Background: an optimization exercise with open tools, aiming at small area and a short achievable clock period. Do not read the settings as production practice.
Where RTL was checked, it was by simulation tests only, not by an equivalence proof against the original.
Some runs may be left out. An edit can pass the tests and still lose a function that they never use.
No functional check of the RTL was part of runs 2, 3 and 12 to 14.

==> flow/run.sh <==
#!/bin/bash
# synth_recipe.tcl (not shown) runs the flow's synth.tcl, then flattens the netlist and writes it again
# the make line also repeats each setting of config.mk as NAME=value (left out here)
make -C /OpenROAD-flow-scripts/flow DESIGN_CONFIG=/design/flow/config.mk WORK_HOME=/design/flow/orfs CLKGATE_MAP_FILE= SYNTH_SCRIPT=/design/flow/synth_recipe.tcl finish
==> flow/config.mk <==
export PLATFORM = sky130hd
export DESIGN_NAME = awstm
export DESIGN_NICKNAME = awstm
export VERILOG_FILES = /design/flow/design.v
export SDC_FILE = /design/flow/constraint.sdc
export NUM_CORES = 4
export LEC_CHECK = 0
export CAP_MARGIN = 20
export CORE_MARGIN = 2
export CORE_UTILIZATION = 40
export PLACE_DENSITY = 0.6
export SLEW_MARGIN = 20
==> flow/constraint.sdc <==
create_clock -name core_clock -period 6.0 [get_ports {clk}]
set_input_delay 1.2000 -clock core_clock [delete_from_list [all_inputs] [get_ports {clk}]]
set_output_delay 1.2000 -clock core_clock [all_outputs]
set_load 0.01 [all_outputs]
==> flow/design.v <==
`timescale 1ns / 1ps
module awstm(
        pps,
        tevt,
        evt,
        rst_n,
        clk
    );
    input pps;
    input [31:0] tevt;
    output [31:0] evt;
    input rst_n;
    input clk;
    reg r_pps, r_awspps;
    reg [26:0] r_tcyc;       
    reg [26:0] r_td;         
    reg [30:0] r_awstm;      
    reg [30:0] r_tmev_next;  
    reg [31:0] r_set_tmev;  
    reg [10:0] r_tcor;       
    reg [10:0] r_tcor_max;   
    reg r_pps_lock;          
    wire evt_pps;            
    parameter [26:0] p_cyc_per_sec  = 27'd9_999;   
    parameter [26:0] p_pps_to       = 27'd14_999;  
    parameter [30:0] p_awstm_max    = 31'd99_999;   
    assign evt = r_set_tmev;
    assign evt_pps = pps & ~r_pps;
    wire [26:0] td_abs;
    wire [25:0] tmp1_td_abs;
    wire [25:0] tmp2_td_abs;
    wire [10:0] tmp_tcor_max;
    assign td_abs = (r_td[26] ? (~r_td + 17'd1): r_td);
    genvar i;
    assign tmp1_td_abs[25] = td_abs[25];  
    generate 
        for(i = 24; i >= 0; i=i-1) begin :g_tmp1_td_abs
            assign tmp1_td_abs[i] = td_abs[i+1] | td_abs[i];  
        end 
    endgenerate
    assign tmp2_td_abs[25] = tmp1_td_abs[25];
    generate
        for(i = 24; i >= 0; i=i-1) begin: g_tmp2_td_abs
            assign tmp2_td_abs[i] = tmp1_td_abs[i+1] ^ tmp1_td_abs[i];
        end
    endgenerate
    assign tmp_tcor_max[2:0] = 3'b000;
    generate 
        for(i = 0; i < 7; i=i+1) begin: g_tmp_tcor_max
            assign tmp_tcor_max[i+3] = tmp2_td_abs[25-i]; 
        end
    endgenerate
    assign tmp_tcor_max[10] = (tmp1_td_abs[20] & !tmp2_td_abs[20] ? 1'b0 : 1'b1); 
    always @(posedge clk or negedge rst_n) begin
        if(rst_n == 1'b0) begin
            r_pps <= 1'b0;
            r_awspps <= 1'b0;
            r_pps_lock <= 1'b0;
            r_tcyc <= 27'd0;
            r_td <= 27'd0;
            r_tcor <= 11'd0;
            r_tcor_max <= 11'd1024;
            r_awstm <= 31'd0;
            r_tmev_next <= 31'd0;
            r_set_tmev <= 32'd0;
        end else begin
            r_pps <= pps;
            r_tcyc <= r_tcyc + 1;
            r_tcor_max <= tmp_tcor_max;
            if(r_tcor >= r_tcor_max) begin
                r_tcor <= 10'd0;
            end else begin
                r_tcor <= r_tcor + 1;
            end
            if(r_tcyc == p_cyc_per_sec) begin
                r_awspps <= 1'b1;
            end else begin
                r_awspps <= 1'b0;
            end
            if(evt_pps) begin
                r_pps_lock <= 1'b1;
                r_tcyc <= 27'd0;
                r_td <= r_td + p_cyc_per_sec + ~r_tcyc + 27'd1;
            end else begin
                if(r_tcyc == p_pps_to) begin  
                    r_pps_lock <= 1'b0;
                    r_tcyc <= (p_pps_to - p_cyc_per_sec);     
                end                
            end
            if(r_awstm >= p_awstm_max) begin
                r_awstm <= 31'd0;
            end else begin
                if(r_tcor == r_tcor_max) begin
                    if(r_td[26]) begin  
                        r_awstm <= r_awstm;
                        r_td <= r_td + 27'd1;
                    end else begin  
                        r_awstm <= r_awstm + 31'd2;
                        r_td <= r_td - 27'd1;
                    end
                end else begin
                    r_awstm <= r_awstm + 31'd1;
                end
            end
            if(r_tmev_next == r_awstm || (r_tmev_next + 31'd1) == r_awstm) begin
                r_set_tmev <= {r_pps_lock, r_awstm};
                r_tmev_next <= r_tmev_next + tevt;
            end
            if(r_tmev_next > p_awstm_max) begin
                r_tmev_next <= r_tmev_next + ~p_awstm_max + 31'd1;
            end             
        end
    end
endmodule
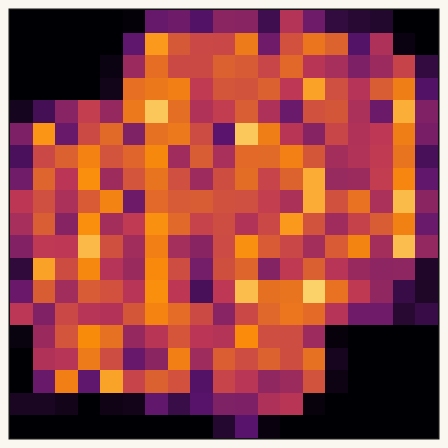
**Above:** run 1 (placement density heat map).
The die is cut into 19 by 19 equal tiles; black is low, pale yellow is high, 0 to 100% covered.
nearly empty tiles	17%
mean over tiles	41%
fullest tile	90%
tiles over 75% full	5.8%
emptiest ninth of the die	bottom right

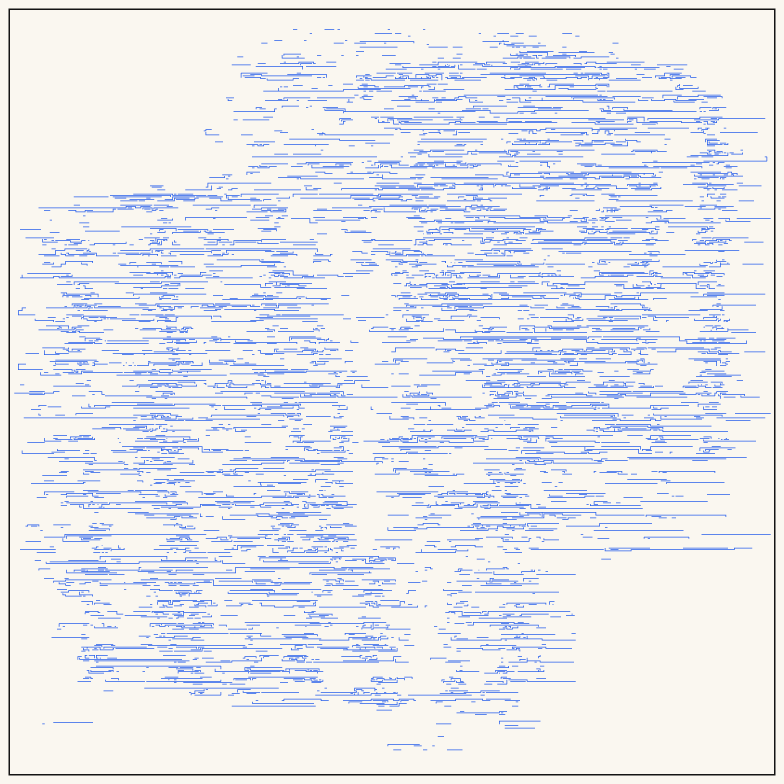
**Above:** run 1 (met1 routing).
wire length on this layer	16,400 um
nets with wire on the layer	1,680
longest straight run	35.0 um
Routed WL: 34,100 um
Vias: 11,674
GR Util met1: 26.8%

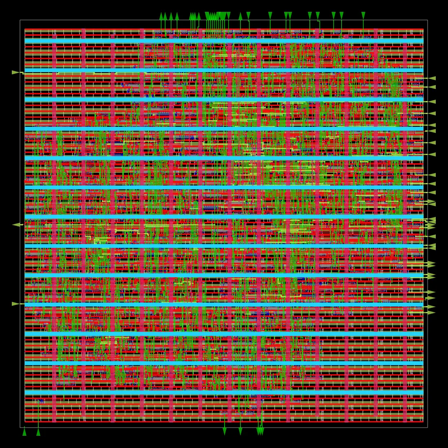
**Above:** run 1 (final layout).
design area: 15,300 um2
final std cells w/o fill: 2,083
Rows: 67
die area: 35,800 um2
die height: 189 um

==> run summary, run 1 <==
status timing/DRC/antenna clean; Worst Path Buf+Inv 1; Synth Area in XOR/XNOR between 10% and 20%; crit-path cells clkdlybuf4s50_1 -> ha_1 -> a2111oi_0 -> a211oi_1 -> nor3_1 -> o31a_1 -> o211ai_1 -> nor2_1 -> nor3_1 -> a311oi_1 -> o21ai_1; critical-path maximum fanout 8; post-synthesis sequential element count between 150 and 200; Critical Path Slowest Stage Cell a2111oi_0; dominant cells by area after synthesis dfrtp_1 (31%), ha_1 (11%), xnor2_1 (6.6%); Synth Area in Compound Gates between 10% and 20%; RSZ-0062 raised after global routing no; RePlAce Congestion between 0.8 and 0.9; CORE AREA 33,700 um2; final period utilization between 60% and 70%; GRT Resource Usage Total 19.5%; clock sink count about 170; dpl cells about 2,100; Simple-Gate Fraction of Synth Area a little under 20%; post-synthesis cell area 13,700 um2; clock buffer depth 2; Layout area overhead 11.5%; Die W 189 um; 1st-iter DRT viols 756; ys async rst share 100%; Ports 67; Worst Hold Slack around 0.47 ns; hold endpoint r_pps_lock; cell taking the most area after synthesis dfrtp_1; post-cts gate resize count 0; drt via density roughly 5.6; initial antenna violation count 0; Final ANT Viol Nets 0
-- run 1: layer usage --
metal	GRT usage, %	up-vias	part of all wire, %
met5	0	-	0
met4	4.59	0	1.5
met3	3.04	41	4.0
met2	32.1	249	47
met1	26.8	5581	48
li1	-	5803	-
-- run 1: sequential cells by signal (all words and copies together) (netlist names) --
signal       flops
r_awstm         31
r_pps            1
r_pps_lock       1
r_set_tmev      32
r_tcor          11
r_tcor_max       8
r_tcyc          27
r_td            27
r_tmev_next     31
-- run 1: per-stage QoR --
| stage | cell area [um2] | util (%) |
|---|---|---|
| after floorplan | 13800 | - |
| after global placement | 14700 | 43.7 |
| after detailed placement | 14700 | 43.7 |
| after CTS | 15300 | 45.4 |
| after global routing | 15300 | 45.4 |
| final | 15300 | 45.4 |
-- run 1: cell families after synthesis --
logic type | count (synthesis)
buf+inv | 150
other cells | 1
xor+xnor | 184
fa+ha+maj | 124
mux | 34
compound gates | 392
flops | 169
simple gates | 533
-- run 1: cell type report --
cell class,count,area (um2)
Sequential cell,169,4230
Inverter,78,293
Multi-Input combinational cell,1281,8930
Timing Repair Buffer,75,727
Clock buffer,20,457
Clock inverter,12,103
Fill cell,3324,18400
Tap cell,448,561
-- run 1: cell usage after synthesis (all sizes together), types with 30 or more instances --
library cell,number
nor3,40
dfrtp,168
a21o,34
xor2,81
clkbuf,46
ha,121
xnor2,103
nand4,40
nand3,65
nor2,143
o21ai,82
inv,78
nand2,120
a21oi,118
a211oi,30
-- run 1: cell usage in the layout, fill, tap and decap left out, drive strengths merged, types with 10 or more instances in the layout --
cell type      instances
clkbuf                20
mux2                  29
nand2b                16
nor3                  40
nand3                 65
nor2                 143
nor2b                 15
and3                  20
o22ai                 13
conb                  14
a21oi                118
a21o                  34
a31oi                 15
dfrtp                168
inv                   85
buf                   11
xor2                  81
o21a                  13
clkdlybuf4s50         64
nand2                120
ha                   121
o21ai                 82
or3                   10
a211oi                30
nand4                 40
nor4                  27
o21bai                13
xnor2                103
==> run 2, diff against run 1 <==
==> flow/design.v (replaced) <==
`timescale 1ns / 1ps
module awstm(
        pps,
        tevt,
        evt,
        rst_n,
        clk
    );
    input pps;
    input [31:0] tevt;
    output [31:0] evt;
    input rst_n;
    input clk;
    reg r_pps;
    reg r_pps_lock;
    reg [14:0] r_k;           
    reg [26:0] r_td;
    reg [16:0] r_awstm;
    reg [30:0] r_tmev_next;
    reg [17:0] r_set_tmev;    
    reg [10:0] r_tcor;
    reg [7:0]  r_tcor_max;    
    wire evt_pps = pps & ~r_pps;
    assign evt = {r_set_tmev[17], 14'd0, r_set_tmev[16:0]};
    wire        low_zero = ~|r_td[18:0];
    wire [6:0]  a = (r_td[25:19] ^ {7{r_td[26]}}) + {6'd0, r_td[26] & low_zero};
    wire [6:0]  t1;
    wire [6:0]  t2;
    assign t1[6] = a[6];
    assign t1[5:0] = a[6:1] | a[5:0];
    assign t2[6] = t1[6];
    assign t2[5:0] = t1[6:1] ^ t1[5:0];
    wire [7:0]  tcm_next = {~(t1[1] & t1[2]), t2[0], t2[1], t2[2], t2[3], t2[4], t2[5], t2[6]};
    wire tcor_ge = r_tcor[10:3] >= r_tcor_max;
    wire tcor_eq = (r_tcor[10:3] == r_tcor_max) && (r_tcor[2:0] == 3'd0);
    wire k_to = r_k[14] & ~r_k[12] & ~r_k[9] & ~r_k[8] & ~r_k[7] & ~r_k[2] & ~r_k[1] & ~r_k[0];
    wire aws_wrap = r_awstm[16] & r_awstm[15] & r_awstm[10] & r_awstm[9] & r_awstm[7] &
                    (r_awstm[5] | (&r_awstm[4:0]));
    wire cor = ~aws_wrap & tcor_eq;
    wire [26:0] td_op = cor ? {{26{~r_td[26]}}, 1'b1} : (evt_pps ? {{12{r_k[14]}}, r_k} : 27'd0);
    wire [1:0]  aws_inc = tcor_eq ? (r_td[26] ? 2'd0 : 2'd2) : 2'd1;
    wire        tm_gt = (r_tmev_next > 31'd99999);
    wire        tm_hz = ~|r_tmev_next[30:17];
    wire        tm_ho = &r_tmev_next[30:17];
    wire [16:0] tm_l = r_tmev_next[16:0];
    wire        match = (tm_hz & ((tm_l == r_awstm) | ({1'b0, tm_l} + 18'd1 == {1'b0, r_awstm}))) |
                        (tm_ho & (&tm_l) & (r_awstm == 17'd0));
    wire [30:0] tm_op = tm_gt ? 31'h7ffe7961 : (match ? tevt[30:0] : 31'd0);
    always @(posedge clk or negedge rst_n) begin
        if (rst_n == 1'b0) begin
            r_pps <= 1'b0;
            r_pps_lock <= 1'b0;
            r_k <= 15'd9999;
            r_td <= 27'd0;
            r_tcor <= 11'd0;
            r_tcor_max <= 8'd128;
            r_awstm <= 17'd0;
            r_tmev_next <= 31'd0;
            r_set_tmev <= 18'd0;
        end else begin
            r_pps <= pps;
            r_tcor_max <= tcm_next;
            r_tcor <= tcor_ge ? 11'd0 : r_tcor + 11'd1;
            if (evt_pps) begin
                r_pps_lock <= 1'b1;
                r_k <= 15'd9999;
            end else if (k_to) begin
                r_pps_lock <= 1'b0;
                r_k <= 15'd4999;
            end else begin
                r_k <= r_k - 15'd1;
            end
            r_td <= r_td + td_op;
            r_awstm <= aws_wrap ? 17'd0 : r_awstm + {15'd0, aws_inc};
            if (match)
                r_set_tmev <= {r_pps_lock, r_awstm};
            r_tmev_next <= r_tmev_next + tm_op;
        end
    end
endmodule
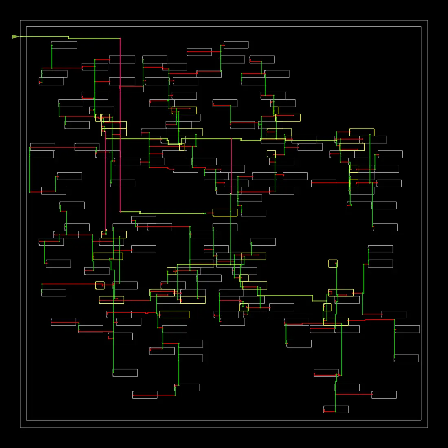
**Above:** run 2 (clock nets).
seq_cells: 129
Clock Latency Late Sink: 0.42 ns
CTS Buf Count: 17

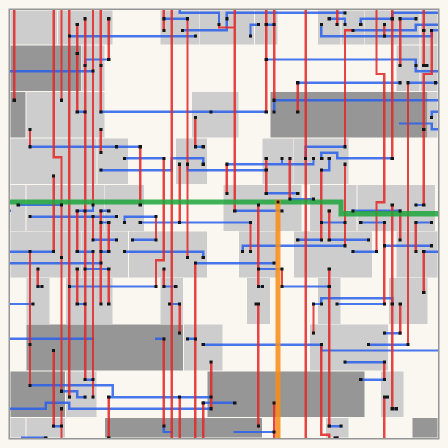
**Above:** run 2 (layout detail).
Region (63, 94) to (88, 119) um. Cells in gray, sequential cells in the stronger gray; small squares are vias.
layer	color
met3	green
met2	red
met4	orange
met1	blue
most frequent	ha_1 (8), inv_1 (6)
netlist names of flops here include	r_tcor_max (2), r_tcor (1)
cells with their middle in the window	43
sequential cells in the window	3

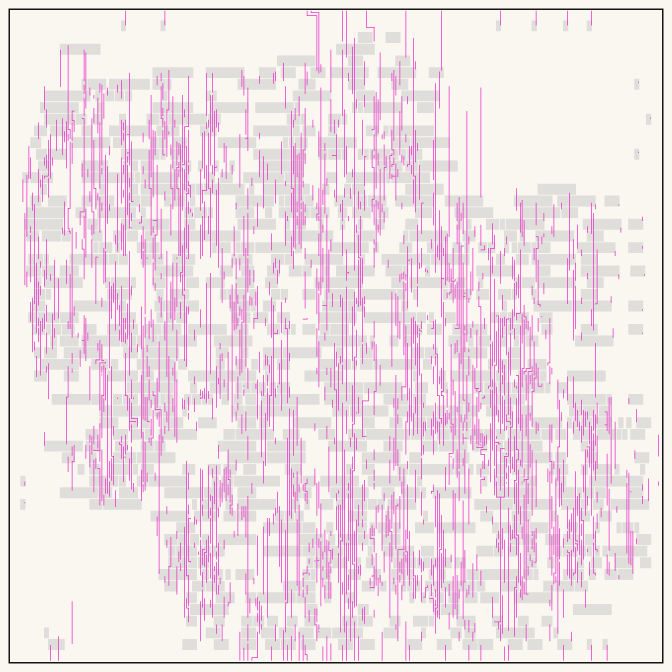
**Above:** run 2 (M2 wires).
longest straight run	54.1 um
wire length on this layer	9,340 um
GR Util met2: 29.7%
Vias: 6,679
Routed WL: 19,500 um

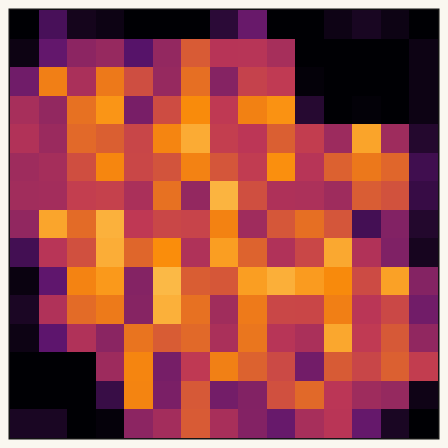
**Above:** run 2 (placement density heat map).
The die is cut into 15 by 15 equal tiles; black is low, pale yellow is high, 0 to 100% covered.
fullest tile	85%
mean over tiles	43%
tiles over 75% full	8.9%
densest ninth of the die	middle
nearly empty tiles	12%

==> run summary, run 2 <==
status timing/DRC/antenna clean; 1st-iter DRT viols ~350; die area roughly 23,000 um2; drt via density ~5.2; die height between 150 and 200 um; post-layout util a little under half; crit-path cells ha_1 -> and4_1 -> and3_1 -> and3_1 -> ha_1 -> xor2_1 -> nor4_1 -> nand3_1 -> nand4b_1 -> o41ai_4 -> o21a_2 -> a21o_1 -> ha_1 -> fa_1 -> a211oi_1 -> o21a_1 -> o31ai_1 -> o41a_1 -> a21oi_1 -> o221ai_1 -> o211ai_1 -> a31o_2 -> xnor2_1; final period utilization between 90% and 100%; Layout area overhead 16.4%; top flop regs r_tmev_next: 31 flops, r_td: 27 flops, r_set_tmev: 18 flops; post-synthesis sequential element count about 130; Top reg by flops r_tmev_next; post-cts gate resize count 0; Synth Area in XOR/XNOR 12.6%; design area approximately 10,000 um2; RSZ-0062 raised after global routing no; CORE AREA approximately 22,000 um2; Rows 54; final std cells w/o fill between 1,000 and 1,500; clock sink count roughly 130; critical-path maximum fanout 4; ys async rst share 100%; initial antenna violation count 0
run 2: area by class of cell:
cell class	count	area [um2]
inverter	36	135
clock buffer	17	425
tap	280	350
fill	2076	11400
sequential	129	3240
multi-input combinational	731	5230
timing repair buffer	69	651
clock inverter	15	160
run 2: logic make-up after synthesis:
logic type,after synthesis
multiplexers,20
flip-flops,129
adder cells (fa/ha/maj),77
AND/OR/NAND/NOR,287
XOR/XNOR,126
AO/OA/AOI/OAI,207
other,1
buffers and inverters,73
run 2: per-layer routing:
| layer | part of all wire (%) | global-route usage (%) |
|---|---|---|
| met5 | 0 | 0 |
| met4 | 1.3 | 4.76 |
| met3 | 3.3 | 3.28 |
| met2 | 48 | 29.7 |
| met1 | 47 | 23.3 |
run 2: worst paths after layout:
check / slack, ns / to / start
min reg2reg: 0.46 / r_k[0] / r_k[0]
max reg2reg: 0.38 / r_tmev_next[30] / r_tmev_next[0]
max: 0.38 / r_tmev_next[30] / r_tmev_next[0]
min: 0.46 / r_k[0] / r_k[0]
max in group asynchronous: 3.98 / r_tcor_max[0] / rst_n
min in group asynchronous: 0.81 / r_tmev_next[24] / rst_n
==> run 3, diff against run 2 <==
--- a/flow/config.mk
+++ b/flow/config.mk
@@ -9,4 +9,5 @@
 export CORE_MARGIN = 2
 export CORE_UTILIZATION = 40
 export PLACE_DENSITY = 0.6
+export SETUP_SLACK_MARGIN = 3.5
 export SLEW_MARGIN = 20
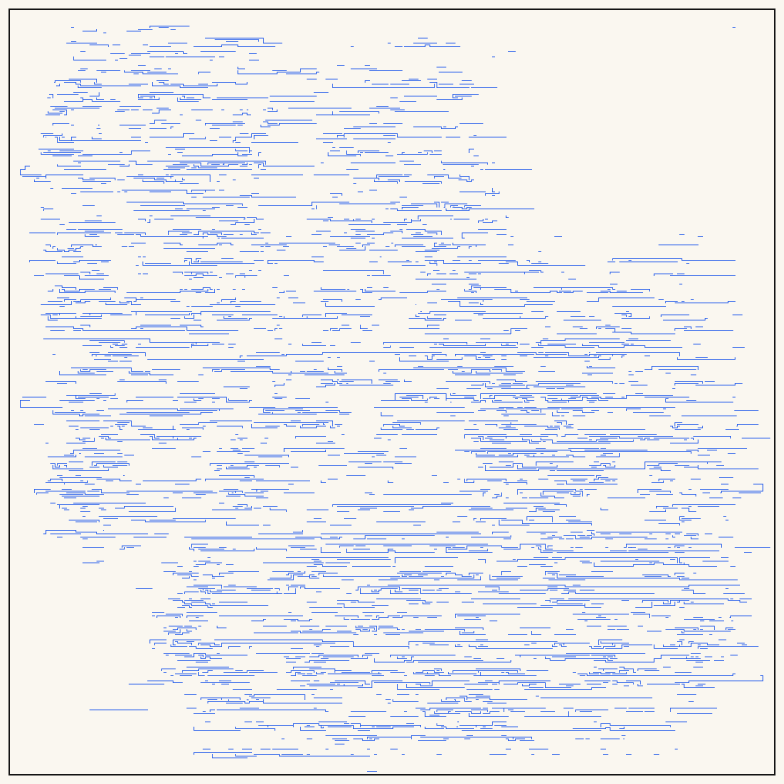
**Above:** run 3 (met1 routing).
longest straight run	35.2 um
wire length on this layer	10,000 um
nets with wire on the layer	1,095
share of all routed wire	45%
GR Util met1: 24.3%
Vias: 7,160
Routed WL: 22,100 um

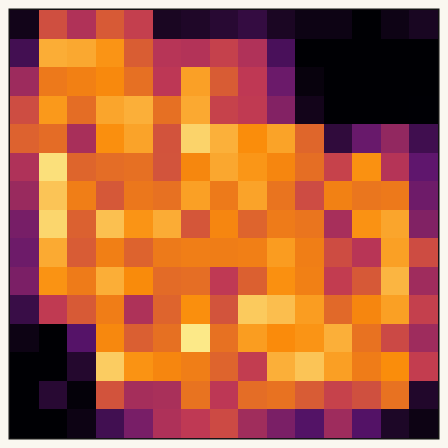
**Above:** run 3 (placement density heat map).
The die is cut into 15 by 15 equal tiles; black is low, pale yellow is high, 0 to 100% covered.
mean over tiles	52%
nearly empty tiles	9.3%
fullest tile	95%
tiles over 75% full	22%

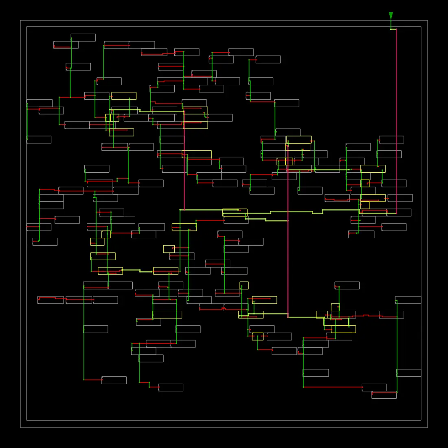
**Above:** run 3 (clock nets).
Clock Latency Late Sink: 0.43 ns
clock buffers: 18
skew final: 0.0115 ns
clock sink count: 129

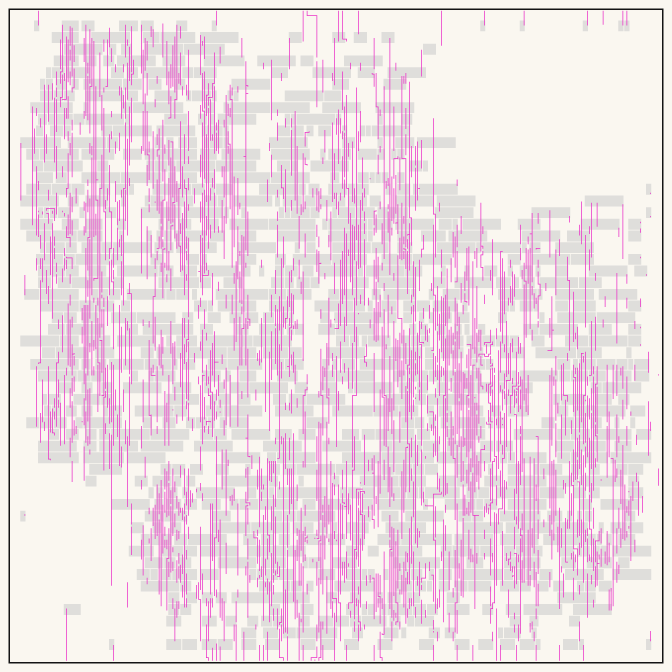
**Above:** run 3 (M2 wires).
wire length on this layer	11,200 um
nets with wire on the layer	1,028
share of all routed wire	51%
longest straight run	55.1 um
main direction	vertical
GR Util met2: 32.8%

==> run summary, run 3 <==
leading cell type in the layout, fill and taps excluded dfrtp_1; RSZ-0062 raised after global routing yes; metal3 WL ~670 um; ys async rst share 100%; top post-synthesis cells by count dfrtp_1 (120), nor2_1 (87), ha_1 (74), xnor2_1 (72), a21oi_1 (62); Final ANT Viol Nets 0; critical-path maximum fanout 6; cell taking the most area after synthesis dfrtp_1; crit-path cells ha_4 -> and4_4 -> and3_4 -> and3_4 -> ha_4 -> nand4_1 -> or4_1 -> nor2_1 -> a21oi_2 -> o41ai_4 -> buf_4 -> nand3_4 -> nor2_1 -> ha_4 -> o21ai_2 -> o21a_1 -> o31ai_4 -> o41a_1 -> buf_6 -> a21oi_4 -> o221ai_4 -> o211ai_1 -> nand3b_1 -> xor2_1; Critical Path Slowest Stage Cell or4_1; die area 23,100 um2; DRT met1 WL 10,000 um; dominant cells by area after synthesis dfrtp_1 (34%), ha_1 (11%), xnor2_1 (7.2%); Die W ~150 um; clock buffer depth 2; final std cells w/o fill between 1,000 and 1,500; dpl cells around 1,200; Worst Path Buf+Inv 2; reg2reg end r_tmev_next[28]; Top Usage Layer GRT met2; crit path capture r_tmev_next[28]; max FFs per register 31; Top reg by flops r_tmev_next; most frequent cells in the layout dfrtp_1 (109), nor2_1 (74), buf_4 (74); initial antenna violation count 0; status timing/DRC/antenna clean; top flop regs r_tmev_next: 31 flops, r_td: 27 flops, r_set_tmev: 18 flops; Critical Path Start r_tmev_next[1]; CTS Buf Count 17; 1st-iter DRT viols about 260; reg2reg setup slack around 0.95 ns; metal2 WL 11,200 um
-- run 3: cell counts after synthesis --
Identical to the previous run, type by type.
-- run 3: logic make-up (layout without fill, tap and decap cells) --
group | after synthesis | after routing | synth area share, %
adder cells (fa/ha/maj) | 77 | 77 | 11.3
buffers and inverters | 73 | 223 | 4.02
AND/OR/NAND/NOR | 287 | 287 | 16.5
flip-flops | 129 | 129 | 37.0
other | 1 | 14 | 0.0428
multiplexers | 20 | 20 | 2.70
XOR/XNOR | 126 | 126 | 12.6
AO/OA/AOI/OAI | 207 | 207 | 15.8
-- run 3: per-stage QoR --
| step | hold slack (ns) | util, % |
|---|---|---|
| after floorplan | 0.426 | - |
| after global placement | 0.436 | 46.3 |
| after detailed placement | 0.443 | 46.3 |
| after CTS | 0.456 | 53.3 |
| after global routing | 0.464 | 56.7 |
| final | 0.458 | 56.7 |
-- run 3: how the worst min path moves through the flow --
stage | startpoint | end | slack (ns)
after global placement | r_k[0] | r_k[0] | 0.44
after global routing | r_k[0] | r_k[0] | 0.46
after floorplan | r_k[0] | r_k[0] | 0.43
final | r_k[0] | r_k[0] | 0.46
after CTS | r_k[0] | r_k[0] | 0.46
after detailed placement | r_k[0] | r_k[0] | 0.44
-- run 3: layout make-up --
type | count | area [um2] | area share, %
clock buffer | 18 | 439 | 3.58
clock inverter | 14 | 168 | 1.37
tap | 280 | 350 | 2.86
multi-input combinational | 731 | 6490 | 53.0
inverter | 36 | 135 | 1.10
sequential | 129 | 3250 | 26.5
timing repair buffer | 155 | 1420 | 11.6
-- run 3: worst reg2reg max path, stage by stage (launching register included) --
cell	delay (ns)
dfrtp_2	0.43
ha_4	0.16
and4_4	0.20
and3_4	0.19
and3_4	0.19
ha_4	0.13
nand4_1	0.06
or4_1	0.57
nor2_1	0.21
a21oi_2	0.08
o41ai_4	0.07
buf_4	0.19
nand3_4	0.15
nor2_1	0.22
ha_4	0.25
o21ai_2	0.16
o21a_1	0.18
o31ai_4	0.07
o41a_1	0.45
buf_6	0.14
a21oi_4	0.15
o221ai_4	0.15
o211ai_1	0.27
nand3b_1	0.13
xor2_1	0.15
==> run 4, diff against run 3 <==
==> flow/design.v (replaced) <==
`timescale 1ns / 1ps
module awstm(
        pps,
        tevt,
        evt,
        rst_n,
        clk
    );
    input pps;
    input [31:0] tevt;
    output [31:0] evt;
    input rst_n;
    input clk;
    reg r_pps;
    reg r_pps_lock;
    reg [13:0] r_tcyc;
    reg [26:0] r_td;
    reg [16:0] r_awstm;
    reg [30:0] r_tmev_next;
    reg [17:0] r_set_tmev;    
    reg [10:0] r_tcor;
    reg [7:0]  r_tcor_max;    
    wire evt_pps = pps & ~r_pps;
    assign evt = {r_set_tmev[17], 14'd0, r_set_tmev[16:0]};
    wire        low_zero = ~|r_td[18:0];
    wire [6:0]  a = r_td[26] ? (~r_td[25:19] + {6'd0, low_zero}) : r_td[25:19];
    wire [6:0]  t1;
    wire [6:0]  t2;
    assign t1[6] = a[6];
    assign t1[5:0] = a[6:1] | a[5:0];
    assign t2[6] = t1[6];
    assign t2[5:0] = t1[6:1] ^ t1[5:0];
    wire [7:0]  tcm_next = {~(t1[1] & ~t2[1]), t2[0], t2[1], t2[2], t2[3], t2[4], t2[5], t2[6]};
    wire tcor_ge = r_tcor[10:3] >= r_tcor_max;
    wire tcor_eq = (r_tcor[10:3] == r_tcor_max) && (r_tcor[2:0] == 3'd0);
    wire tcyc_to = (r_tcyc == 14'd14999);
    wire aws_wrap = (r_awstm >= 17'd99999);
    wire cor = ~aws_wrap & tcor_eq;
    wire        tm_gt = (r_tmev_next > 31'd99999);
    wire [31:0] tm_d  = {15'd0, r_awstm} - {1'b0, r_tmev_next};
    wire        match = (tm_d[30:0] == 31'd0) || (tm_d[30:0] == 31'd1);
    always @(posedge clk or negedge rst_n) begin
        if (rst_n == 1'b0) begin
            r_pps <= 1'b0;
            r_pps_lock <= 1'b0;
            r_tcyc <= 14'd0;
            r_td <= 27'd0;
            r_tcor <= 11'd0;
            r_tcor_max <= 8'd128;
            r_awstm <= 17'd0;
            r_tmev_next <= 31'd0;
            r_set_tmev <= 18'd0;
        end else begin
            r_pps <= pps;
            r_tcor_max <= tcm_next;
            r_tcor <= tcor_ge ? 11'd0 : r_tcor + 11'd1;
            if (evt_pps) begin
                r_pps_lock <= 1'b1;
                r_tcyc <= 14'd0;
            end else if (tcyc_to) begin
                r_pps_lock <= 1'b0;
                r_tcyc <= 14'd5000;
            end else begin
                r_tcyc <= r_tcyc + 14'd1;
            end
            if (cor)
                r_td <= r_td[26] ? r_td + 27'd1 : r_td - 27'd1;
            else if (evt_pps)
                r_td <= r_td + 27'd9999 - {13'd0, r_tcyc};
            if (aws_wrap)
                r_awstm <= 17'd0;
            else if (tcor_eq)
                r_awstm <= r_td[26] ? r_awstm : r_awstm + 17'd2;
            else
                r_awstm <= r_awstm + 17'd1;
            if (match)
                r_set_tmev <= {r_pps_lock, r_awstm};
            if (tm_gt)
                r_tmev_next <= r_tmev_next - 31'd99999;
            else if (match)
                r_tmev_next <= r_tmev_next + tevt[30:0];
        end
    end
endmodule
--- a/flow/config.mk
+++ b/flow/config.mk
@@ -9,5 +9,4 @@
 export CORE_MARGIN = 2
 export CORE_UTILIZATION = 40
 export PLACE_DENSITY = 0.6
-export SETUP_SLACK_MARGIN = 3.5
 export SLEW_MARGIN = 20
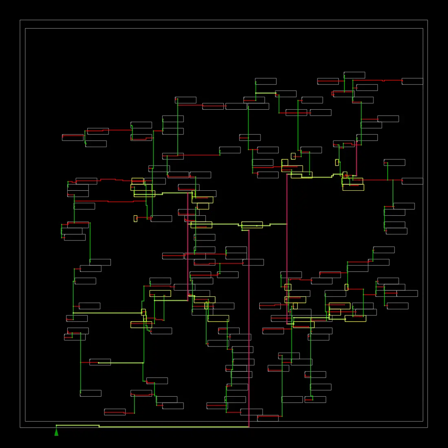
**Above:** run 4 (clock nets).
Clock Latency Late Sink: 0.42 ns

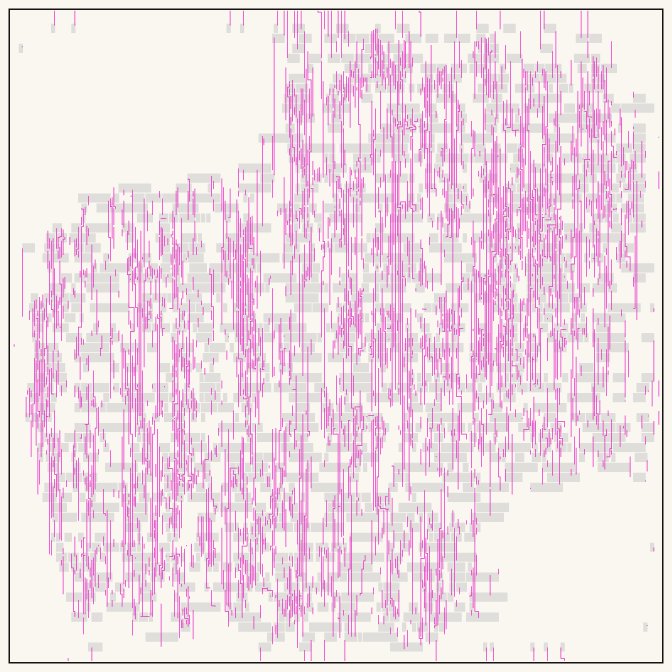
**Above:** run 4 (M2 wires).
main direction	vertical
wire length on this layer	14,900 um
share of all routed wire	48%
longest straight run	66.6 um
nets with wire on the layer	1,359

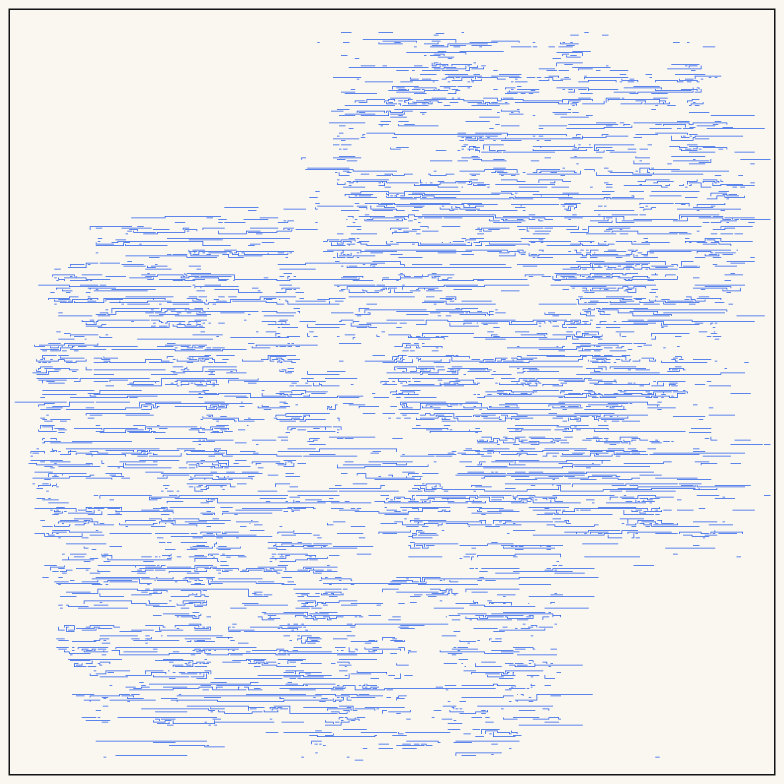
**Above:** run 4 (met1 routing).
main direction	horizontal
longest straight run	38.2 um
nets with wire on the layer	1,534
wire length on this layer	14,500 um
Routed WL: 30,900 um
Vias: 10,523
GR Util met1: 26.6%

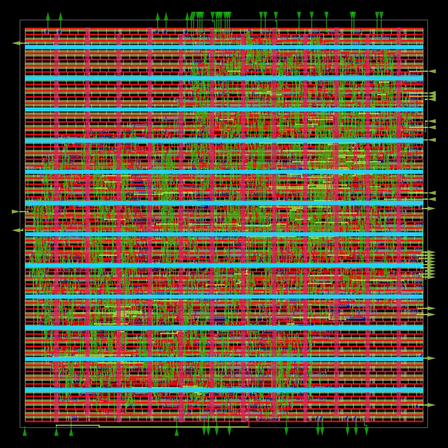
**Above:** run 4 (final layout).
die height: 178 um
Die W: 178 um

==> run summary, run 4 <==
dominant cells by area after synthesis dfrtp_1 (26%), ha_1 (14%), xnor2_1 (5.5%); Critical Path Start tevt[1]; post-cts gate resize count 0; leading cell type in the layout, fill and taps excluded ha_1; most frequent cell after synthesis ha_1; clock buffer depth 2; top post-synthesis cells by count ha_1 (134), nor2_1 (131), dfrtp_1 (127), nand2_1 (105), a21oi_1 (102); status timing/DRC/antenna clean; fill count 2,980; Layout area overhead 11.5%; input/output buffers 51; crit path capture r_tmev_next[29]; reg2reg end r_tmev_next[6]; post-route DRC violation count 0; CTS Buf Count 17; 1st-iter DRT viols 810; Area after DPL approximately 13,000 um2; post-synthesis sequential element count between 100 and 150; die area ~32,000 um2; Seq/Total Area, Yosys a little over a quarter; top flop regs r_tmev_next: 31 flops, r_td: 27 flops, r_set_tmev: 18 flops; RSZ-0062 raised after global routing no; dpl cells 1,855; Synth warnings 1; max FFs per register 31; final std cells w/o fill between 1,500 and 2,000; initial antenna violation count 0; design area approximately 13,000 um2; Top reg by flops r_tmev_next; critical-path maximum fanout 3; Storage cell area between 3000 and 4000 um2; CORE AREA 29,700 um2; RePlAce Congestion around 0.9; ys async rst share 100%; cell taking the most area after synthesis dfrtp_1; reg2reg setup slack 1.78 ns; Ports 67; Rows 63; GRT Resource Usage Total roughly a fifth; clock sink count between 100 and 150; final period utilization approximately three quarters; Critical R2R Launch r_tmev_next[8]
[run 4: cell type report]
type / instances / area share, %
Clock buffer: 26 / 3.63
Clock inverter: 6 / 0.260
Inverter: 94 / 2.62
Multi-Input combinational cell: 1182 / 61.7
Sequential cell: 128 / 23.8
Tap cell: 390 / 3.62
Timing Repair Buffer: 61 / 4.36
[run 4: metal layers]
metal	wire length (um)	track usage, %	vias up
met5	0	0	-
met4	402	4.58	0
met3	1090	2.68	24
met2	14900	34.4	194
met1	14500	26.6	5000
li1	-	-	5305
[run 4: how the worst min path moves through the flow]
stage,startpoint,end,slack [ns],cells past startpoint
after global routing,r_pps_lock,r_pps_lock,0.51,2
final,r_pps_lock,r_pps_lock,0.47,2
after floorplan,r_pps_lock,r_pps_lock,0.44,2
after global placement,r_pps_lock,r_pps_lock,0.47,2
after CTS,r_pps_lock,r_pps_lock,0.48,2
after detailed placement,r_pps_lock,r_pps_lock,0.46,2
[run 4: stage by stage]
stage,utilization (%),hold WS [ns]
finish,45.3,0.474
global route,45.3,0.508
CTS,45.3,0.481
detailed placement,43.5,0.465
global placement,43.5,0.468
floorplan,-,0.443
[run 4: cell families after synthesis]
| family | after synthesis | synth area share, % |
|---|---|---|
| adders and majority gates | 138 | 14.6 |
| xor gates and xnor gates | 132 | 9.58 |
| and+or+nand+nor | 461 | 18.9 |
| muxes | 27 | 2.39 |
| other | 1 | 0.0311 |
| AOI/OAI and AO/OA | 410 | 22.8 |
| DFF | 128 | 26.5 |
| buffers and inverters | 147 | 5.14 |
[run 4: critical path, cell delays in order]
cell and delay (ns):
clkdlybuf4s50_1 0.49, ha_1 0.32, a21oi_1 0.29, o2111ai_1 0.27
o211ai_1 0.36, a31oi_1 0.17, o41a_1 0.39, a22o_1 0.27
a221oi_1 0.49, o21ai_0 0.19, xnor2_1 0.16, o31ai_1 0.18
==> run 5, diff against run 4 <==
==> flow/design.v (replaced) <==
`timescale 1ns / 1ps
module awstm(
        pps,
        tevt,
        evt,
        rst_n,
        clk
    );
    input pps;
    input [31:0] tevt;
    output [31:0] evt;
    input rst_n;
    input clk;
    reg r_pps;
    reg r_pps_lock;
    reg [14:0] r_k;           
    reg [26:0] r_td;
    reg [16:0] r_awstm;
    reg [30:0] r_tmev_next;
    reg [17:0] r_set_tmev;    
    reg [10:0] r_tcor;
    reg [7:0]  r_tcor_max;    
    reg r_eq;                 
    reg r_wrap;               
    wire evt_pps = pps & ~r_pps;
    assign evt = {r_set_tmev[17], 14'd0, r_set_tmev[16:0]};
    wire        low_zero = ~|r_td[18:0];
    wire [6:0]  a = (r_td[25:19] ^ {7{r_td[26]}}) + {6'd0, r_td[26] & low_zero};
    wire [6:0]  t1;
    wire [6:0]  t2;
    assign t1[6] = a[6];
    assign t1[5:0] = a[6:1] | a[5:0];
    assign t2[6] = t1[6];
    assign t2[5:0] = t1[6:1] ^ t1[5:0];
    wire [7:0]  tcm_next = {~(t1[1] & t1[2]), t2[0], t2[1], t2[2], t2[3], t2[4], t2[5], t2[6]};
    wire tcor_ge = r_tcor[10:3] >= r_tcor_max;
    wire eq_next = ~tcor_ge & (&r_tcor[2:0]) & (r_tcor[10:3] + 8'd1 == tcm_next);
    wire k_to = r_k[14] & ~r_k[12] & ~r_k[9] & ~r_k[8] & ~r_k[7] & ~r_k[2] & ~r_k[1] & ~r_k[0];
    wire cor = ~r_wrap & r_eq;
    wire inc0 = r_eq & r_td[26];
    wire inc2 = r_eq & ~r_td[26];
    wire at_99998 = (&r_awstm[16:15]) & (&r_awstm[10:9]) & r_awstm[7] & (&r_awstm[4:1]);
    wire at_99997 = (&r_awstm[16:15]) & (&r_awstm[10:9]) & r_awstm[7] & (&r_awstm[4:2]) & r_awstm[0];
    wire wrap_next = ~r_wrap & ((at_99998 & ~inc0) | (at_99997 & inc2));
    wire [16:0] aws_next = r_wrap ? 17'd0 : (inc2 ? r_awstm + 17'd2 : (inc0 ? r_awstm : r_awstm + 17'd1));
    wire [26:0] td_pk = r_td + {{12{r_k[14]}}, r_k};
    wire [26:0] td_pm = r_td + {{26{~r_td[26]}}, 1'b1};
    wire [16:0] tm_l = r_tmev_next[16:0];
    wire        tm_hz = ~|r_tmev_next[30:17];
    wire        tm_ho = &r_tmev_next[30:17];
    wire        l_ones = &tm_l;
    wire [16:0] e = ~(tm_l ^ r_awstm);
    wire [16:0] q;
    assign q[16:0] = {e[16:1] ^ ~(r_awstm[15:0] | ~tm_l[15:0]), ~e[0]};
    wire        m_eq = tm_hz & (&e);
    wire        m_p1 = (&q) & (l_ones ? tm_ho : tm_hz);
    wire        match = m_eq | m_p1;
    wire        tm_gt = ~tm_hz | (tm_l > 17'd99999);
    wire [30:0] tm_sum = {tevt[30:17], 17'd0} + {14'd0, tm_l} + {14'd0, tevt[16:0]};
    wire [30:0] tm_sub = r_tmev_next - 31'd99999;
    wire [30:0] tm_keep = tm_gt ? tm_sub : r_tmev_next;
    always @(posedge clk or negedge rst_n) begin
        if (rst_n == 1'b0) begin
            r_pps <= 1'b0;
            r_pps_lock <= 1'b0;
            r_k <= 15'd9999;
            r_td <= 27'd0;
            r_tcor <= 11'd0;
            r_tcor_max <= 8'd128;
            r_eq <= 1'b0;
            r_wrap <= 1'b0;
            r_awstm <= 17'd0;
            r_tmev_next <= 31'd0;
            r_set_tmev <= 18'd0;
        end else begin
            r_pps <= pps;
            r_tcor_max <= tcm_next;
            r_tcor <= tcor_ge ? 11'd0 : r_tcor + 11'd1;
            r_eq <= eq_next;
            r_wrap <= wrap_next;
            if (evt_pps) begin
                r_pps_lock <= 1'b1;
                r_k <= 15'd9999;
            end else if (k_to) begin
                r_pps_lock <= 1'b0;
                r_k <= 15'd4999;
            end else begin
                r_k <= r_k - 15'd1;
            end
            if (cor)
                r_td <= td_pm;
            else if (evt_pps)
                r_td <= td_pk;
            r_awstm <= aws_next;
            if (match)
                r_set_tmev <= {r_pps_lock, r_awstm};
            r_tmev_next <= (match & ~tm_gt) ? tm_sum : tm_keep;
        end
    end
endmodule
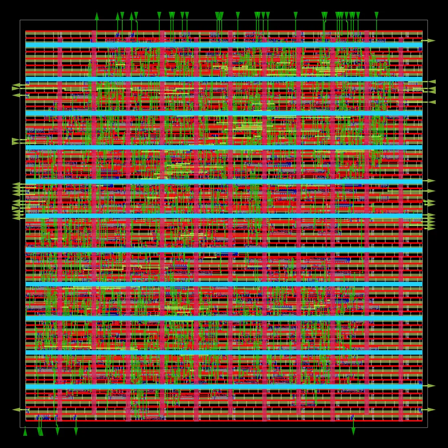
**Above:** run 5 (final layout).
post-layout util: 46.2%
die height: 162 um
Routed WL: 25,200 um

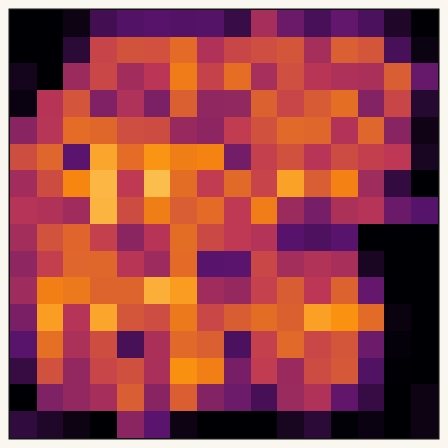
**Above:** run 5 (placement density heat map).
The die is cut into 16 by 16 equal tiles; black is low, pale yellow is high, 0 to 100% covered.
tiles over 75% full	5.1%
mean over tiles	41%
fullest tile	86%
emptiest ninth of the die	bottom right

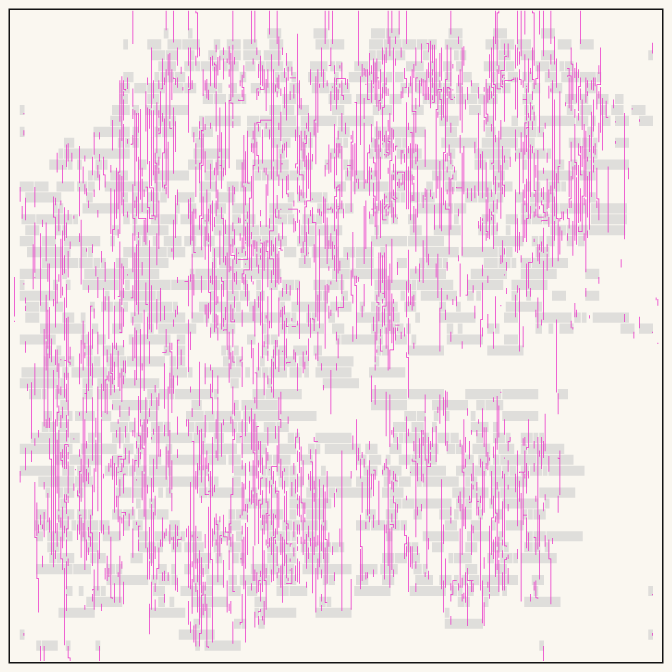
**Above:** run 5 (M2 wires).
wire length on this layer	11,000 um
main direction	vertical
GR Util met2: 30.2%
Vias: 8,644

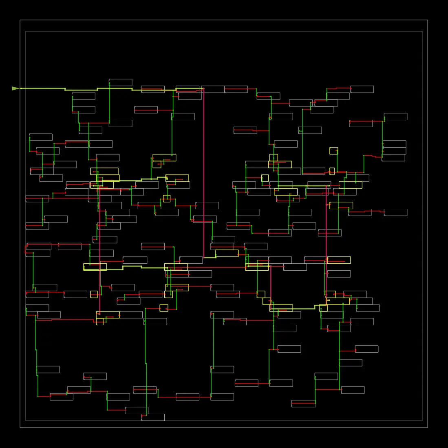
**Above:** run 5 (clock nets).
clock buffers: 17
clock sink count: 131
seq_cells: 131

==> run summary, run 5 <==
1st-iter DRT viols approximately 560; top post-synthesis cells by count dfrtp_1 (122), nand2_1 (114), nor2_1 (104), o21ai_0 (87), a21oi_1 (85); Die W 162 um; dominant cells by area after synthesis dfrtp_1 (30%), ha_1 (9.6%), xnor2_1 (6.6%); top flop regs r_tmev_next: 31 flops, r_td: 27 flops, r_set_tmev: 18 flops; leading cell type in the layout, fill and taps excluded dfrtp_1; CORE AREA ~24,000 um2; Synth warnings 1; max FFs per register 31; RSZ-0062 raised after global routing no; Hold Startpoint r_k[0]; Seq/Total Area, Yosys 32.8%; die area roughly 26,000 um2; Final ANT Viol Nets 0; drt via density about 5.6; mux cell area share after synthesis 0.425%; CTS Buf Count 17; initial antenna violation count 0; final period utilization 78.2%; Post-Synth Adder-Cell Area approximately a tenth; Top reg by flops r_tmev_next; Ports 67; most frequent cell after synthesis dfrtp_1; post-synthesis sequential element count approximately 130; cell taking the most area after synthesis dfrtp_1; reg2reg end r_td[26]; critical-path maximum fanout 20; largest family of logic cells by synthesized area simple AND/OR/NAND/NOR gates; status timing/DRC/antenna clean; Synth Area in Compound Gates 19.7%; Critical R2R Launch r_wrap; post-route DRC violation count 0; Simple-Gate Fraction of Synth Area between 20% and 30%; fill count 2,394; Area after DPL between 10,000 and 15,000 um2
-- run 5: changes by cell type in the layout (fill, tap and decap cells not counted), sizes merged, moves of 10 or more --
cell	before	now
mux2i	12	2
ha	134	77
a21oi	102	86
inv	93	56
o211ai	34	8
a211oi	23	7
nor2	131	104
nand3	48	37
mux2	15	2
nand2b	25	10
-- run 5: layout make-up --
type	count	area (um2)	share of cell area, %
Clock buffer	17	425	3.76
Clock inverter	15	146	1.30
Inverter	49	184	1.63
Multi-Input combinational cell	960	6310	55.8
Sequential cell	131	3290	29.1
Tap cell	324	405	3.59
Timing Repair Buffer	55	542	4.79
-- run 5: worst max path at each step --
stage                     startpoint        to  slack [ns]  cells past startpoint
final                         r_wrap  r_td[26]        1.31                     12
after global routing          r_wrap  r_td[26]        0.85                     12
after CTS                     r_wrap  r_td[26]        1.37                     12
after detailed placement      r_wrap  r_td[26]        1.38                     12
after global placement        r_wrap  r_td[26]        1.45                     12
after floorplan             r_td[26]      r_eq        2.07                     15
-- run 5: routing by layer --
layer,vias up,GRT usage (%),wire length [um]
li1,4308,-,-
met1,4153,29.6,12900
met2,169,30.2,11000
met3,14,2.94,1080
met4,0,4.26,211
met5,-,0,0
-- run 5: per-stage QoR --
step	hold slack (ns)	instances
floorplan	0.433	1199
global placement	0.448	1519
detailed placement	0.456	1519
CTS	0.472	1551
global route	0.480	1551
finish	0.466	1551
-- run 5: kinds of logic after synthesis --
| family | count (synthesis) |
|---|---|
| and+or+nand+nor | 422 |
| AOI/OAI and AO/OA | 311 |
| DFF | 131 |
| xor gates and xnor gates | 129 |
| buffers and inverters | 108 |
| adders and majority gates | 80 |
| muxes | 4 |
| other | 1 |
-- run 5: worst max-delay path, cell delays in order, from the launching register on --
cell,delay [ns]
dfrtp_1,0.78
nand2b_1,0.60
nor2_1,0.36
a21o_1,0.29
fa_1,0.42
a21oi_1,0.26
o211ai_1,0.13
a221oi_1,0.54
a21oi_1,0.21
and3_1,0.31
or3_1,0.37
a21oi_1,0.18
xor2_1,0.09
==> run 6, diff against run 5 <==
--- a/flow/config.mk
+++ b/flow/config.mk
@@ -9,4 +9,5 @@
 export CORE_MARGIN = 2
 export CORE_UTILIZATION = 40
 export PLACE_DENSITY = 0.6
+export SETUP_SLACK_MARGIN = 3.5
 export SLEW_MARGIN = 20
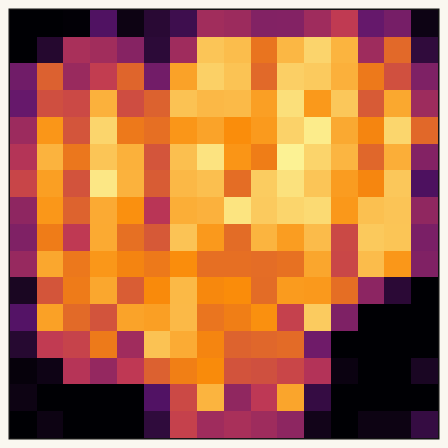
**Above:** run 6 (placement density heat map).
The die is cut into 16 by 16 equal tiles; black is low, pale yellow is high, 0 to 100% covered.
fullest tile	97%
emptiest ninth of the die	bottom right
mean over tiles	55%
tiles over 75% full	35%

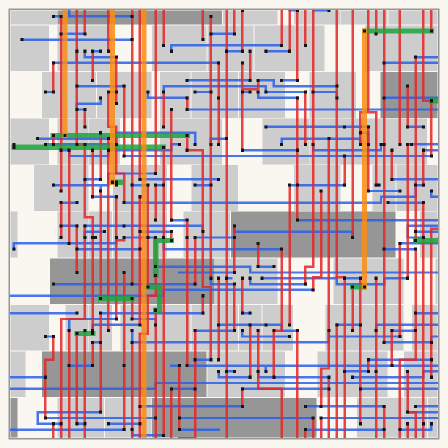
**Above:** run 6 (layout detail).
Region (69, 101) to (94, 126) um. Cells in gray, sequential cells in the stronger gray; small squares are vias.
layer	color
met1	blue
met2	red
met4	orange
met3	green
netlist names of flops here include	r_tmev_next (4)
most frequent	buf_4 (10)
sequential cells in the window	4
cells with their middle in the window	49

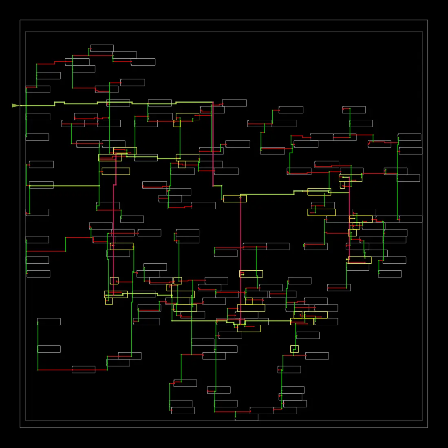
**Above:** run 6 (clock nets).
Clock Latency Late Sink: 0.44 ns

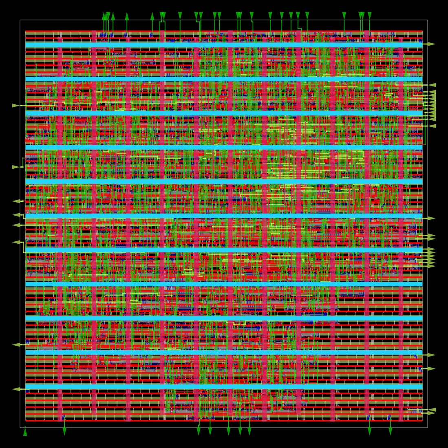
**Above:** run 6 (final layout).
die area: 26,300 um2
post-layout util: 60.5%
final std cells w/o fill: 1,734
Routed WL: 31,500 um
design area: 14,800 um2

==> run summary, run 6 <==
status timing/DRC/antenna clean; skew final 0.0171 ns; leading cell type in the layout, fill and taps excluded buf_4; die height around 160 um; critical-path maximum fanout 7; clock buffer depth 2; Final ANT Viol Nets 0; clock sink count roughly 130; CTS Buf Count 17; CORE AREA roughly 24,000 um2; post-route DRC violation count 0; Synth Area in Compound Gates between 10% and 20%; hold endpoint r_k[0]; Rows between 50 and 60; fill count just under 2,000; Hold Path Stages 1; Ports 67; Die W 162 um; largest family of logic cells by synthesized area simple AND/OR/NAND/NOR gates; Critical R2R Launch r_wrap; Seq/Total Area, Yosys 32.8%; max FFs per register 31; dominant cells by area after synthesis dfrtp_1 (30%), ha_1 (9.6%), xnor2_1 (6.6%); Top reg by flops r_tmev_next; top flop regs r_tmev_next: 31 flops, r_td: 27 flops, r_set_tmev: 18 flops; initial antenna violation count 0; ys async rst share 100%; drt via density approximately 5.6
==> run 6: kinds of logic (layout without fill, tap and decap cells) <==
kind of cell | after synthesis | in the layout
adder cells (fa/ha/maj) | 80 | 80
buffers and inverters | 108 | 316
multiplexers | 4 | 4
flip-flops | 131 | 131
other | 1 | 14
AND/OR/NAND/NOR | 422 | 424
XOR/XNOR | 129 | 129
AO/OA/AOI/OAI | 311 | 312
==> run 6: repair_timing <==
| action | in CTS | in global routing |
|---|---|---|
| resized for setup | 236 | 168 |
| setup buffers | 106 | 66 |
| hold buffers | 0 | 0 |
| pin swaps | 94 | 88 |
| endpoints found under the setup margin | 100 | 89 |
| cloned | 9 | 1 |
==> run 6: cell type report <==
cell class	count	area (um2)	share of cell area (%)
inverter	49	191	1.29
timing repair buffer	234	2110	14.3
sequential	131	3320	22.5
clock inverter	15	181	1.23
tap	324	405	2.74
clock buffer	17	425	2.88
multi-input combinational	963	8150	55.1
timing repair inverter	1	6.26	0.0423
==> run 6: how the worst max path moves through the flow <==
stage	startpoint	endpoint	slack, ns
detailed placement	tevt[0]	r_tmev_next[22]	1.94
floorplan	r_td[26]	r_eq	2.83
CTS	r_td[9]	r_eq	2.81
finish	r_wrap	r_td[26]	2.86
global placement	r_td[26]	r_eq	1.92
global route	r_wrap	r_td[26]	2.69
==> run 6: critical path: stages, from the launching register on <==
cell and delay [ns]:
dfrtp_4 0.51, nand2b_4 0.21, nor2_4 0.23, buf_12 0.15
a21o_1 0.11, ha_4 0.22, a21oi_2 0.21, o211ai_1 0.19
a221oi_4 0.33, a21oi_2 0.11, and3_4 0.18, or3_1 0.33
a21oi_2 0.15, xor2_1 0.14
==> run 6: metal layers <==
layer,share of wire [%],vias to the layer above,GRT usage [%],wire [um]
met5,0,-,0,0
met2,49,301,38.1,15600
met1,44,4767,30.4,13800
met3,4.6,56,4.14,1460
met4,2.0,0,6.07,630
li1,-,4673,-,-
==> run 6: through the flow <==
stage          hold slack, ns
6_report                0.462
5_1_grt                 0.489
4_1_cts                 0.468
3_5_place_dp            0.450
3_3_place_gp            0.447
2_1_floorplan           0.433
==> run 7, diff against run 6 <==
--- a/flow/config.mk
+++ b/flow/config.mk
@@ -9,5 +9,5 @@
 export CORE_MARGIN = 2
 export CORE_UTILIZATION = 40
 export PLACE_DENSITY = 0.6
-export SETUP_SLACK_MARGIN = 3.5
+export SETUP_SLACK_MARGIN = 1.5
 export SLEW_MARGIN = 20
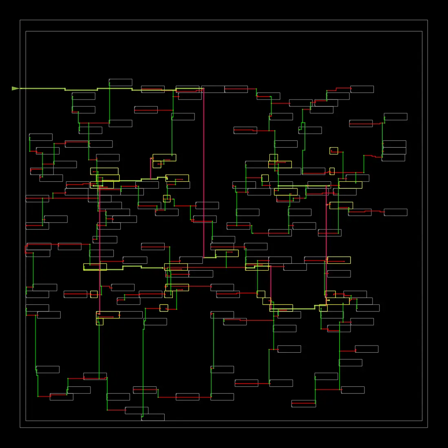
**Above:** run 7 (clock nets).
skew final: 0.0164 ns
Clock Latency Late Sink: 0.43 ns

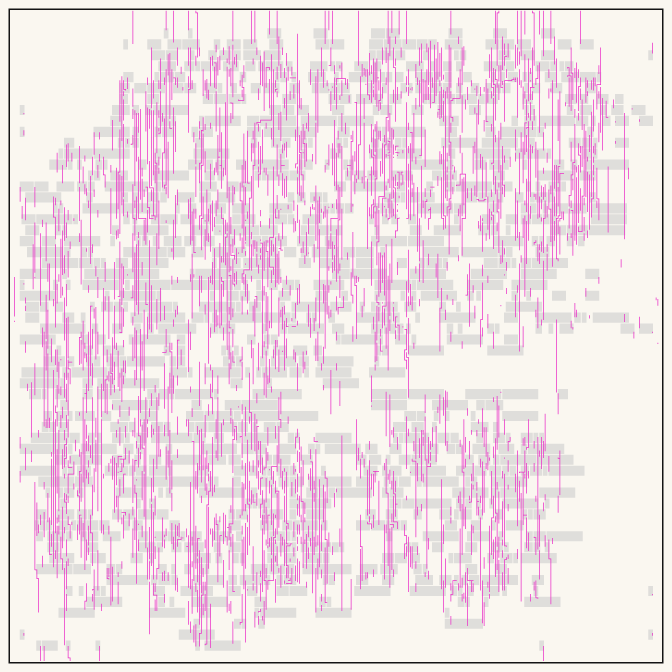
**Above:** run 7 (M2 wires).
longest straight run	49.0 um
share of all routed wire	44%

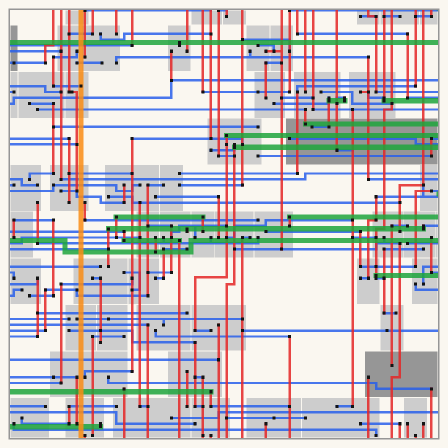
**Above:** run 7 (layout detail).
Region (69, 101) to (94, 126) um. Cells in gray, sequential cells in the stronger gray; small squares are vias.
layer	color
met3	green
met1	blue
met4	orange
met2	red
cells with their middle in the window	42
sequential cells in the window	1
netlist names of flops here include	r_tmev_next (1)
most frequent	nor2_1 (5), nor3_1 (4), nand2_1 (4)

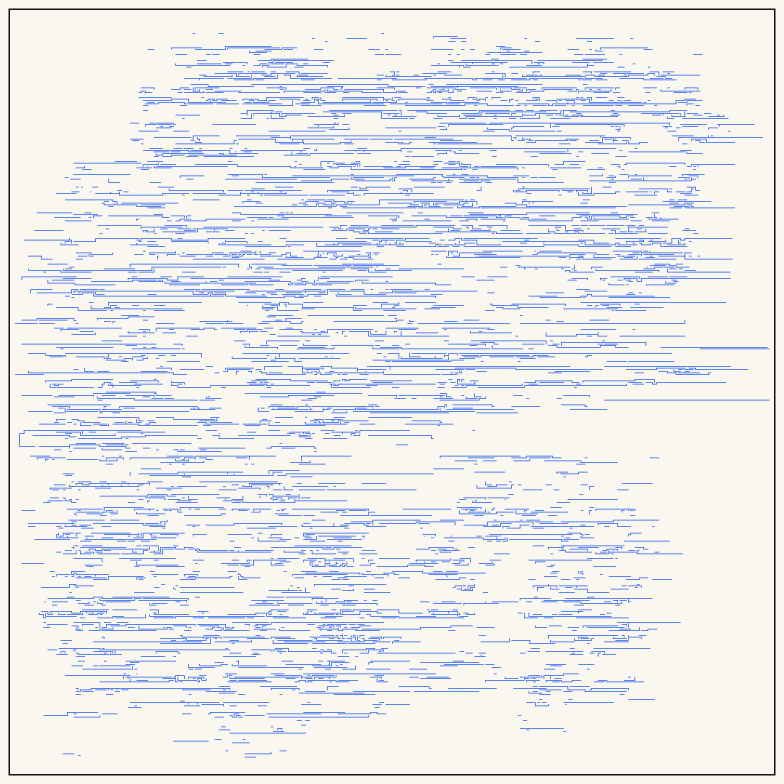
**Above:** run 7 (met1 routing).
nets with wire on the layer	1,233
wire length on this layer	12,900 um
share of all routed wire	51%
longest straight run	46.9 um
main direction	horizontal

==> run summary, run 7 <==
status timing/DRC/antenna clean; Seq/Total Area, Yosys between 30% and 40%; top post-synthesis cells by count dfrtp_1 (122), nand2_1 (114), nor2_1 (104), o21ai_0 (87), a21oi_1 (85); die area approximately 26,000 um2; post-route DRC violation count 0; most frequent cell after synthesis dfrtp_1; top flop regs r_tmev_next: 31 flops, r_td: 27 flops, r_set_tmev: 18 flops; Vias around 8,700; dominant cells by area after synthesis dfrtp_1 (30%), ha_1 (9.6%), xnor2_1 (6.6%); 1st-iter DRT viols 540; dpl cells between 1,500 and 2,000; CTS Buf Count 17; post-synthesis sequential element count approximately 130; post-synthesis cell area ~10,000 um2; leading cell type in the layout, fill and taps excluded dfrtp_1; initial antenna violation count 0; clock sink count 131; RSZ-0062 raised after global routing yes; cell mode on critical path a21oi_1; ys async rst share 100%; Synth warnings 1; clock buffer depth 2; die height roughly 160 um; endpoints failing setup 0; Area after DPL roughly 11,000 um2; drt via density between 5 and 6; Die W around 160 um; Layout area overhead 13.0%; most frequent cells in the layout dfrtp_1 (121), nand2_1 (114), nor2_1 (103); Final Hold Viols 0; input/output buffers 51; final std cells w/o fill approximately 1,600; Rows 57; Critical Path Slowest Stage Cell dfrtp_1; final period utilization between 70 and 80%; max FFs per register 31; overflow left after global routing 0; Final ANT Viol Nets 0; Top reg by flops r_tmev_next; CORE AREA 24,500 um2; Ports between 60 and 70; critical-path maximum fanout 20; Routed WL 25,200 um; cell taking the most area after synthesis dfrtp_1; Largest stage delay, worst path around 0.77 ns
## run 7: through the flow
step	hold slack, ns	utilization, %
3_3_place_gp	0.448	43.9
2_1_floorplan	0.433	-
3_5_place_dp	0.456	43.9
5_1_grt	0.480	46.2
6_report	0.466	46.2
4_1_cts	0.472	46.2
## run 7: layer usage
layer | wire length [um] | vias up | track usage [%]
li1 | - | 4311 | -
met1 | 12900 | 4144 | 29.6
met2 | 11000 | 180 | 30.2
met3 | 1030 | 16 | 2.94
met4 | 219 | 0 | 4.26
met5 | 0 | - | 0
## run 7: layout make-up
type	count	area, um2
clock buffers	17	425
clock inverters	15	146
fillers	2390	13100
inverters	49	184
multi-input cells	960	6320
flip-flops and latches	131	3290
well taps	324	405
repair buffers	55	542
## run 7: kinds of logic after synthesis
group | synth area share [%]
buffers and inverters | 4.67
XOR/XNOR | 11.3
other | 0.0374
adder cells (fa/ha/maj) | 10.1
AO/OA/AOI/OAI | 19.7
flip-flops | 32.8
AND/OR/NAND/NOR | 20.9
multiplexers | 0.425
## run 7: path summary, 6_finish.rpt
path,start,endpoint,slack (ns),cells after the start
min reg2reg,r_k[0],r_k[0],0.47,1
min in group asynchronous,rst_n,r_td[10],0.88,1
max,r_wrap,r_td[26],1.73,12
min,r_k[0],r_k[0],0.47,1
max in group asynchronous,rst_n,r_td[26],4.03,2
max reg2reg,r_wrap,r_td[26],1.73,12
## run 7: what timing repair did
action | 4_1_cts | 5_1_grt
hold buffers | 0 | 0
gates resized for setup | 1 | 3
hold endpoints to repair | 0 | 0
pin swaps | 0 | 0
endpoints found under the setup margin | 3 | 13
## run 7: critical path, delay by kind of cell (launching register included)
family / cells / cell delay (ns)
simple gates: 4 / 1.29
xor+xnor: 1 / 0.16
flops: 1 / 0.77
compound gates: 6 / 1.54
fa+ha+maj: 1 / 0.42
==> run 8, diff against run 7 <==
--- a/flow/config.mk
+++ b/flow/config.mk
@@ -9,5 +9,5 @@
 export CORE_MARGIN = 2
 export CORE_UTILIZATION = 40
 export PLACE_DENSITY = 0.6
-export SETUP_SLACK_MARGIN = 1.5
+export SETUP_SLACK_MARGIN = 2.5
 export SLEW_MARGIN = 20
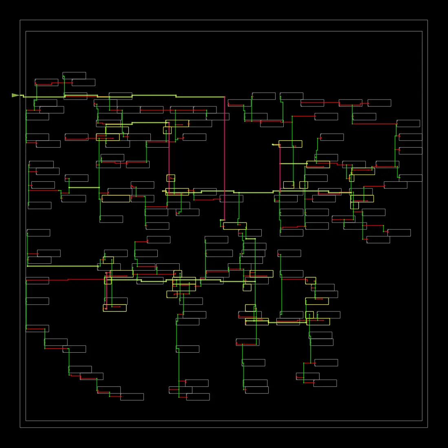
**Above:** run 8 (clock nets).
skew final: 0.0115 ns

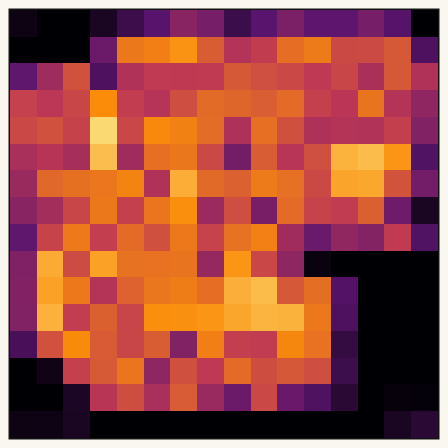
**Above:** run 8 (placement density heat map).
The die is cut into 16 by 16 equal tiles; black is low, pale yellow is high, 0 to 100% covered.
emptiest ninth of the die	bottom right
tiles over 75% full	9.4%
mean over tiles	44%

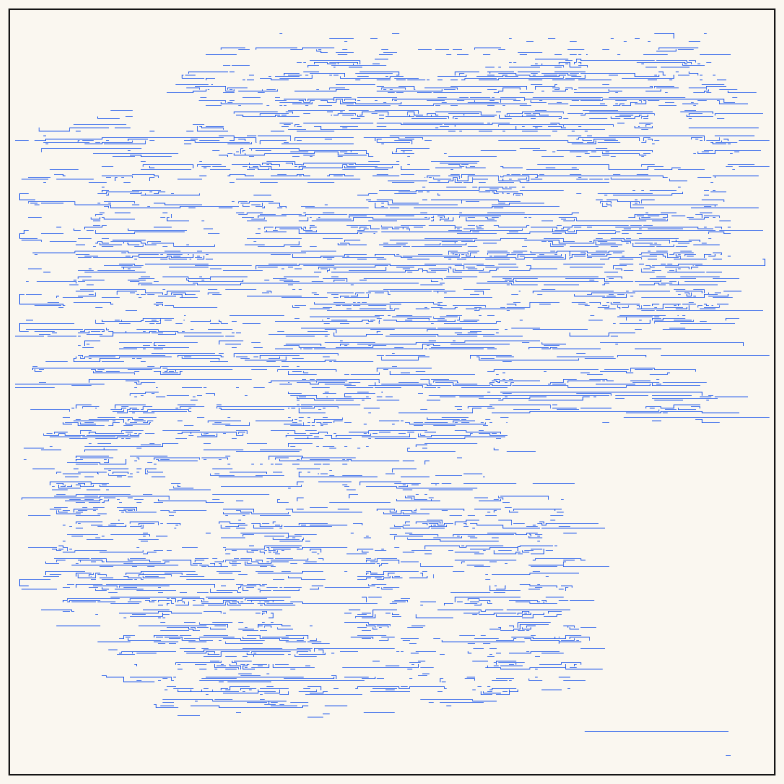
**Above:** run 8 (met1 routing).
main direction	horizontal
nets with wire on the layer	1,273
wire length on this layer	12,400 um
Routed WL: 26,000 um
Vias: 8,814

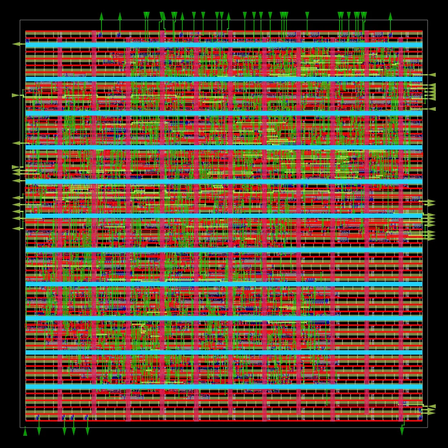
**Above:** run 8 (final layout).
Rows: 57
post-layout util: 48.8%
Die W: 162 um
final std cells w/o fill: 1,588
design area: 11,900 um2

==> run summary, run 8 <==
Clock Latency Late Sink ~0.43 ns; 1st-iter DRT viols 559; GR Util met1 approximately 29%; most frequent cell after synthesis dfrtp_1; met3 Use GR between 3 and 4%; Ports 67; GR Util met2 between 30% and 40%; post-synthesis cell area roughly 10,000 um2; critical-path maximum fanout 4; CORE AREA 24,500 um2; Synth warnings 1; Layout area overhead 19.3%; top post-synthesis cells by count dfrtp_1 (122), nand2_1 (114), nor2_1 (104), o21ai_0 (87), a21oi_1 (85); clock sink count between 100 and 150; Largest stage delay, worst path between 0.4 and 0.5 ns; Worst Path Buf+Inv 1; status timing/DRC/antenna clean; fill count between 2,000 and 2,500; top flop regs r_tmev_next: 31 flops, r_td: 27 flops, r_set_tmev: 18 flops; most frequent cells in the layout dfrtp_1 (119), nand2_1 (113), nor2_1 (102); metal3 WL ~1300 um; cell taking the most area after synthesis dfrtp_1; Final Hold Viols 0; input/output buffers 51
==> run 8: cell counts after synthesis <==
Identical to the previous run, type by type.
==> run 8: cell families (layout without fill, tap and decap cells) <==
kind of cell	Yosys count	after routing	synth area share (%)
other cells	1	14	0.0374
flops	131	131	32.8
fa+ha+maj	80	80	10.1
xor+xnor	129	129	11.3
mux	4	4	0.425
simple gates	422	423	20.9
compound gates	311	312	19.7
buf+inv	108	171	4.67
==> run 8: what timing repair did <==
| item | CTS | global route |
|---|---|---|
| hold endpoints to repair | 0 | 0 |
| gates cloned | 1 | 1 |
| buffers inserted | 14 | 20 |
| pin swaps | 10 | 25 |
| gates resized for setup | 35 | 33 |
| endpoints found under the setup margin | 50 | 38 |
==> run 8: metrics by stage <==
step                      setup slack (ns)  std cells  hold WS, ns
final                                 2.56       1588        0.465
after global routing                  2.37       1588        0.482
after CTS                             2.48       1567        0.467
after floorplan                       2.45       1199        0.433
after detailed placement              1.45       1520        0.450
after global placement                1.50       1520        0.446
==> run 8: final timing paths <==
check | startpoint | endpoint | slack [ns] | depth (start not counted)
setup reg to reg | r_wrap | r_td[26] | 2.59 | 12
setup / recovery | tevt[1] | r_tmev_next[21] | 2.56 | 9
min in group asynchronous | rst_n | r_tcor[10] | 0.85 | 1
hold / removal | r_k[0] | r_k[0] | 0.47 | 1
max in group asynchronous | rst_n | r_tmev_next[6] | 4.06 | 2
hold reg to reg | r_k[0] | r_k[0] | 0.47 | 1
==> run 8: cell type report <==
type / instances / area (um2) / area share (%)
Clock buffer: 17 / 425 / 3.56
Timing Repair Buffer: 90 / 823 / 6.89
Tap cell: 324 / 405 / 3.39
Multi-Input combinational cell: 962 / 6650 / 55.6
Inverter: 49 / 186 / 1.56
Sequential cell: 131 / 3300 / 27.6
Clock inverter: 15 / 160 / 1.34
==> run 9, diff against run 8 <==
--- a/flow/config.mk
+++ b/flow/config.mk
@@ -9,5 +9,5 @@
 export CORE_MARGIN = 2
 export CORE_UTILIZATION = 40
 export PLACE_DENSITY = 0.6
-export SETUP_SLACK_MARGIN = 2.5
+export SETUP_SLACK_MARGIN = 3.0
 export SLEW_MARGIN = 20
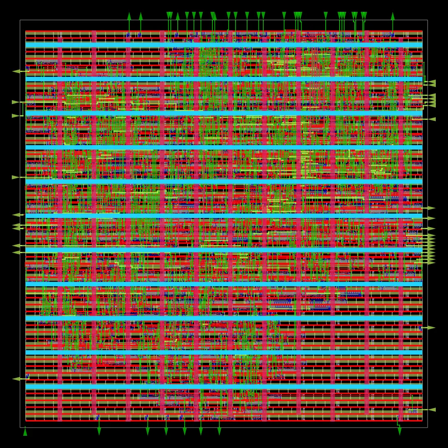
**Above:** run 9 (final layout).
post-layout util: 53.8%
design area: 13,200 um2

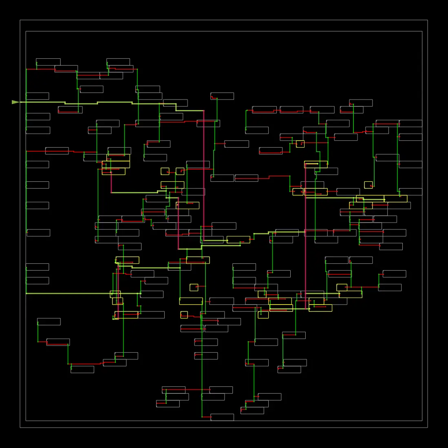
**Above:** run 9 (clock nets).
skew final: 0.0102 ns
Clock Latency Late Sink: 0.42 ns

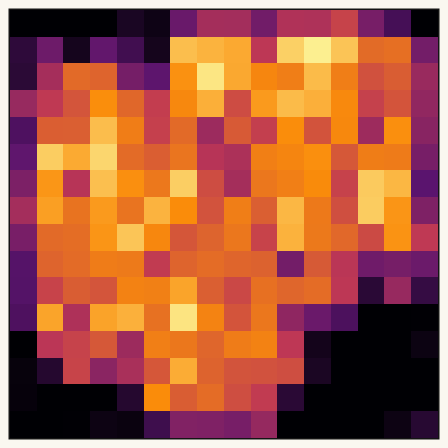
**Above:** run 9 (placement density heat map).
The die is cut into 16 by 16 equal tiles; black is low, pale yellow is high, 0 to 100% covered.
fullest tile	97%
tiles over 75% full	18%
emptiest ninth of the die	bottom right
mean over tiles	49%

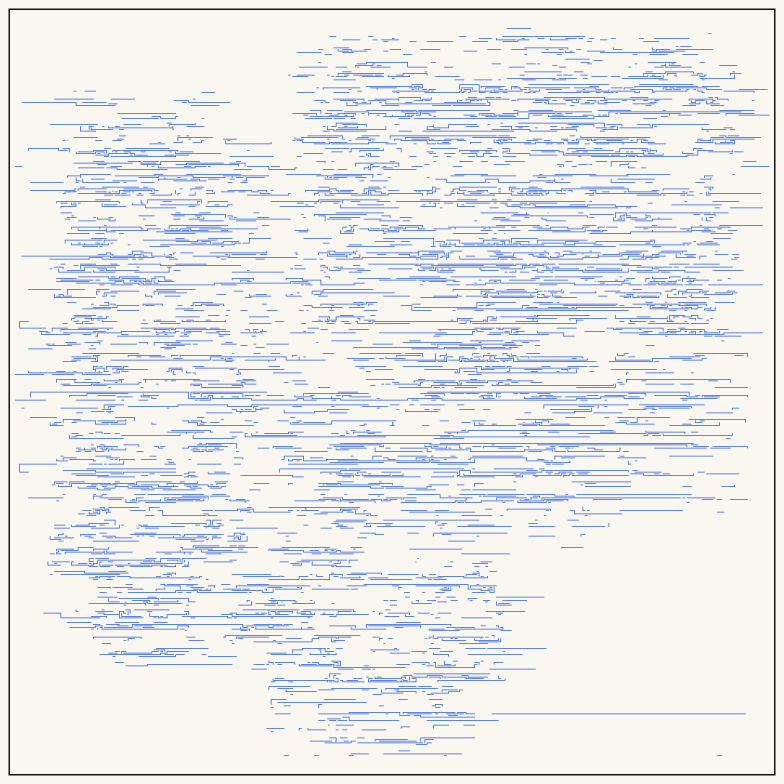
**Above:** run 9 (met1 routing).
wire length on this layer	12,700 um
longest straight run	55.7 um
share of all routed wire	46%
main direction	horizontal
nets with wire on the layer	1,300

==> run summary, run 9 <==
Die W 162 um; 1st-iter DRT viols ~610; Seq/Total Area, Yosys around a third; die area 26,300 um2; Highest Signal Layer met4; Critical Path Start r_td[4]; GR Util met1 between 20 and 30%; top post-synthesis cells by count dfrtp_1 (122), nand2_1 (114), nor2_1 (104), o21ai_0 (87), a21oi_1 (85); Final ANT Viol Nets 0; Vias slightly above 9,000; post-route DRC violation count 0; Final Hold Viols 0; metal3 WL ~1200 um; leading cell type in the layout, fill and taps excluded dfrtp_1; most frequent cells in the layout dfrtp_1 (114), nand2_1 (110), nor2_1 (99); fill count approximately 2,100; cell taking the most area after synthesis dfrtp_1; cell count of the worst reg-to-reg path 13; Routed WL around 28,000 um; input/output buffers 51; max FFs per register 31; Synth warnings 1; Worst Hold Slack 0.468 ns; most frequent cell after synthesis dfrtp_1; CORE AREA roughly 24,000 um2; status timing/DRC/antenna clean; final period utilization ~53%; metal2 WL approximately 13,000 um; Layout area overhead 31.5%; reg2reg setup slack 2.84 ns; critical-path maximum fanout 3; dominant cells by area after synthesis dfrtp_1 (30%), ha_1 (9.6%), xnor2_1 (6.6%); top flop regs r_tmev_next: 31 flops, r_td: 27 flops, r_set_tmev: 18 flops; RePlAce Congestion 0.906; initial antenna violation count 0; clock sink count between 100 and 150
-- run 9: cell counts after synthesis --
Identical to the previous run, type by type.
-- run 9: area by class of cell --
cell class / instances / area, um2 / share of cell area (%)
Multi-Input combinational cell: 961 / 7340 / 55.8
Clock buffer: 17 / 425 / 3.23
Sequential cell: 131 / 3300 / 25.1
Inverter: 49 / 189 / 1.43
Timing Repair Buffer: 143 / 1310 / 9.94
Clock inverter: 15 / 193 / 1.46
Tap cell: 324 / 405 / 3.08
-- run 9: what timing repair did --
item | 4_1_cts | 5_1_grt
pin swaps | 54 | 48
hold buffers | 0 | 0
resized for setup | 112 | 84
cloned | 1 | 3
setup endpoints to repair | 53 | 44
buffers inserted | 62 | 20
-- run 9: cell families (layout without fill, tap and decap cells) --
family                   count (synthesis)  in the layout  share of synthesized area [%]
buffers and inverters                  108            224                           4.67
other                                    1             14                         0.0374
AO/OA/AOI/OAI                          311            312                           19.7
XOR/XNOR                               129            129                           11.3
adder cells (fa/ha/maj)                 80             80                           10.1
multiplexers                             4              4                          0.425
flip-flops                             131            131                           32.8
AND/OR/NAND/NOR                        422            422                           20.9
-- run 9: worst min path at each step --
stage / startpoint / endpoint / cells past startpoint / slack (ns)
floorplan: r_k[0] / r_k[0] / 1 / 0.43
global placement: r_k[0] / r_k[0] / 1 / 0.45
detailed placement: r_k[0] / r_k[0] / 1 / 0.45
CTS: r_k[0] / r_k[0] / 1 / 0.47
global route: r_k[0] / r_k[0] / 1 / 0.48
finish: r_k[0] / r_k[0] / 1 / 0.47
-- run 9: worst max-delay path: stages, from the launching register on --
cell and delay [ns]:
dfrtp_1 0.43, nor4_2 0.34, nand3_1 0.17, nor2_2 0.17
ha_4 0.17, ha_4 0.15, or4b_4 0.46, a22oi_2 0.21
xor2_2 0.16, nand2_1 0.10, a2bb2o_4 0.21, mux2_4 0.26
a2bb2oi_2 0.14, nor4_2 0.06
-- run 9: through the flow --
step / std cells / worst slack, ns
global route: 1640 / 2.69
finish: 1640 / 2.84
detailed placement: 1522 / 1.99
CTS: 1617 / 2.88
global placement: 1522 / 2.03
floorplan: 1199 / 2.83
==> run 10, diff against run 9 <==
--- a/flow/config.mk
+++ b/flow/config.mk
@@ -8,6 +8,7 @@
 export CAP_MARGIN = 20
 export CORE_MARGIN = 2
 export CORE_UTILIZATION = 40
+export CTS_BUF_LIST = sky130_fd_sc_hd__clkbuf_8
 export PLACE_DENSITY = 0.6
-export SETUP_SLACK_MARGIN = 3.0
+export SETUP_SLACK_MARGIN = 2.5
 export SLEW_MARGIN = 20
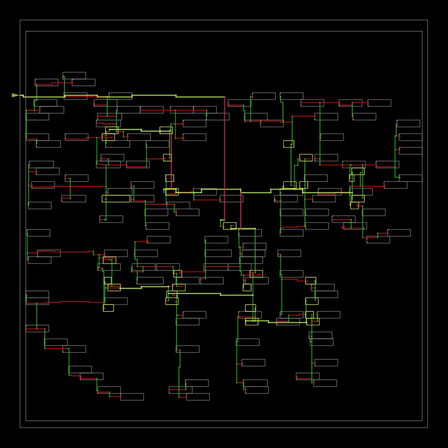
**Above:** run 10 (clock nets).
Clock Latency Late Sink: 0.46 ns
skew final: 0.0176 ns

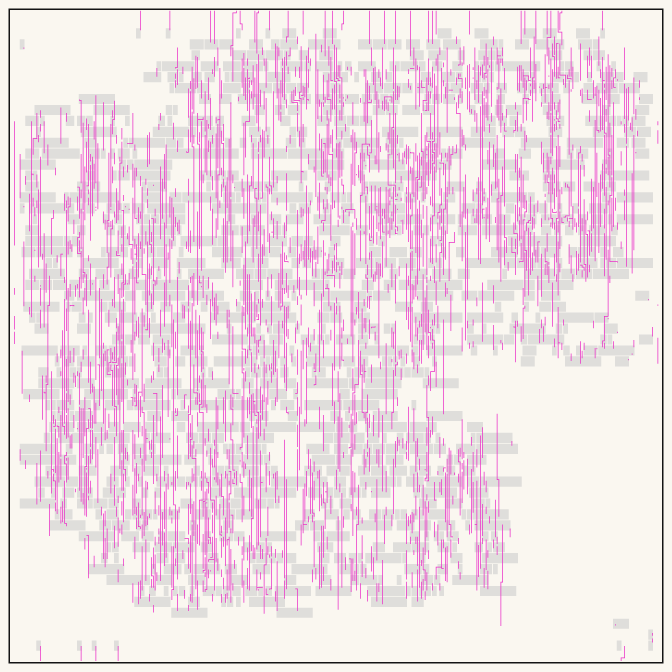
**Above:** run 10 (M2 wires).
share of all routed wire	46%
main direction	vertical

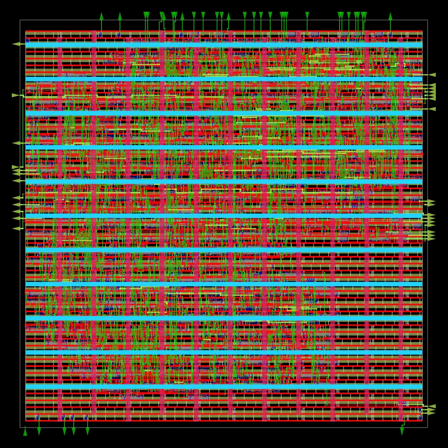
**Above:** run 10 (final layout).
Routed WL: 25,700 um
final std cells w/o fill: 1,586
Ports: 67
post-layout util: 47.9%
design area: 11,700 um2

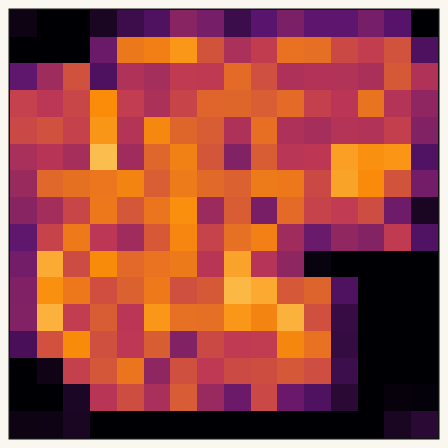
**Above:** run 10 (placement density heat map).
The die is cut into 16 by 16 equal tiles; black is low, pale yellow is high, 0 to 100% covered.
emptiest ninth of the die	bottom right
nearly empty tiles	15%
fullest tile	86%
densest ninth of the die	middle
mean over tiles	43%
CORE AREA: 24,500 um2
initial core utilization: 40.9%

==> run summary, run 10 <==
drt via density about 5.5; most frequent cell after synthesis dfrtp_1; top post-synthesis cells by count dfrtp_1 (122), nand2_1 (114), nor2_1 (104), o21ai_0 (87), a21oi_1 (85); post-synthesis sequential element count 131; post-synthesis cell area roughly 10,000 um2; 1st-iter DRT viols 588; Final Hold Viols 0; overflow left after global routing 0; reg2reg end r_eq; die height 162 um; Top reg by flops r_tmev_next; die area 26,300 um2; final period utilization 57.1%; Critical R2R Launch r_td[8]; status timing/DRC/antenna clean; Hold Path Stages 1; Final ANT Viol Nets 0; CTS Buf Count 17; top flop regs r_tmev_next: 31 flops, r_td: 27 flops, r_set_tmev: 18 flops; Synth warnings 1; leading cell type in the layout, fill and taps excluded dfrtp_1; fill count 2,368; ys async rst share 100%; Area after DPL 10,700 um2; dpl cells around 1,500; clock buffer depth 2; post-route DRC violation count 0; RePlAce Congestion approximately 0.85; clock sink count ~130; cell taking the most area after synthesis dfrtp_1; Rows 57; Hold Startpoint r_k[0]; hold endpoint r_k[0]; reg2reg setup slack roughly 2.6 ns; RSZ-0062 raised after global routing yes; cell count of the worst reg-to-reg path 13; critical-path maximum fanout 7; GRT Resource Usage Total 20.0%
-- run 10: cell counts after synthesis --
Identical to the previous run, type by type.
-- run 10: final cells by class --
class	instances	area [um2]	area share, %
Multi-Input combinational cell	962	6620	56.5
Tap cell	324	405	3.46
Sequential cell	131	3300	28.2
Clock buffer	17	234	2.00
Inverter	49	186	1.59
Timing Repair Buffer	88	806	6.88
Clock inverter	15	160	1.37
-- run 10: metrics by stage --
stage	worst slack, ns	hold slack (ns)
3_3_place_gp	1.50	0.446
4_1_cts	2.50	0.474
3_5_place_dp	1.45	0.450
6_report	2.58	0.472
5_1_grt	2.39	0.490
2_1_floorplan	2.45	0.433
-- run 10: critical path, stage by stage (launching register included) --
cell and delay (ns):
dfrtp_1 0.42, nor4_4 0.34, nand3_2 0.15, nor2_4 0.15, ha_4 0.18, ha_4 0.17, or4b_2 0.60, a22oi_2 0.21
xor2_2 0.19, nand2_1 0.09, a2bb2o_1 0.28, mux2_2 0.27, a2bb2oi_2 0.14, nor4_2 0.07
-- run 10: metal layers --
layer  GRT usage [%]  wire length (um)  share of wire, %
met5               0                 0                 0
met2            31.1             11800                46
met4            4.79               272               1.1
met1            28.8             12600                49
met3            3.40              1030               4.0
-- run 10: worst max-delay path by stage --
stage          slack [ns]       startpoint               to  cells after the start
2_1_floorplan        2.45         r_td[26]             r_eq                     15
5_1_grt              2.39          r_td[8]             r_eq                     13
6_report             2.58          r_td[8]             r_eq                     13
3_5_place_dp         1.45           r_wrap         r_td[23]                     13
3_3_place_gp         1.50           r_wrap         r_td[26]                     13
4_1_cts              2.50  r_tmev_next[25]  r_tmev_next[16]                      7
-- run 10: kinds of logic after synthesis --
logic type / Yosys count / share of synthesized area [%]
AOI/OAI and AO/OA: 311 / 19.7
muxes: 4 / 0.425
and+or+nand+nor: 422 / 20.9
xor gates and xnor gates: 129 / 11.3
other: 1 / 0.0374
adders and majority gates: 80 / 10.1
buffers and inverters: 108 / 4.67
DFF: 131 / 32.8
-- run 10: what timing repair did --
item	4_1_cts	5_1_grt
setup endpoints to repair	50	36
gates cloned	1	1
resized for setup	32	31
setup buffers	13	19
pin swaps	9	20
==> run 11, diff against run 10 <==
==> flow/flow/run.sh (new file) <==
#!/bin/bash
# Standard ORFS layout; the only change is the cell used to buffer the ports.
set -euo pipefail
bash standard.sh finish "BUFFER_PORTS_ARGS=-buffer_cell sky130_fd_sc_hd__buf_1" > make_finish.log 2>&1
==> flow/standard.sh (new file) <==
#!/bin/bash
# synth_recipe.tcl (not shown) runs the flow's synth.tcl, then flattens the netlist and writes it again
# the make line also repeats each setting of config.mk as NAME=value (left out here)
make -C /OpenROAD-flow-scripts/flow DESIGN_CONFIG=/design/flow/config.mk WORK_HOME=/design/flow/orfs CLKGATE_MAP_FILE= SYNTH_SCRIPT=/design/flow/synth_recipe.tcl "${@:-finish}"
removed: flow/run.sh
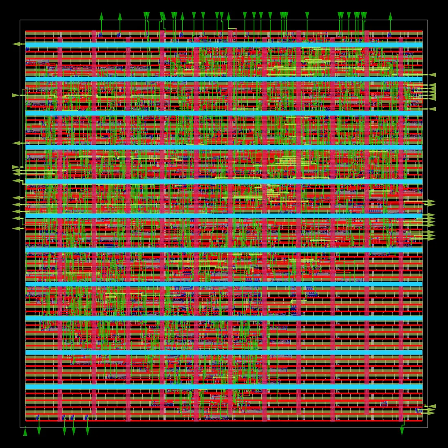
**Above:** run 11 (final layout).
final std cells w/o fill: 1,575
post-layout util: 45.9%
Routed WL: 25,600 um

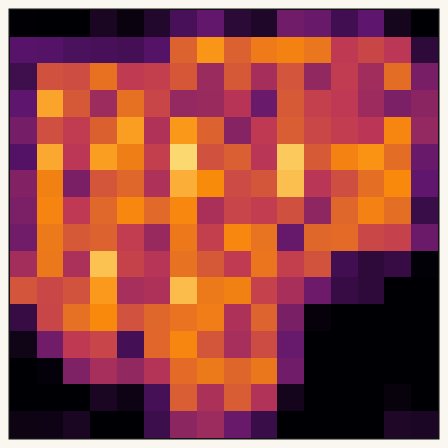
**Above:** run 11 (placement density heat map).
The die is cut into 16 by 16 equal tiles; black is low, pale yellow is high, 0 to 100% covered.
emptiest ninth of the die	bottom right
densest ninth of the die	middle
mean over tiles	41%
nearly empty tiles	15%
tiles over 75% full	5.5%
fullest tile	92%

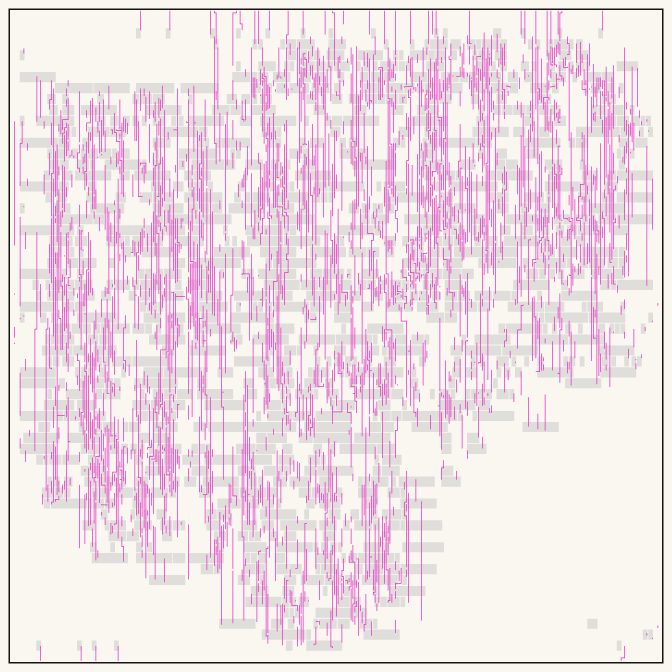
**Above:** run 11 (M2 wires).
main direction	vertical
longest straight run	60.2 um
nets with wire on the layer	1,097
wire length on this layer	11,900 um

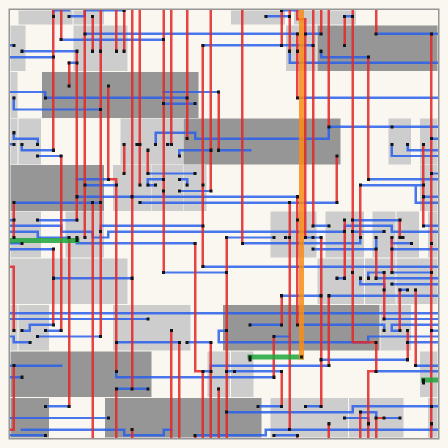
**Above:** run 11 (layout detail).
Region (69, 101) to (94, 126) um. Cells in gray, sequential cells in the stronger gray; small squares are vias.
layer	color
met3	green
met1	blue
met4	orange
met2	red
netlist names of flops here include	r_tmev_next (6), r_set_tmev (1)
most frequent	dfrtp_1 (7), nand2_1 (6), o21ai_0 (3)
sequential cells in the window	7
cells with their middle in the window	35

==> run summary, run 11 <==
status timing/DRC/antenna clean; Synth warnings 1; Top reg by flops r_tmev_next; most frequent cell after synthesis dfrtp_1; GRT Resource Usage Total ~20%; top flop regs r_tmev_next: 31 flops, r_td: 27 flops, r_set_tmev: 18 flops; die area 26,300 um2; max FFs per register 31; Worst Hold Slack approximately 0.47 ns; post-synthesis cell area 10,000 um2; Largest stage delay, worst path around 0.46 ns; ys async rst share 100%; cell taking the most area after synthesis dfrtp_1; clock sink count about 130; Seq/Total Area, Yosys around 33%; critical-path maximum fanout 18; input/output buffers 51; RePlAce Congestion 0.884; initial antenna violation count 0; Final ANT Viol Nets 0; post-synthesis sequential element count ~130; Final Hold Viols 0; final period utilization 56.9%; most frequent cells in the layout dfrtp_1 (118), nand2_1 (113), nor2_1 (102); Vias a little under 9,000; cts hold-fix bufs 0; dpl cells roughly 1,500; clock buffer depth 2; crit-path cells nand2b_4 -> buf_6 -> nand2_1 -> ha_1 -> fa_1 -> a21oi_2 -> o211ai_1 -> a221oi_2 -> a21oi_1 -> and3_1 -> or3_1 -> a21oi_1 -> xor2_1; Rows between 50 and 60; leading cell type in the layout, fill and taps excluded dfrtp_1; die height roughly 160 um; Layout area overhead 12.1%; CTS Buf Count 17; post-route DRC violation count 0; top post-synthesis cells by count dfrtp_1 (122), nand2_1 (114), nor2_1 (104), o21ai_0 (87), a21oi_1 (85); overflow left after global routing 0; drt via density around 5.5; RSZ-0062 raised after global routing yes; dominant cells by area after synthesis dfrtp_1 (30%), ha_1 (9.6%), xnor2_1 (6.6%); Clock Latency Late Sink around 0.45 ns; Critical Path Slowest Stage Cell dfrtp_4
-- run 11: cell type report --
| class | count | area, um2 |
|---|---|---|
| fillers | 2378 | 13200 |
| multi-input cells | 961 | 6510 |
| flip-flops and latches | 131 | 3300 |
| well taps | 324 | 405 |
| repair buffers | 78 | 402 |
| clock buffers | 18 | 248 |
| inverters | 49 | 184 |
| clock inverters | 14 | 175 |
-- run 11: metal layers --
layer	up-vias	track usage [%]	routed length, um
met3	22	3.63	1120
met5	-	0	0
met1	4114	27.6	12300
li1	4351	-	-
met2	171	31.5	11900
met4	0	4.71	319
-- run 11: stage by stage --
stage	instance area, um2	setup WS [ns]
after floorplan	10100	2.45
after global placement	10400	1.76
after detailed placement	10400	1.71
after CTS	11000	2.38
after global routing	11200	2.34
final	11200	2.59
-- run 11: kinds of logic (layout without fill, tap and decap cells) --
| logic type | after synthesis | after routing | share of synthesized area [%] |
|---|---|---|---|
| adders and majority gates | 80 | 80 | 10.1 |
| muxes | 4 | 4 | 0.425 |
| and+or+nand+nor | 422 | 422 | 20.9 |
| DFF | 131 | 131 | 32.8 |
| buffers and inverters | 108 | 159 | 4.67 |
| AOI/OAI and AO/OA | 311 | 312 | 19.7 |
| xor gates and xnor gates | 129 | 129 | 11.3 |
| other | 1 | 14 | 0.0374 |
-- run 11: path summary, 6_finish.rpt --
check,slack [ns],cells after the start,start,endpoint
setup / recovery,2.59,13,r_wrap,r_td[26]
hold / removal,0.47,1,r_k[0],r_k[0]
setup reg to reg,2.59,13,r_wrap,r_td[26]
hold reg to reg,0.47,1,r_k[0],r_k[0]
max in group asynchronous,4.06,2,rst_n,r_wrap
min in group asynchronous,0.83,1,rst_n,r_td[22]
-- run 11: critical path: cells and delay by family, from the launching register on --
kind / cells / cell delay, ns
adder cells (fa/ha/maj): 2 / 0.65
flip-flops: 1 / 0.46
AND/OR/NAND/NOR: 4 / 0.90
buffers and inverters: 1 / 0.18
XOR/XNOR: 1 / 0.16
AO/OA/AOI/OAI: 5 / 0.99
==> run 12, diff against run 11 <==
--- a/flow/design.v
+++ b/flow/design.v
@@ -43,8 +43,12 @@
     wire at_99997 = (&r_awstm[16:15]) & (&r_awstm[10:9]) & r_awstm[7] & (&r_awstm[4:2]) & r_awstm[0];
     wire wrap_next = ~r_wrap & ((at_99998 & ~inc0) | (at_99997 & inc2));
     wire [16:0] aws_next = r_wrap ? 17'd0 : (inc2 ? r_awstm + 17'd2 : (inc0 ? r_awstm : r_awstm + 17'd1));
-    wire [26:0] td_pk = r_td + {{12{r_k[14]}}, r_k};
-    wire [26:0] td_pm = r_td + {{26{~r_td[26]}}, 1'b1};
+    wire [14:0] td_o = cor ? {{14{~r_td[26]}}, 1'b1} : ({15{evt_pps}} & r_k);
+    wire [15:0] td_lo = {1'b0, r_td[14:0]} + {1'b0, td_o};
+    wire [11:0] td_hi_p = r_td[26:15] + 12'd1;
+    wire [11:0] td_hi_m = r_td[26:15] - 12'd1;
+    wire [11:0] td_hi = (td_o[14] == td_lo[15]) ? r_td[26:15] : (td_lo[15] ? td_hi_p : td_hi_m);
+    wire [26:0] td_nx = {td_hi, td_lo[14:0]};
     wire [16:0] tm_l = r_tmev_next[16:0];
     wire        tm_hz = ~|r_tmev_next[30:17];
     wire        tm_ho = &r_tmev_next[30:17];
@@ -56,7 +60,7 @@
     wire        m_p1 = (&q) & (l_ones ? tm_ho : tm_hz);
     wire        match = m_eq | m_p1;
     wire        tm_gt = ~tm_hz | (tm_l > 17'd99999);
-    wire [30:0] tm_sum = {tevt[30:17], 17'd0} + {14'd0, tm_l} + {14'd0, tevt[16:0]};
+    wire [30:0] tm_sum = tevt[30:0] + {14'd0, tm_l};
     wire [30:0] tm_sub = r_tmev_next - 31'd99999;
     wire [30:0] tm_keep = tm_gt ? tm_sub : r_tmev_next;
     always @(posedge clk or negedge rst_n) begin
@@ -87,10 +91,7 @@
             end else begin
                 r_k <= r_k - 15'd1;
             end
-            if (cor)
-                r_td <= td_pm;
-            else if (evt_pps)
-                r_td <= td_pk;
+            r_td <= td_nx;
             r_awstm <= aws_next;
             if (match)
                 r_set_tmev <= {r_pps_lock, r_awstm};
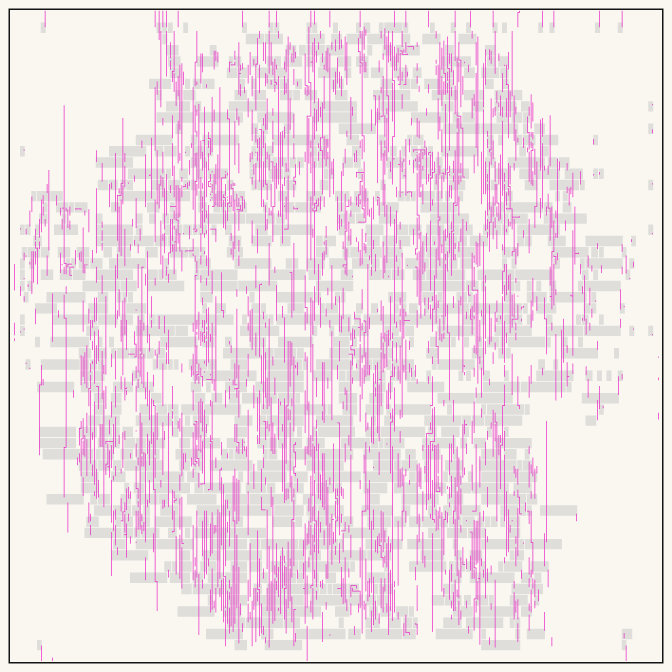
**Above:** run 12 (M2 wires).
wire length on this layer	10,000 um
longest straight run	42.2 um
main direction	vertical
nets with wire on the layer	1,045
share of all routed wire	45%

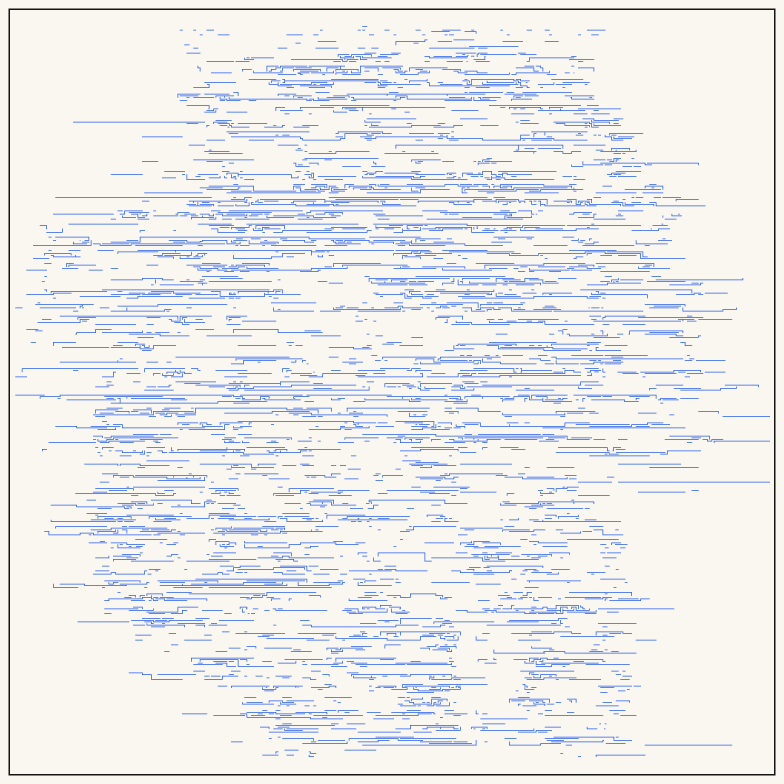
**Above:** run 12 (met1 routing).
longest straight run	35.9 um
nets with wire on the layer	1,138
wire length on this layer	11,000 um
Routed WL: 22,100 um
GR Util met1: 26.3%
Vias: 7,856

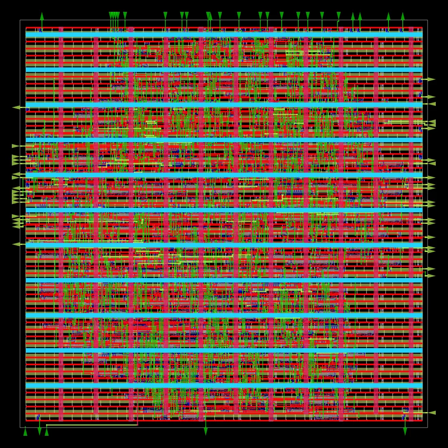
**Above:** run 12 (final layout).
design area: 11,100 um2
Die W: 158 um

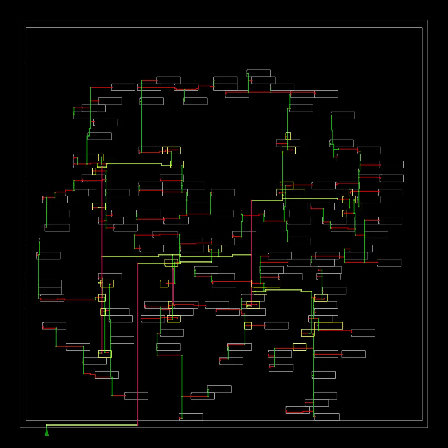
**Above:** run 12 (clock nets).
clock buffers: 18
skew final: 0.0138 ns

==> run summary, run 12 <==
status timing/DRC/antenna clean; 1st-iter DRT viols between 300 and 400; max FFs per register 31; cell taking the most area after synthesis dfrtp_1; dominant cells by area after synthesis dfrtp_1 (32%), ha_1 (10%), xnor2_1 (8.7%); RSZ-0062 raised after global routing yes; post-layout util a little under half; pre-CTS setup slack approximately 0.63 ns; endpoints failing setup 0; initial antenna violation count 0; Rows 56; most frequent cell after synthesis dfrtp_1; drt via density approximately 5.3; clock sink count 131; CORE AREA 23,400 um2; Worst Path Buf+Inv 3; Top reg by flops r_tmev_next; CTS Buf Count 17; Largest stage delay, worst path approximately 0.50 ns; Layout area overhead 16.6%; Area after DPL 10,000 um2; cell count of the worst reg-to-reg path 18; Clock Latency Late Sink around 0.45 ns; cell mode on critical path a21o_1; most frequent cells in the layout dfrtp_1 (120), nor2_1 (97), nand2_1 (93), xnor2_1 (93), ha_1 (62); mux cell area share after synthesis 1.00%; leading cell type in the layout, fill and taps excluded dfrtp_1; post-route DRC violation count 0; largest family of logic cells by synthesized area simple AND/OR/NAND/NOR gates; post-synthesis sequential element count 131; Ports 67; final std cells w/o fill about 1,500; initial core utilization about two fifths; Synth warnings 1; Post-Synth Adder-Cell Area approximately 11%; input/output buffers 51; top flop regs r_tmev_next: 31 flops, r_td: 27 flops, r_set_tmev: 18 flops; GRT Resource Usage Total between 10% and 20%; Setup WS post-layout between 1.5 and 2 ns; dpl cells between 1,000 and 1,500; overflow left after global routing 0; Worst path top cell family by delay compound AO/OA/AOI/OAI gates; Synth Area in Compound Gates ~17%; crit-path cells buf_8 -> nand2b_4 -> nor2_4 -> buf_6 -> a21o_1 -> ha_2 -> a21o_1 -> o41a_1 -> a221oi_4 -> o21a_4 -> ha_4 -> nor2b_4 -> o21ai_4 -> a21oi_2 -> or4_4 -> o311ai_4 -> buf_4 -> xor2_1 -> o21ai_1; final period utilization 70.4%; critical path depth 19; top post-synthesis cells by count dfrtp_1 (122), nor2_1 (104), nand2_1 (95), xnor2_1 (94), ha_1 (76); Simple-Gate Fraction of Synth Area between 10% and 20%; Seq/Total Area, Yosys a little over a third; clock buffer depth 2; ys async rst share 100%
==> run 12: changes by cell type after synthesis, moves of 9 or more <==
cell / before / now
o21ai_0: 87 / 61
a21oi_1: 85 / 60
xor2_1: 53 / 29
clkbuf_1: 37 / 14
nand2_1: 114 / 95
xnor2_1: 76 / 94
nand3_1: 37 / 28
==> run 12: worst register-to-register path, cell delays in order (launching register included) <==
cell      delay [ns]
dfrtp_2         0.57
nor2b_4         0.23
nor2_4          0.07
buf_6           0.13
a21o_1          0.17
ha_2            0.17
a21o_1          0.20
o41a_1          0.43
a221oi_4        0.29
o21a_4          0.21
ha_4            0.21
nor2b_4         0.13
o21ai_4         0.14
a21oi_2         0.09
or4_4           0.50
o311ai_4        0.09
buf_4           0.16
xor2_1          0.14
o21ai_1         0.07
==> run 12: final timing paths <==
| check | from | endpoint | slack, ns |
|---|---|---|---|
| min in group asynchronous | rst_n | r_tcor_max[6] | 0.87 |
| max in group asynchronous | rst_n | r_eq | 3.84 |
| min reg2reg | r_k[0] | r_k[0] | 0.47 |
| min | r_k[0] | r_k[0] | 0.47 |
| max reg2reg | r_wrap | r_td[23] | 1.89 |
| max | pps | r_td[23] | 1.77 |
==> run 12: repair_timing <==
item,CTS,global route
pin swaps,31,25
gates cloned,1,1
resized for setup,45,36
endpoints found under the setup margin,15,32
setup buffers,22,7
hold buffers,0,0
==> run 12: final cells by class <==
cell class	instances	area (um2)
multi-input cells	857	6240
repair buffers	87	554
well taps	319	399
flip-flops and latches	131	3290
fillers	2266	12300
clock inverters	14	149
clock buffers	18	248
inverters	47	176
==> run 12: metal layers <==
layer	track usage (%)	up-vias	wire, um
li1	-	3916	-
met1	26.3	3785	11000
met2	28.9	140	10000
met3	2.90	15	815
met4	4.33	0	244
met5	0	-	0
==> run 13, diff against run 12 <==
--- a/flow/design.v
+++ b/flow/design.v
@@ -34,7 +34,8 @@
     assign t2[5:0] = t1[6:1] ^ t1[5:0];
     wire [7:0]  tcm_next = {~(t1[1] & t1[2]), t2[0], t2[1], t2[2], t2[3], t2[4], t2[5], t2[6]};
     wire tcor_ge = r_tcor[10:3] >= r_tcor_max;
-    wire eq_next = ~tcor_ge & (&r_tcor[2:0]) & (r_tcor[10:3] + 8'd1 == tcm_next);
+    wire [10:0] tcor_next = tcor_ge ? 11'd0 : r_tcor + 11'd1;
+    wire eq_next = (tcor_next == {tcm_next, 3'd0});
     wire k_to = r_k[14] & ~r_k[12] & ~r_k[9] & ~r_k[8] & ~r_k[7] & ~r_k[2] & ~r_k[1] & ~r_k[0];
     wire cor = ~r_wrap & r_eq;
     wire inc0 = r_eq & r_td[26];
@@ -43,7 +44,7 @@
     wire at_99997 = (&r_awstm[16:15]) & (&r_awstm[10:9]) & r_awstm[7] & (&r_awstm[4:2]) & r_awstm[0];
     wire wrap_next = ~r_wrap & ((at_99998 & ~inc0) | (at_99997 & inc2));
     wire [16:0] aws_next = r_wrap ? 17'd0 : (inc2 ? r_awstm + 17'd2 : (inc0 ? r_awstm : r_awstm + 17'd1));
-    wire [14:0] td_o = cor ? {{14{~r_td[26]}}, 1'b1} : ({15{evt_pps}} & r_k);
+    wire [14:0] td_o = cor ? {{14{~r_td[26]}}, 1'b1} : r_k;
     wire [15:0] td_lo = {1'b0, r_td[14:0]} + {1'b0, td_o};
     wire [11:0] td_hi_p = r_td[26:15] + 12'd1;
     wire [11:0] td_hi_m = r_td[26:15] - 12'd1;
@@ -79,7 +80,7 @@
         end else begin
             r_pps <= pps;
             r_tcor_max <= tcm_next;
-            r_tcor <= tcor_ge ? 11'd0 : r_tcor + 11'd1;
+            r_tcor <= tcor_next;
             r_eq <= eq_next;
             r_wrap <= wrap_next;
             if (evt_pps) begin
@@ -91,7 +92,8 @@
             end else begin
                 r_k <= r_k - 15'd1;
             end
-            r_td <= td_nx;
+            if (cor | evt_pps)
+                r_td <= td_nx;
             r_awstm <= aws_next;
             if (match)
                 r_set_tmev <= {r_pps_lock, r_awstm};
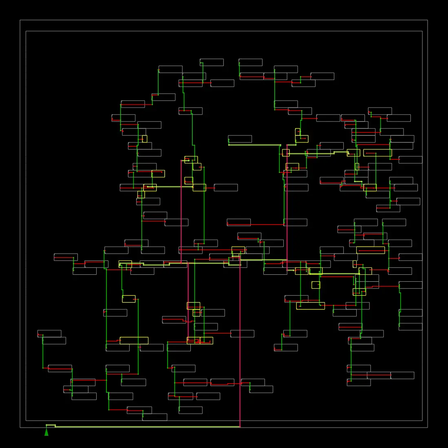
**Above:** run 13 (clock nets).
Clock Latency Late Sink: 0.45 ns

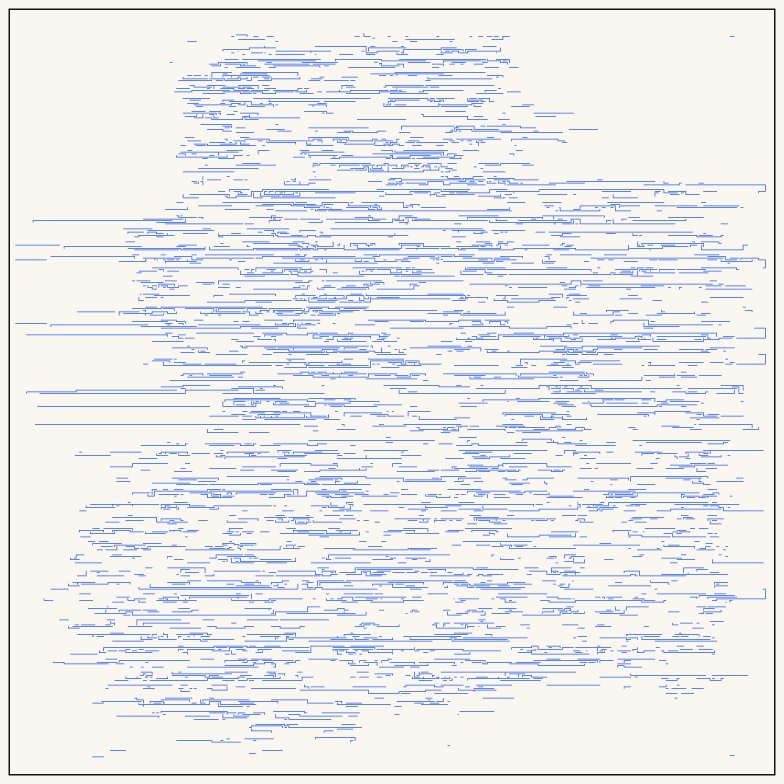
**Above:** run 13 (met1 routing).
nets with wire on the layer	1,196
share of all routed wire	50%
main direction	horizontal
wire length on this layer	11,700 um
longest straight run	55.2 um

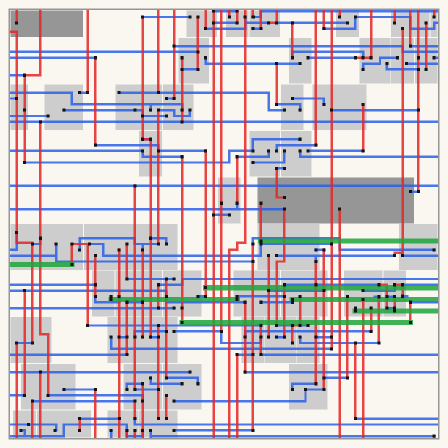
**Above:** run 13 (layout detail).
Region (67, 99) to (92, 124) um. Cells in gray, sequential cells in the stronger gray; small squares are vias.
layer	color
met3	green
met1	blue
met2	red
netlist names of flops here include	r_tmev_next (1)
sequential cells in the window	1
most frequent	nand2_1 (9), a21oi_1 (5)
cells with their middle in the window	43

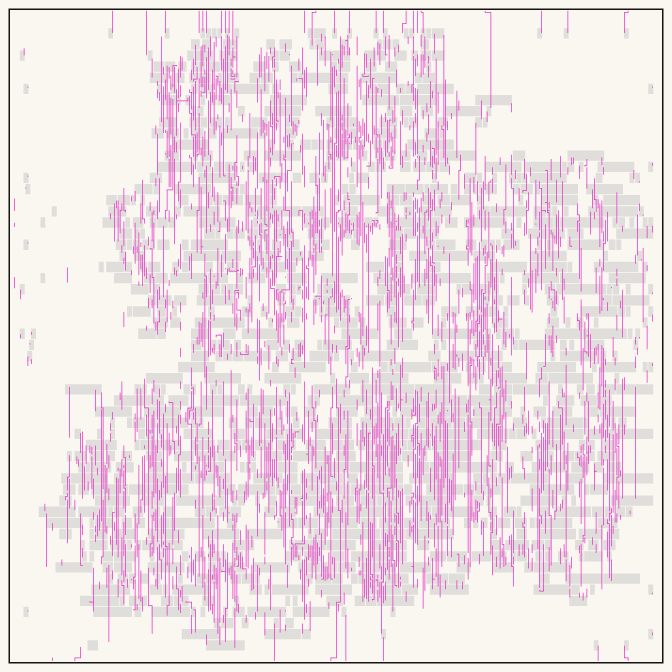
**Above:** run 13 (M2 wires).
share of all routed wire	45%
nets with wire on the layer	1,063
wire length on this layer	10,600 um

==> run summary, run 13 <==
Multi-input gate area roughly 6400 um2; top flop regs r_tmev_next: 31 flops, r_td: 27 flops, r_set_tmev: 18 flops; post-synthesis cell area between 9000 and 10,000 um2; Final Hold Viols 0; Storage cell area 3290 um2; input/output buffers 51; Routed WL around 23,000 um; 1st-iter DRT viols between 500 and 600; Worst Path Buf+Inv 3; RePlAce Congestion slightly below 0.9; final period utilization between 60 and 70%; critical-path maximum fanout 7; initial core utilization roughly 40%; die area 25,400 um2; cell count of the worst reg-to-reg path 20; top post-synthesis cells by count dfrtp_1 (122), nand2_1 (102), nor2_1 (102), a21oi_1 (74), ha_1 (74); CORE AREA between 20,000 and 25,000 um2; skew final between 0.01 and 0.015 ns; Rows between 50 and 60; Hold Path Stages 1; crit-path cells nand2b_4 -> buf_4 -> buf_4 -> a21o_1 -> ha_1 -> a21o_1 -> a21o_1 -> a21oi_2 -> o21ai_2 -> a311oi_4 -> inv_1 -> fa_2 -> nor2b_4 -> o21ai_2 -> a21boi_2 -> o21ai_2 -> a211oi_2 -> o21ai_1 -> nor3b_1 -> o41ai_1; initial antenna violation count 0; most frequent cell after synthesis dfrtp_1; endpoints failing setup 0; fill count ~2,200; RSZ-0062 raised after global routing yes; reg2reg end r_td[25]; leading cell type in the layout, fill and taps excluded dfrtp_1; post-route DRC violation count 0; CTS Buf Count 17; status timing/DRC/antenna clean; Die W about 160 um; die height around 160 um; dominant cells by area after synthesis dfrtp_1 (32%), ha_1 (9.6%), xor2_1 (5.6%); most frequent cells in the layout dfrtp_1 (121), nand2_1 (101), nor2_1 (98); ys async rst share 100%; drt via density roughly 5.3; Seq/Total Area, Yosys about a third; cell taking the most area after synthesis dfrtp_1; post-synthesis sequential element count ~130; Synth warnings 1; Layout area overhead 18.2%; Ports 67; GRT Resource Usage Total between 10% and 20%
==> run 13: worst max-delay path by stage <==
stage	startpoint	end	slack (ns)	cells after the start
final	r_wrap	r_td[25]	1.85	20
after global routing	r_wrap	r_td[25]	1.64	20
after global placement	r_eq	r_td[25]	1.12	19
after floorplan	r_wrap	r_td[25]	1.69	20
after detailed placement	r_eq	r_td[25]	1.03	19
after CTS	r_wrap	r_td[25]	1.95	19
==> run 13: kinds of logic (layout without fill, tap and decap cells) <==
family | after synthesis | count (layout) | share of synthesized area, %
other | 1 | 14 | 0.0388
and+or+nand+nor | 387 | 387 | 19.8
buffers and inverters | 107 | 194 | 4.96
AOI/OAI and AO/OA | 265 | 265 | 18.0
muxes | 15 | 15 | 1.68
DFF | 131 | 131 | 34.1
adders and majority gates | 78 | 78 | 10.3
xor gates and xnor gates | 122 | 122 | 11.1
==> run 13: through the flow <==
step | setup slack [ns] | std cells | cell area (um2) | utilization (%) | hold slack, ns
2_1_floorplan | 1.69 | 1119 | 9840 | - | 0.428
3_3_place_gp | 1.12 | 1447 | 10200 | 43.2 | 0.440
3_5_place_dp | 1.03 | 1447 | 10200 | 43.2 | 0.444
4_1_cts | 1.95 | 1516 | 11200 | 47.4 | 0.467
5_1_grt | 1.64 | 1525 | 11400 | 48.3 | 0.490
6_report | 1.85 | 1525 | 11400 | 48.3 | 0.462
==> run 13: timing repair <==
| action | 4_1_cts | 5_1_grt |
|---|---|---|
| setup endpoints to repair | 19 | 23 |
| resized for setup | 49 | 32 |
| buffers inserted | 37 | 9 |
| pin swaps | 29 | 14 |
| endpoints found under the hold margin | 0 | 0 |
| hold buffers | 0 | 0 |
==> run 13: metal layers <==
| metal | up-vias | share of wire [%] | track usage, % |
|---|---|---|---|
| met4 | 0 | 1.3 | 4.83 |
| met1 | 3853 | 50 | 26.5 |
| met3 | 22 | 3.3 | 3.18 |
| li1 | 4080 | - | - |
| met5 | - | 0 | 0 |
| met2 | 149 | 45 | 29.7 |
==> run 13: area by class of cell <==
| type | count | share of cell area, % |
|---|---|---|
| clock inverters | 14 | 1.63 |
| clock buffers | 18 | 2.17 |
| multi-input cells | 881 | 56.2 |
| inverters | 56 | 1.84 |
| repair buffers | 106 | 5.84 |
| well taps | 319 | 3.50 |
| flip-flops and latches | 131 | 28.8 |
==> run 14, diff against run 13 <==
--- a/flow/design.v
+++ b/flow/design.v
@@ -61,9 +61,11 @@
     wire        m_p1 = (&q) & (l_ones ? tm_ho : tm_hz);
     wire        match = m_eq | m_p1;
     wire        tm_gt = ~tm_hz | (tm_l > 17'd99999);
-    wire [30:0] tm_sum = tevt[30:0] + {14'd0, tm_l};
-    wire [30:0] tm_sub = r_tmev_next - 31'd99999;
-    wire [30:0] tm_keep = tm_gt ? tm_sub : r_tmev_next;
+    wire [17:0] tm_sl = {1'b0, tm_l} + {1'b0, tm_gt ? 17'd31073 : tevt[16:0]};
+    wire [13:0] tm_h = r_tmev_next[30:17];
+    wire [13:0] tm_hi = tm_sl[17] ? (tm_gt ? tm_h : tevt[30:17] + 14'd1)
+                                  : (tm_gt ? tm_h - 14'd1 : tevt[30:17]);
+    wire        tm_upd = tm_gt | match;
     always @(posedge clk or negedge rst_n) begin
         if (rst_n == 1'b0) begin
             r_pps <= 1'b0;
@@ -97,7 +99,8 @@
             r_awstm <= aws_next;
             if (match)
                 r_set_tmev <= {r_pps_lock, r_awstm};
-            r_tmev_next <= (match & ~tm_gt) ? tm_sum : tm_keep;
+            if (tm_upd)
+                r_tmev_next <= {tm_hi, tm_sl[16:0]};
         end
     end
 endmodule
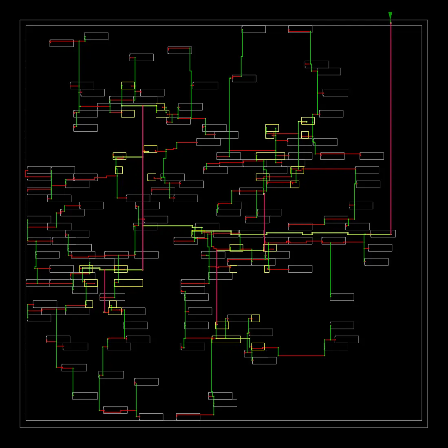
**Above:** run 14 (clock nets).
skew final: 0.0142 ns
Clock Latency Late Sink: 0.46 ns

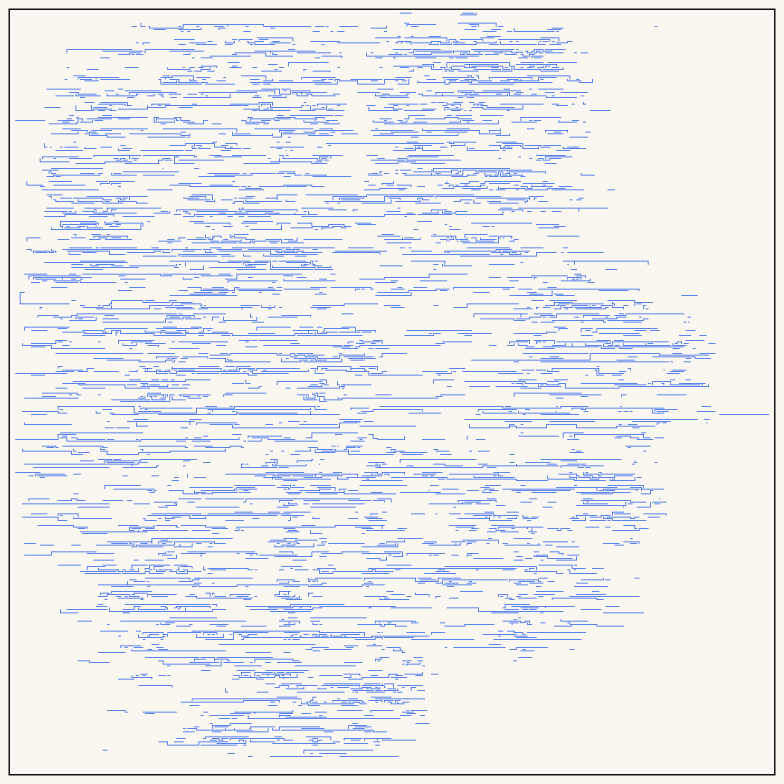
**Above:** run 14 (met1 routing).
wire length on this layer	11,300 um
longest straight run	47.8 um
nets with wire on the layer	1,189
main direction	horizontal
share of all routed wire	48%
Routed WL: 23,900 um
GR Util met1: 27.3%
Vias: 8,143

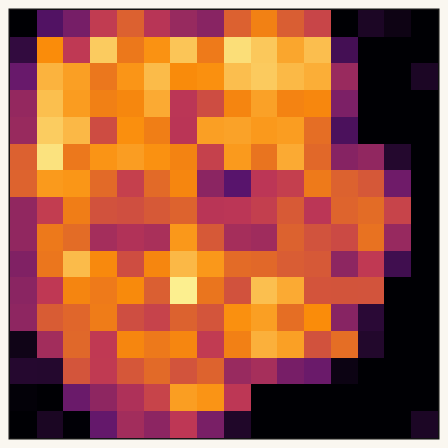
**Above:** run 14 (placement density heat map).
The die is cut into 16 by 16 equal tiles; black is low, pale yellow is high, 0 to 100% covered.
tiles over 75% full	19%
densest ninth of the die	top middle
mean over tiles	48%
fullest tile	97%
nearly empty tiles	18%
initial core utilization: 40.4%
post-layout util: 52.3%
CORE AREA: 23,300 um2

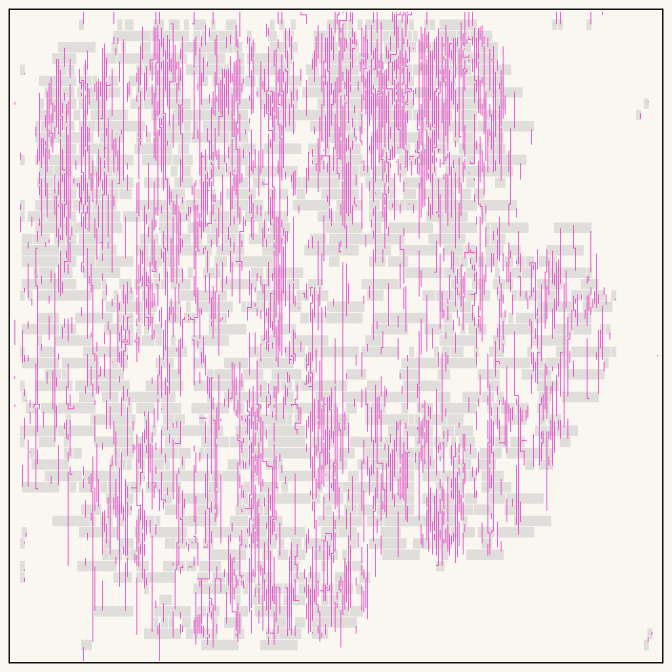
**Above:** run 14 (M2 wires).
nets with wire on the layer	1,100
share of all routed wire	47%
main direction	vertical
longest straight run	51.0 um
wire length on this layer	11,200 um

==> run summary, run 14 <==
max FFs per register 31; cell taking the most area after synthesis dfrtp_1; clock sink count 131; Top reg by flops r_tmev_next; cell count of the worst reg-to-reg path 18; status timing/DRC/antenna clean; mux cell area share after synthesis 4.02%; Hold Path Stages 1; drt via density 5.41; overflow left after global routing 0; input/output buffers 51; Largest stage delay, worst path 0.54 ns; top post-synthesis cells by count dfrtp_1 (122), nand2_1 (89), nor2_1 (83), ha_1 (77), xnor2_1 (72); endpoints failing setup 0; 1st-iter DRT viols between 400 and 500; ys async rst share 100%; critical path depth 18; clock buffer depth 2; final period utilization around two thirds; Synth warnings 1; Worst path top cell family by delay simple AND/OR/NAND/NOR gates; leading cell type in the layout, fill and taps excluded dfrtp_1; die area 24,700 um2; Final ANT Viol Nets 0; GRT Resource Usage Total around 20%; CTS Buf Count 17; Simple-Gate Fraction of Synth Area between 10% and 20%; initial antenna violation count 0; Synth Area in XOR/XNOR between 10 and 15%; Area after DPL around 10,000 um2; top flop regs r_tmev_next: 31 flops, r_td: 27 flops, r_set_tmev: 18 flops; post-synthesis cell area 9390 um2; Final Hold Viols 0; Die W about 160 um; fill count 2,088; most frequent cell after synthesis dfrtp_1; largest family of logic cells by synthesized area simple AND/OR/NAND/NOR gates
[run 14: layer usage]
metal	up-vias	global-route usage (%)	part of all wire [%]
met5	-	0	0
met4	0	7.62	2.3
met3	42	2.95	3.3
met2	170	30.2	47
met1	3961	27.3	48
li1	3970	-	-
[run 14: cells by family (layout without fill, tap and decap cells)]
group / count (synthesis) / in the layout
muxes: 34 / 34
and+or+nand+nor: 359 / 360
adders and majority gates: 80 / 80
buffers and inverters: 96 / 230
xor gates and xnor gates: 108 / 108
DFF: 131 / 131
other: 1 / 14
AOI/OAI and AO/OA: 229 / 229
[run 14: layout make-up]
type	count	area (um2)	share of cell area, %
well taps	319	399	3.28
clock buffers	18	248	2.04
clock inverters	14	176	1.45
repair buffers	147	1100	9.02
repair inverters	1	6.26	0.0514
inverters	50	195	1.60
multi-input cells	825	6750	55.5
flip-flops and latches	131	3290	27.1
[run 14: worst paths after layout]
kind / startpoint / to / slack [ns]
worst max-delay path: r_tmev_next[25] / r_tmev_next[23] / 2.04
worst min-delay path: r_k[0] / r_k[0] / 0.47
worst max register to register: r_tmev_next[25] / r_tmev_next[23] / 2.04
worst min register to register: r_k[0] / r_k[0] / 0.47
max in group asynchronous: rst_n / r_eq / 4.13
min in group asynchronous: rst_n / r_td[11] / 0.78
[run 14: what timing repair did]
item                                    CTS  global route
pin swaps                                58            36
endpoints found under the hold margin     0             0
resized for setup                       106            87
endpoints found under the setup margin   35            34
setup buffers                            56            27
gates cloned                              6             0
[run 14: stage by stage]
stage | util [%] | std cells | hold WS [ns]
after floorplan | - | 1051 | 0.432
after global placement | 43.3 | 1384 | 0.443
after detailed placement | 43.3 | 1384 | 0.450
after CTS | 49.4 | 1478 | 0.471
after global routing | 52.3 | 1505 | 0.488
final | 52.3 | 1505 | 0.466

==> afterwards: timing with drivers on the ports <==
The results above use ideal ports. As a check the final layouts listed here were re-extracted and re-timed, cells and wires unchanged.
Step 1, drivers: a clkbuf_16 drives clk and a buf_2 each remaining input, both assumed.
Step 2, shift: input delay + t, output delay - t, t = (earliest + latest rising clock arrival at the registers) / 2. This alone moves slack from input paths to output paths.
a / b / c = no drivers / after step 1 / after step 2; a / b = the first two.
run | t (ns) | slack for setup (ns) | hold WS [ns] | latest minus earliest clock arrival (ns) | worst slew at a driven data input, ns
run 1 | 0.482 | 1.841 / 1.864 / 1.382 | 0.468 / 0.468 / 0.468 | 0.016 / 0.016 | 0.04
run 2 | 0.460 | 0.384 / 0.384 / 0.384 | 0.462 / 0.462 / 0.462 | 0.013 / 0.012 | 0.04
run 3 | 0.466 | 0.946 / 0.946 / 0.946 | 0.458 / 0.458 / 0.458 | 0.013 / 0.013 | 0.04
run 4 | 0.461 | 1.543 / 1.562 / 1.101 | 0.474 / 0.474 / 0.474 | 0.014 / 0.014 | 0.04
run 5 | 0.467 | 1.306 / 1.306 / 1.306 | 0.466 / 0.466 / 0.466 | 0.019 / 0.019 | 0.04
run 6 | 0.473 | 2.859 / 2.859 / 2.530 | 0.462 / 0.462 / 0.462 | 0.019 / 0.019 | 0.05
run 7 | 0.467 | 1.727 / 1.727 / 1.684 | 0.466 / 0.466 / 0.466 | 0.017 / 0.017 | 0.04
run 8 | 0.472 | 2.562 / 2.583 / 2.111 | 0.465 / 0.465 / 0.465 | 0.011 / 0.012 | 0.04
run 9 | 0.469 | 2.843 / 2.843 / 2.544 | 0.468 / 0.468 / 0.468 | 0.014 / 0.014 | 0.05
run 10 | 0.489 | 2.576 / 2.576 / 2.111 | 0.472 / 0.472 / 0.472 | 0.017 / 0.017 | 0.04
run 11 | 0.487 | 2.587 / 2.587 / 2.250 | 0.466 / 0.466 / 0.466 | 0.022 / 0.022 | 0.04
run 12 | 0.486 | 1.774 / 1.762 / 1.276 | 0.469 / 0.469 / 0.469 | 0.014 / 0.014 | 0.05
run 13 | 0.483 | 1.853 / 1.853 / 1.853 | 0.462 / 0.462 / 0.462 | 0.015 / 0.015 | 0.06
run 14 | 0.493 | 2.045 / 2.045 / 2.045 | 0.466 / 0.466 / 0.466 | 0.014 / 0.015 | 0.04
After both steps setup and hold are still met in every run listed. For run 12, which loses most, drivers alone change the setup slack by -0.012 ns; drivers and shift together by -0.498 ns.
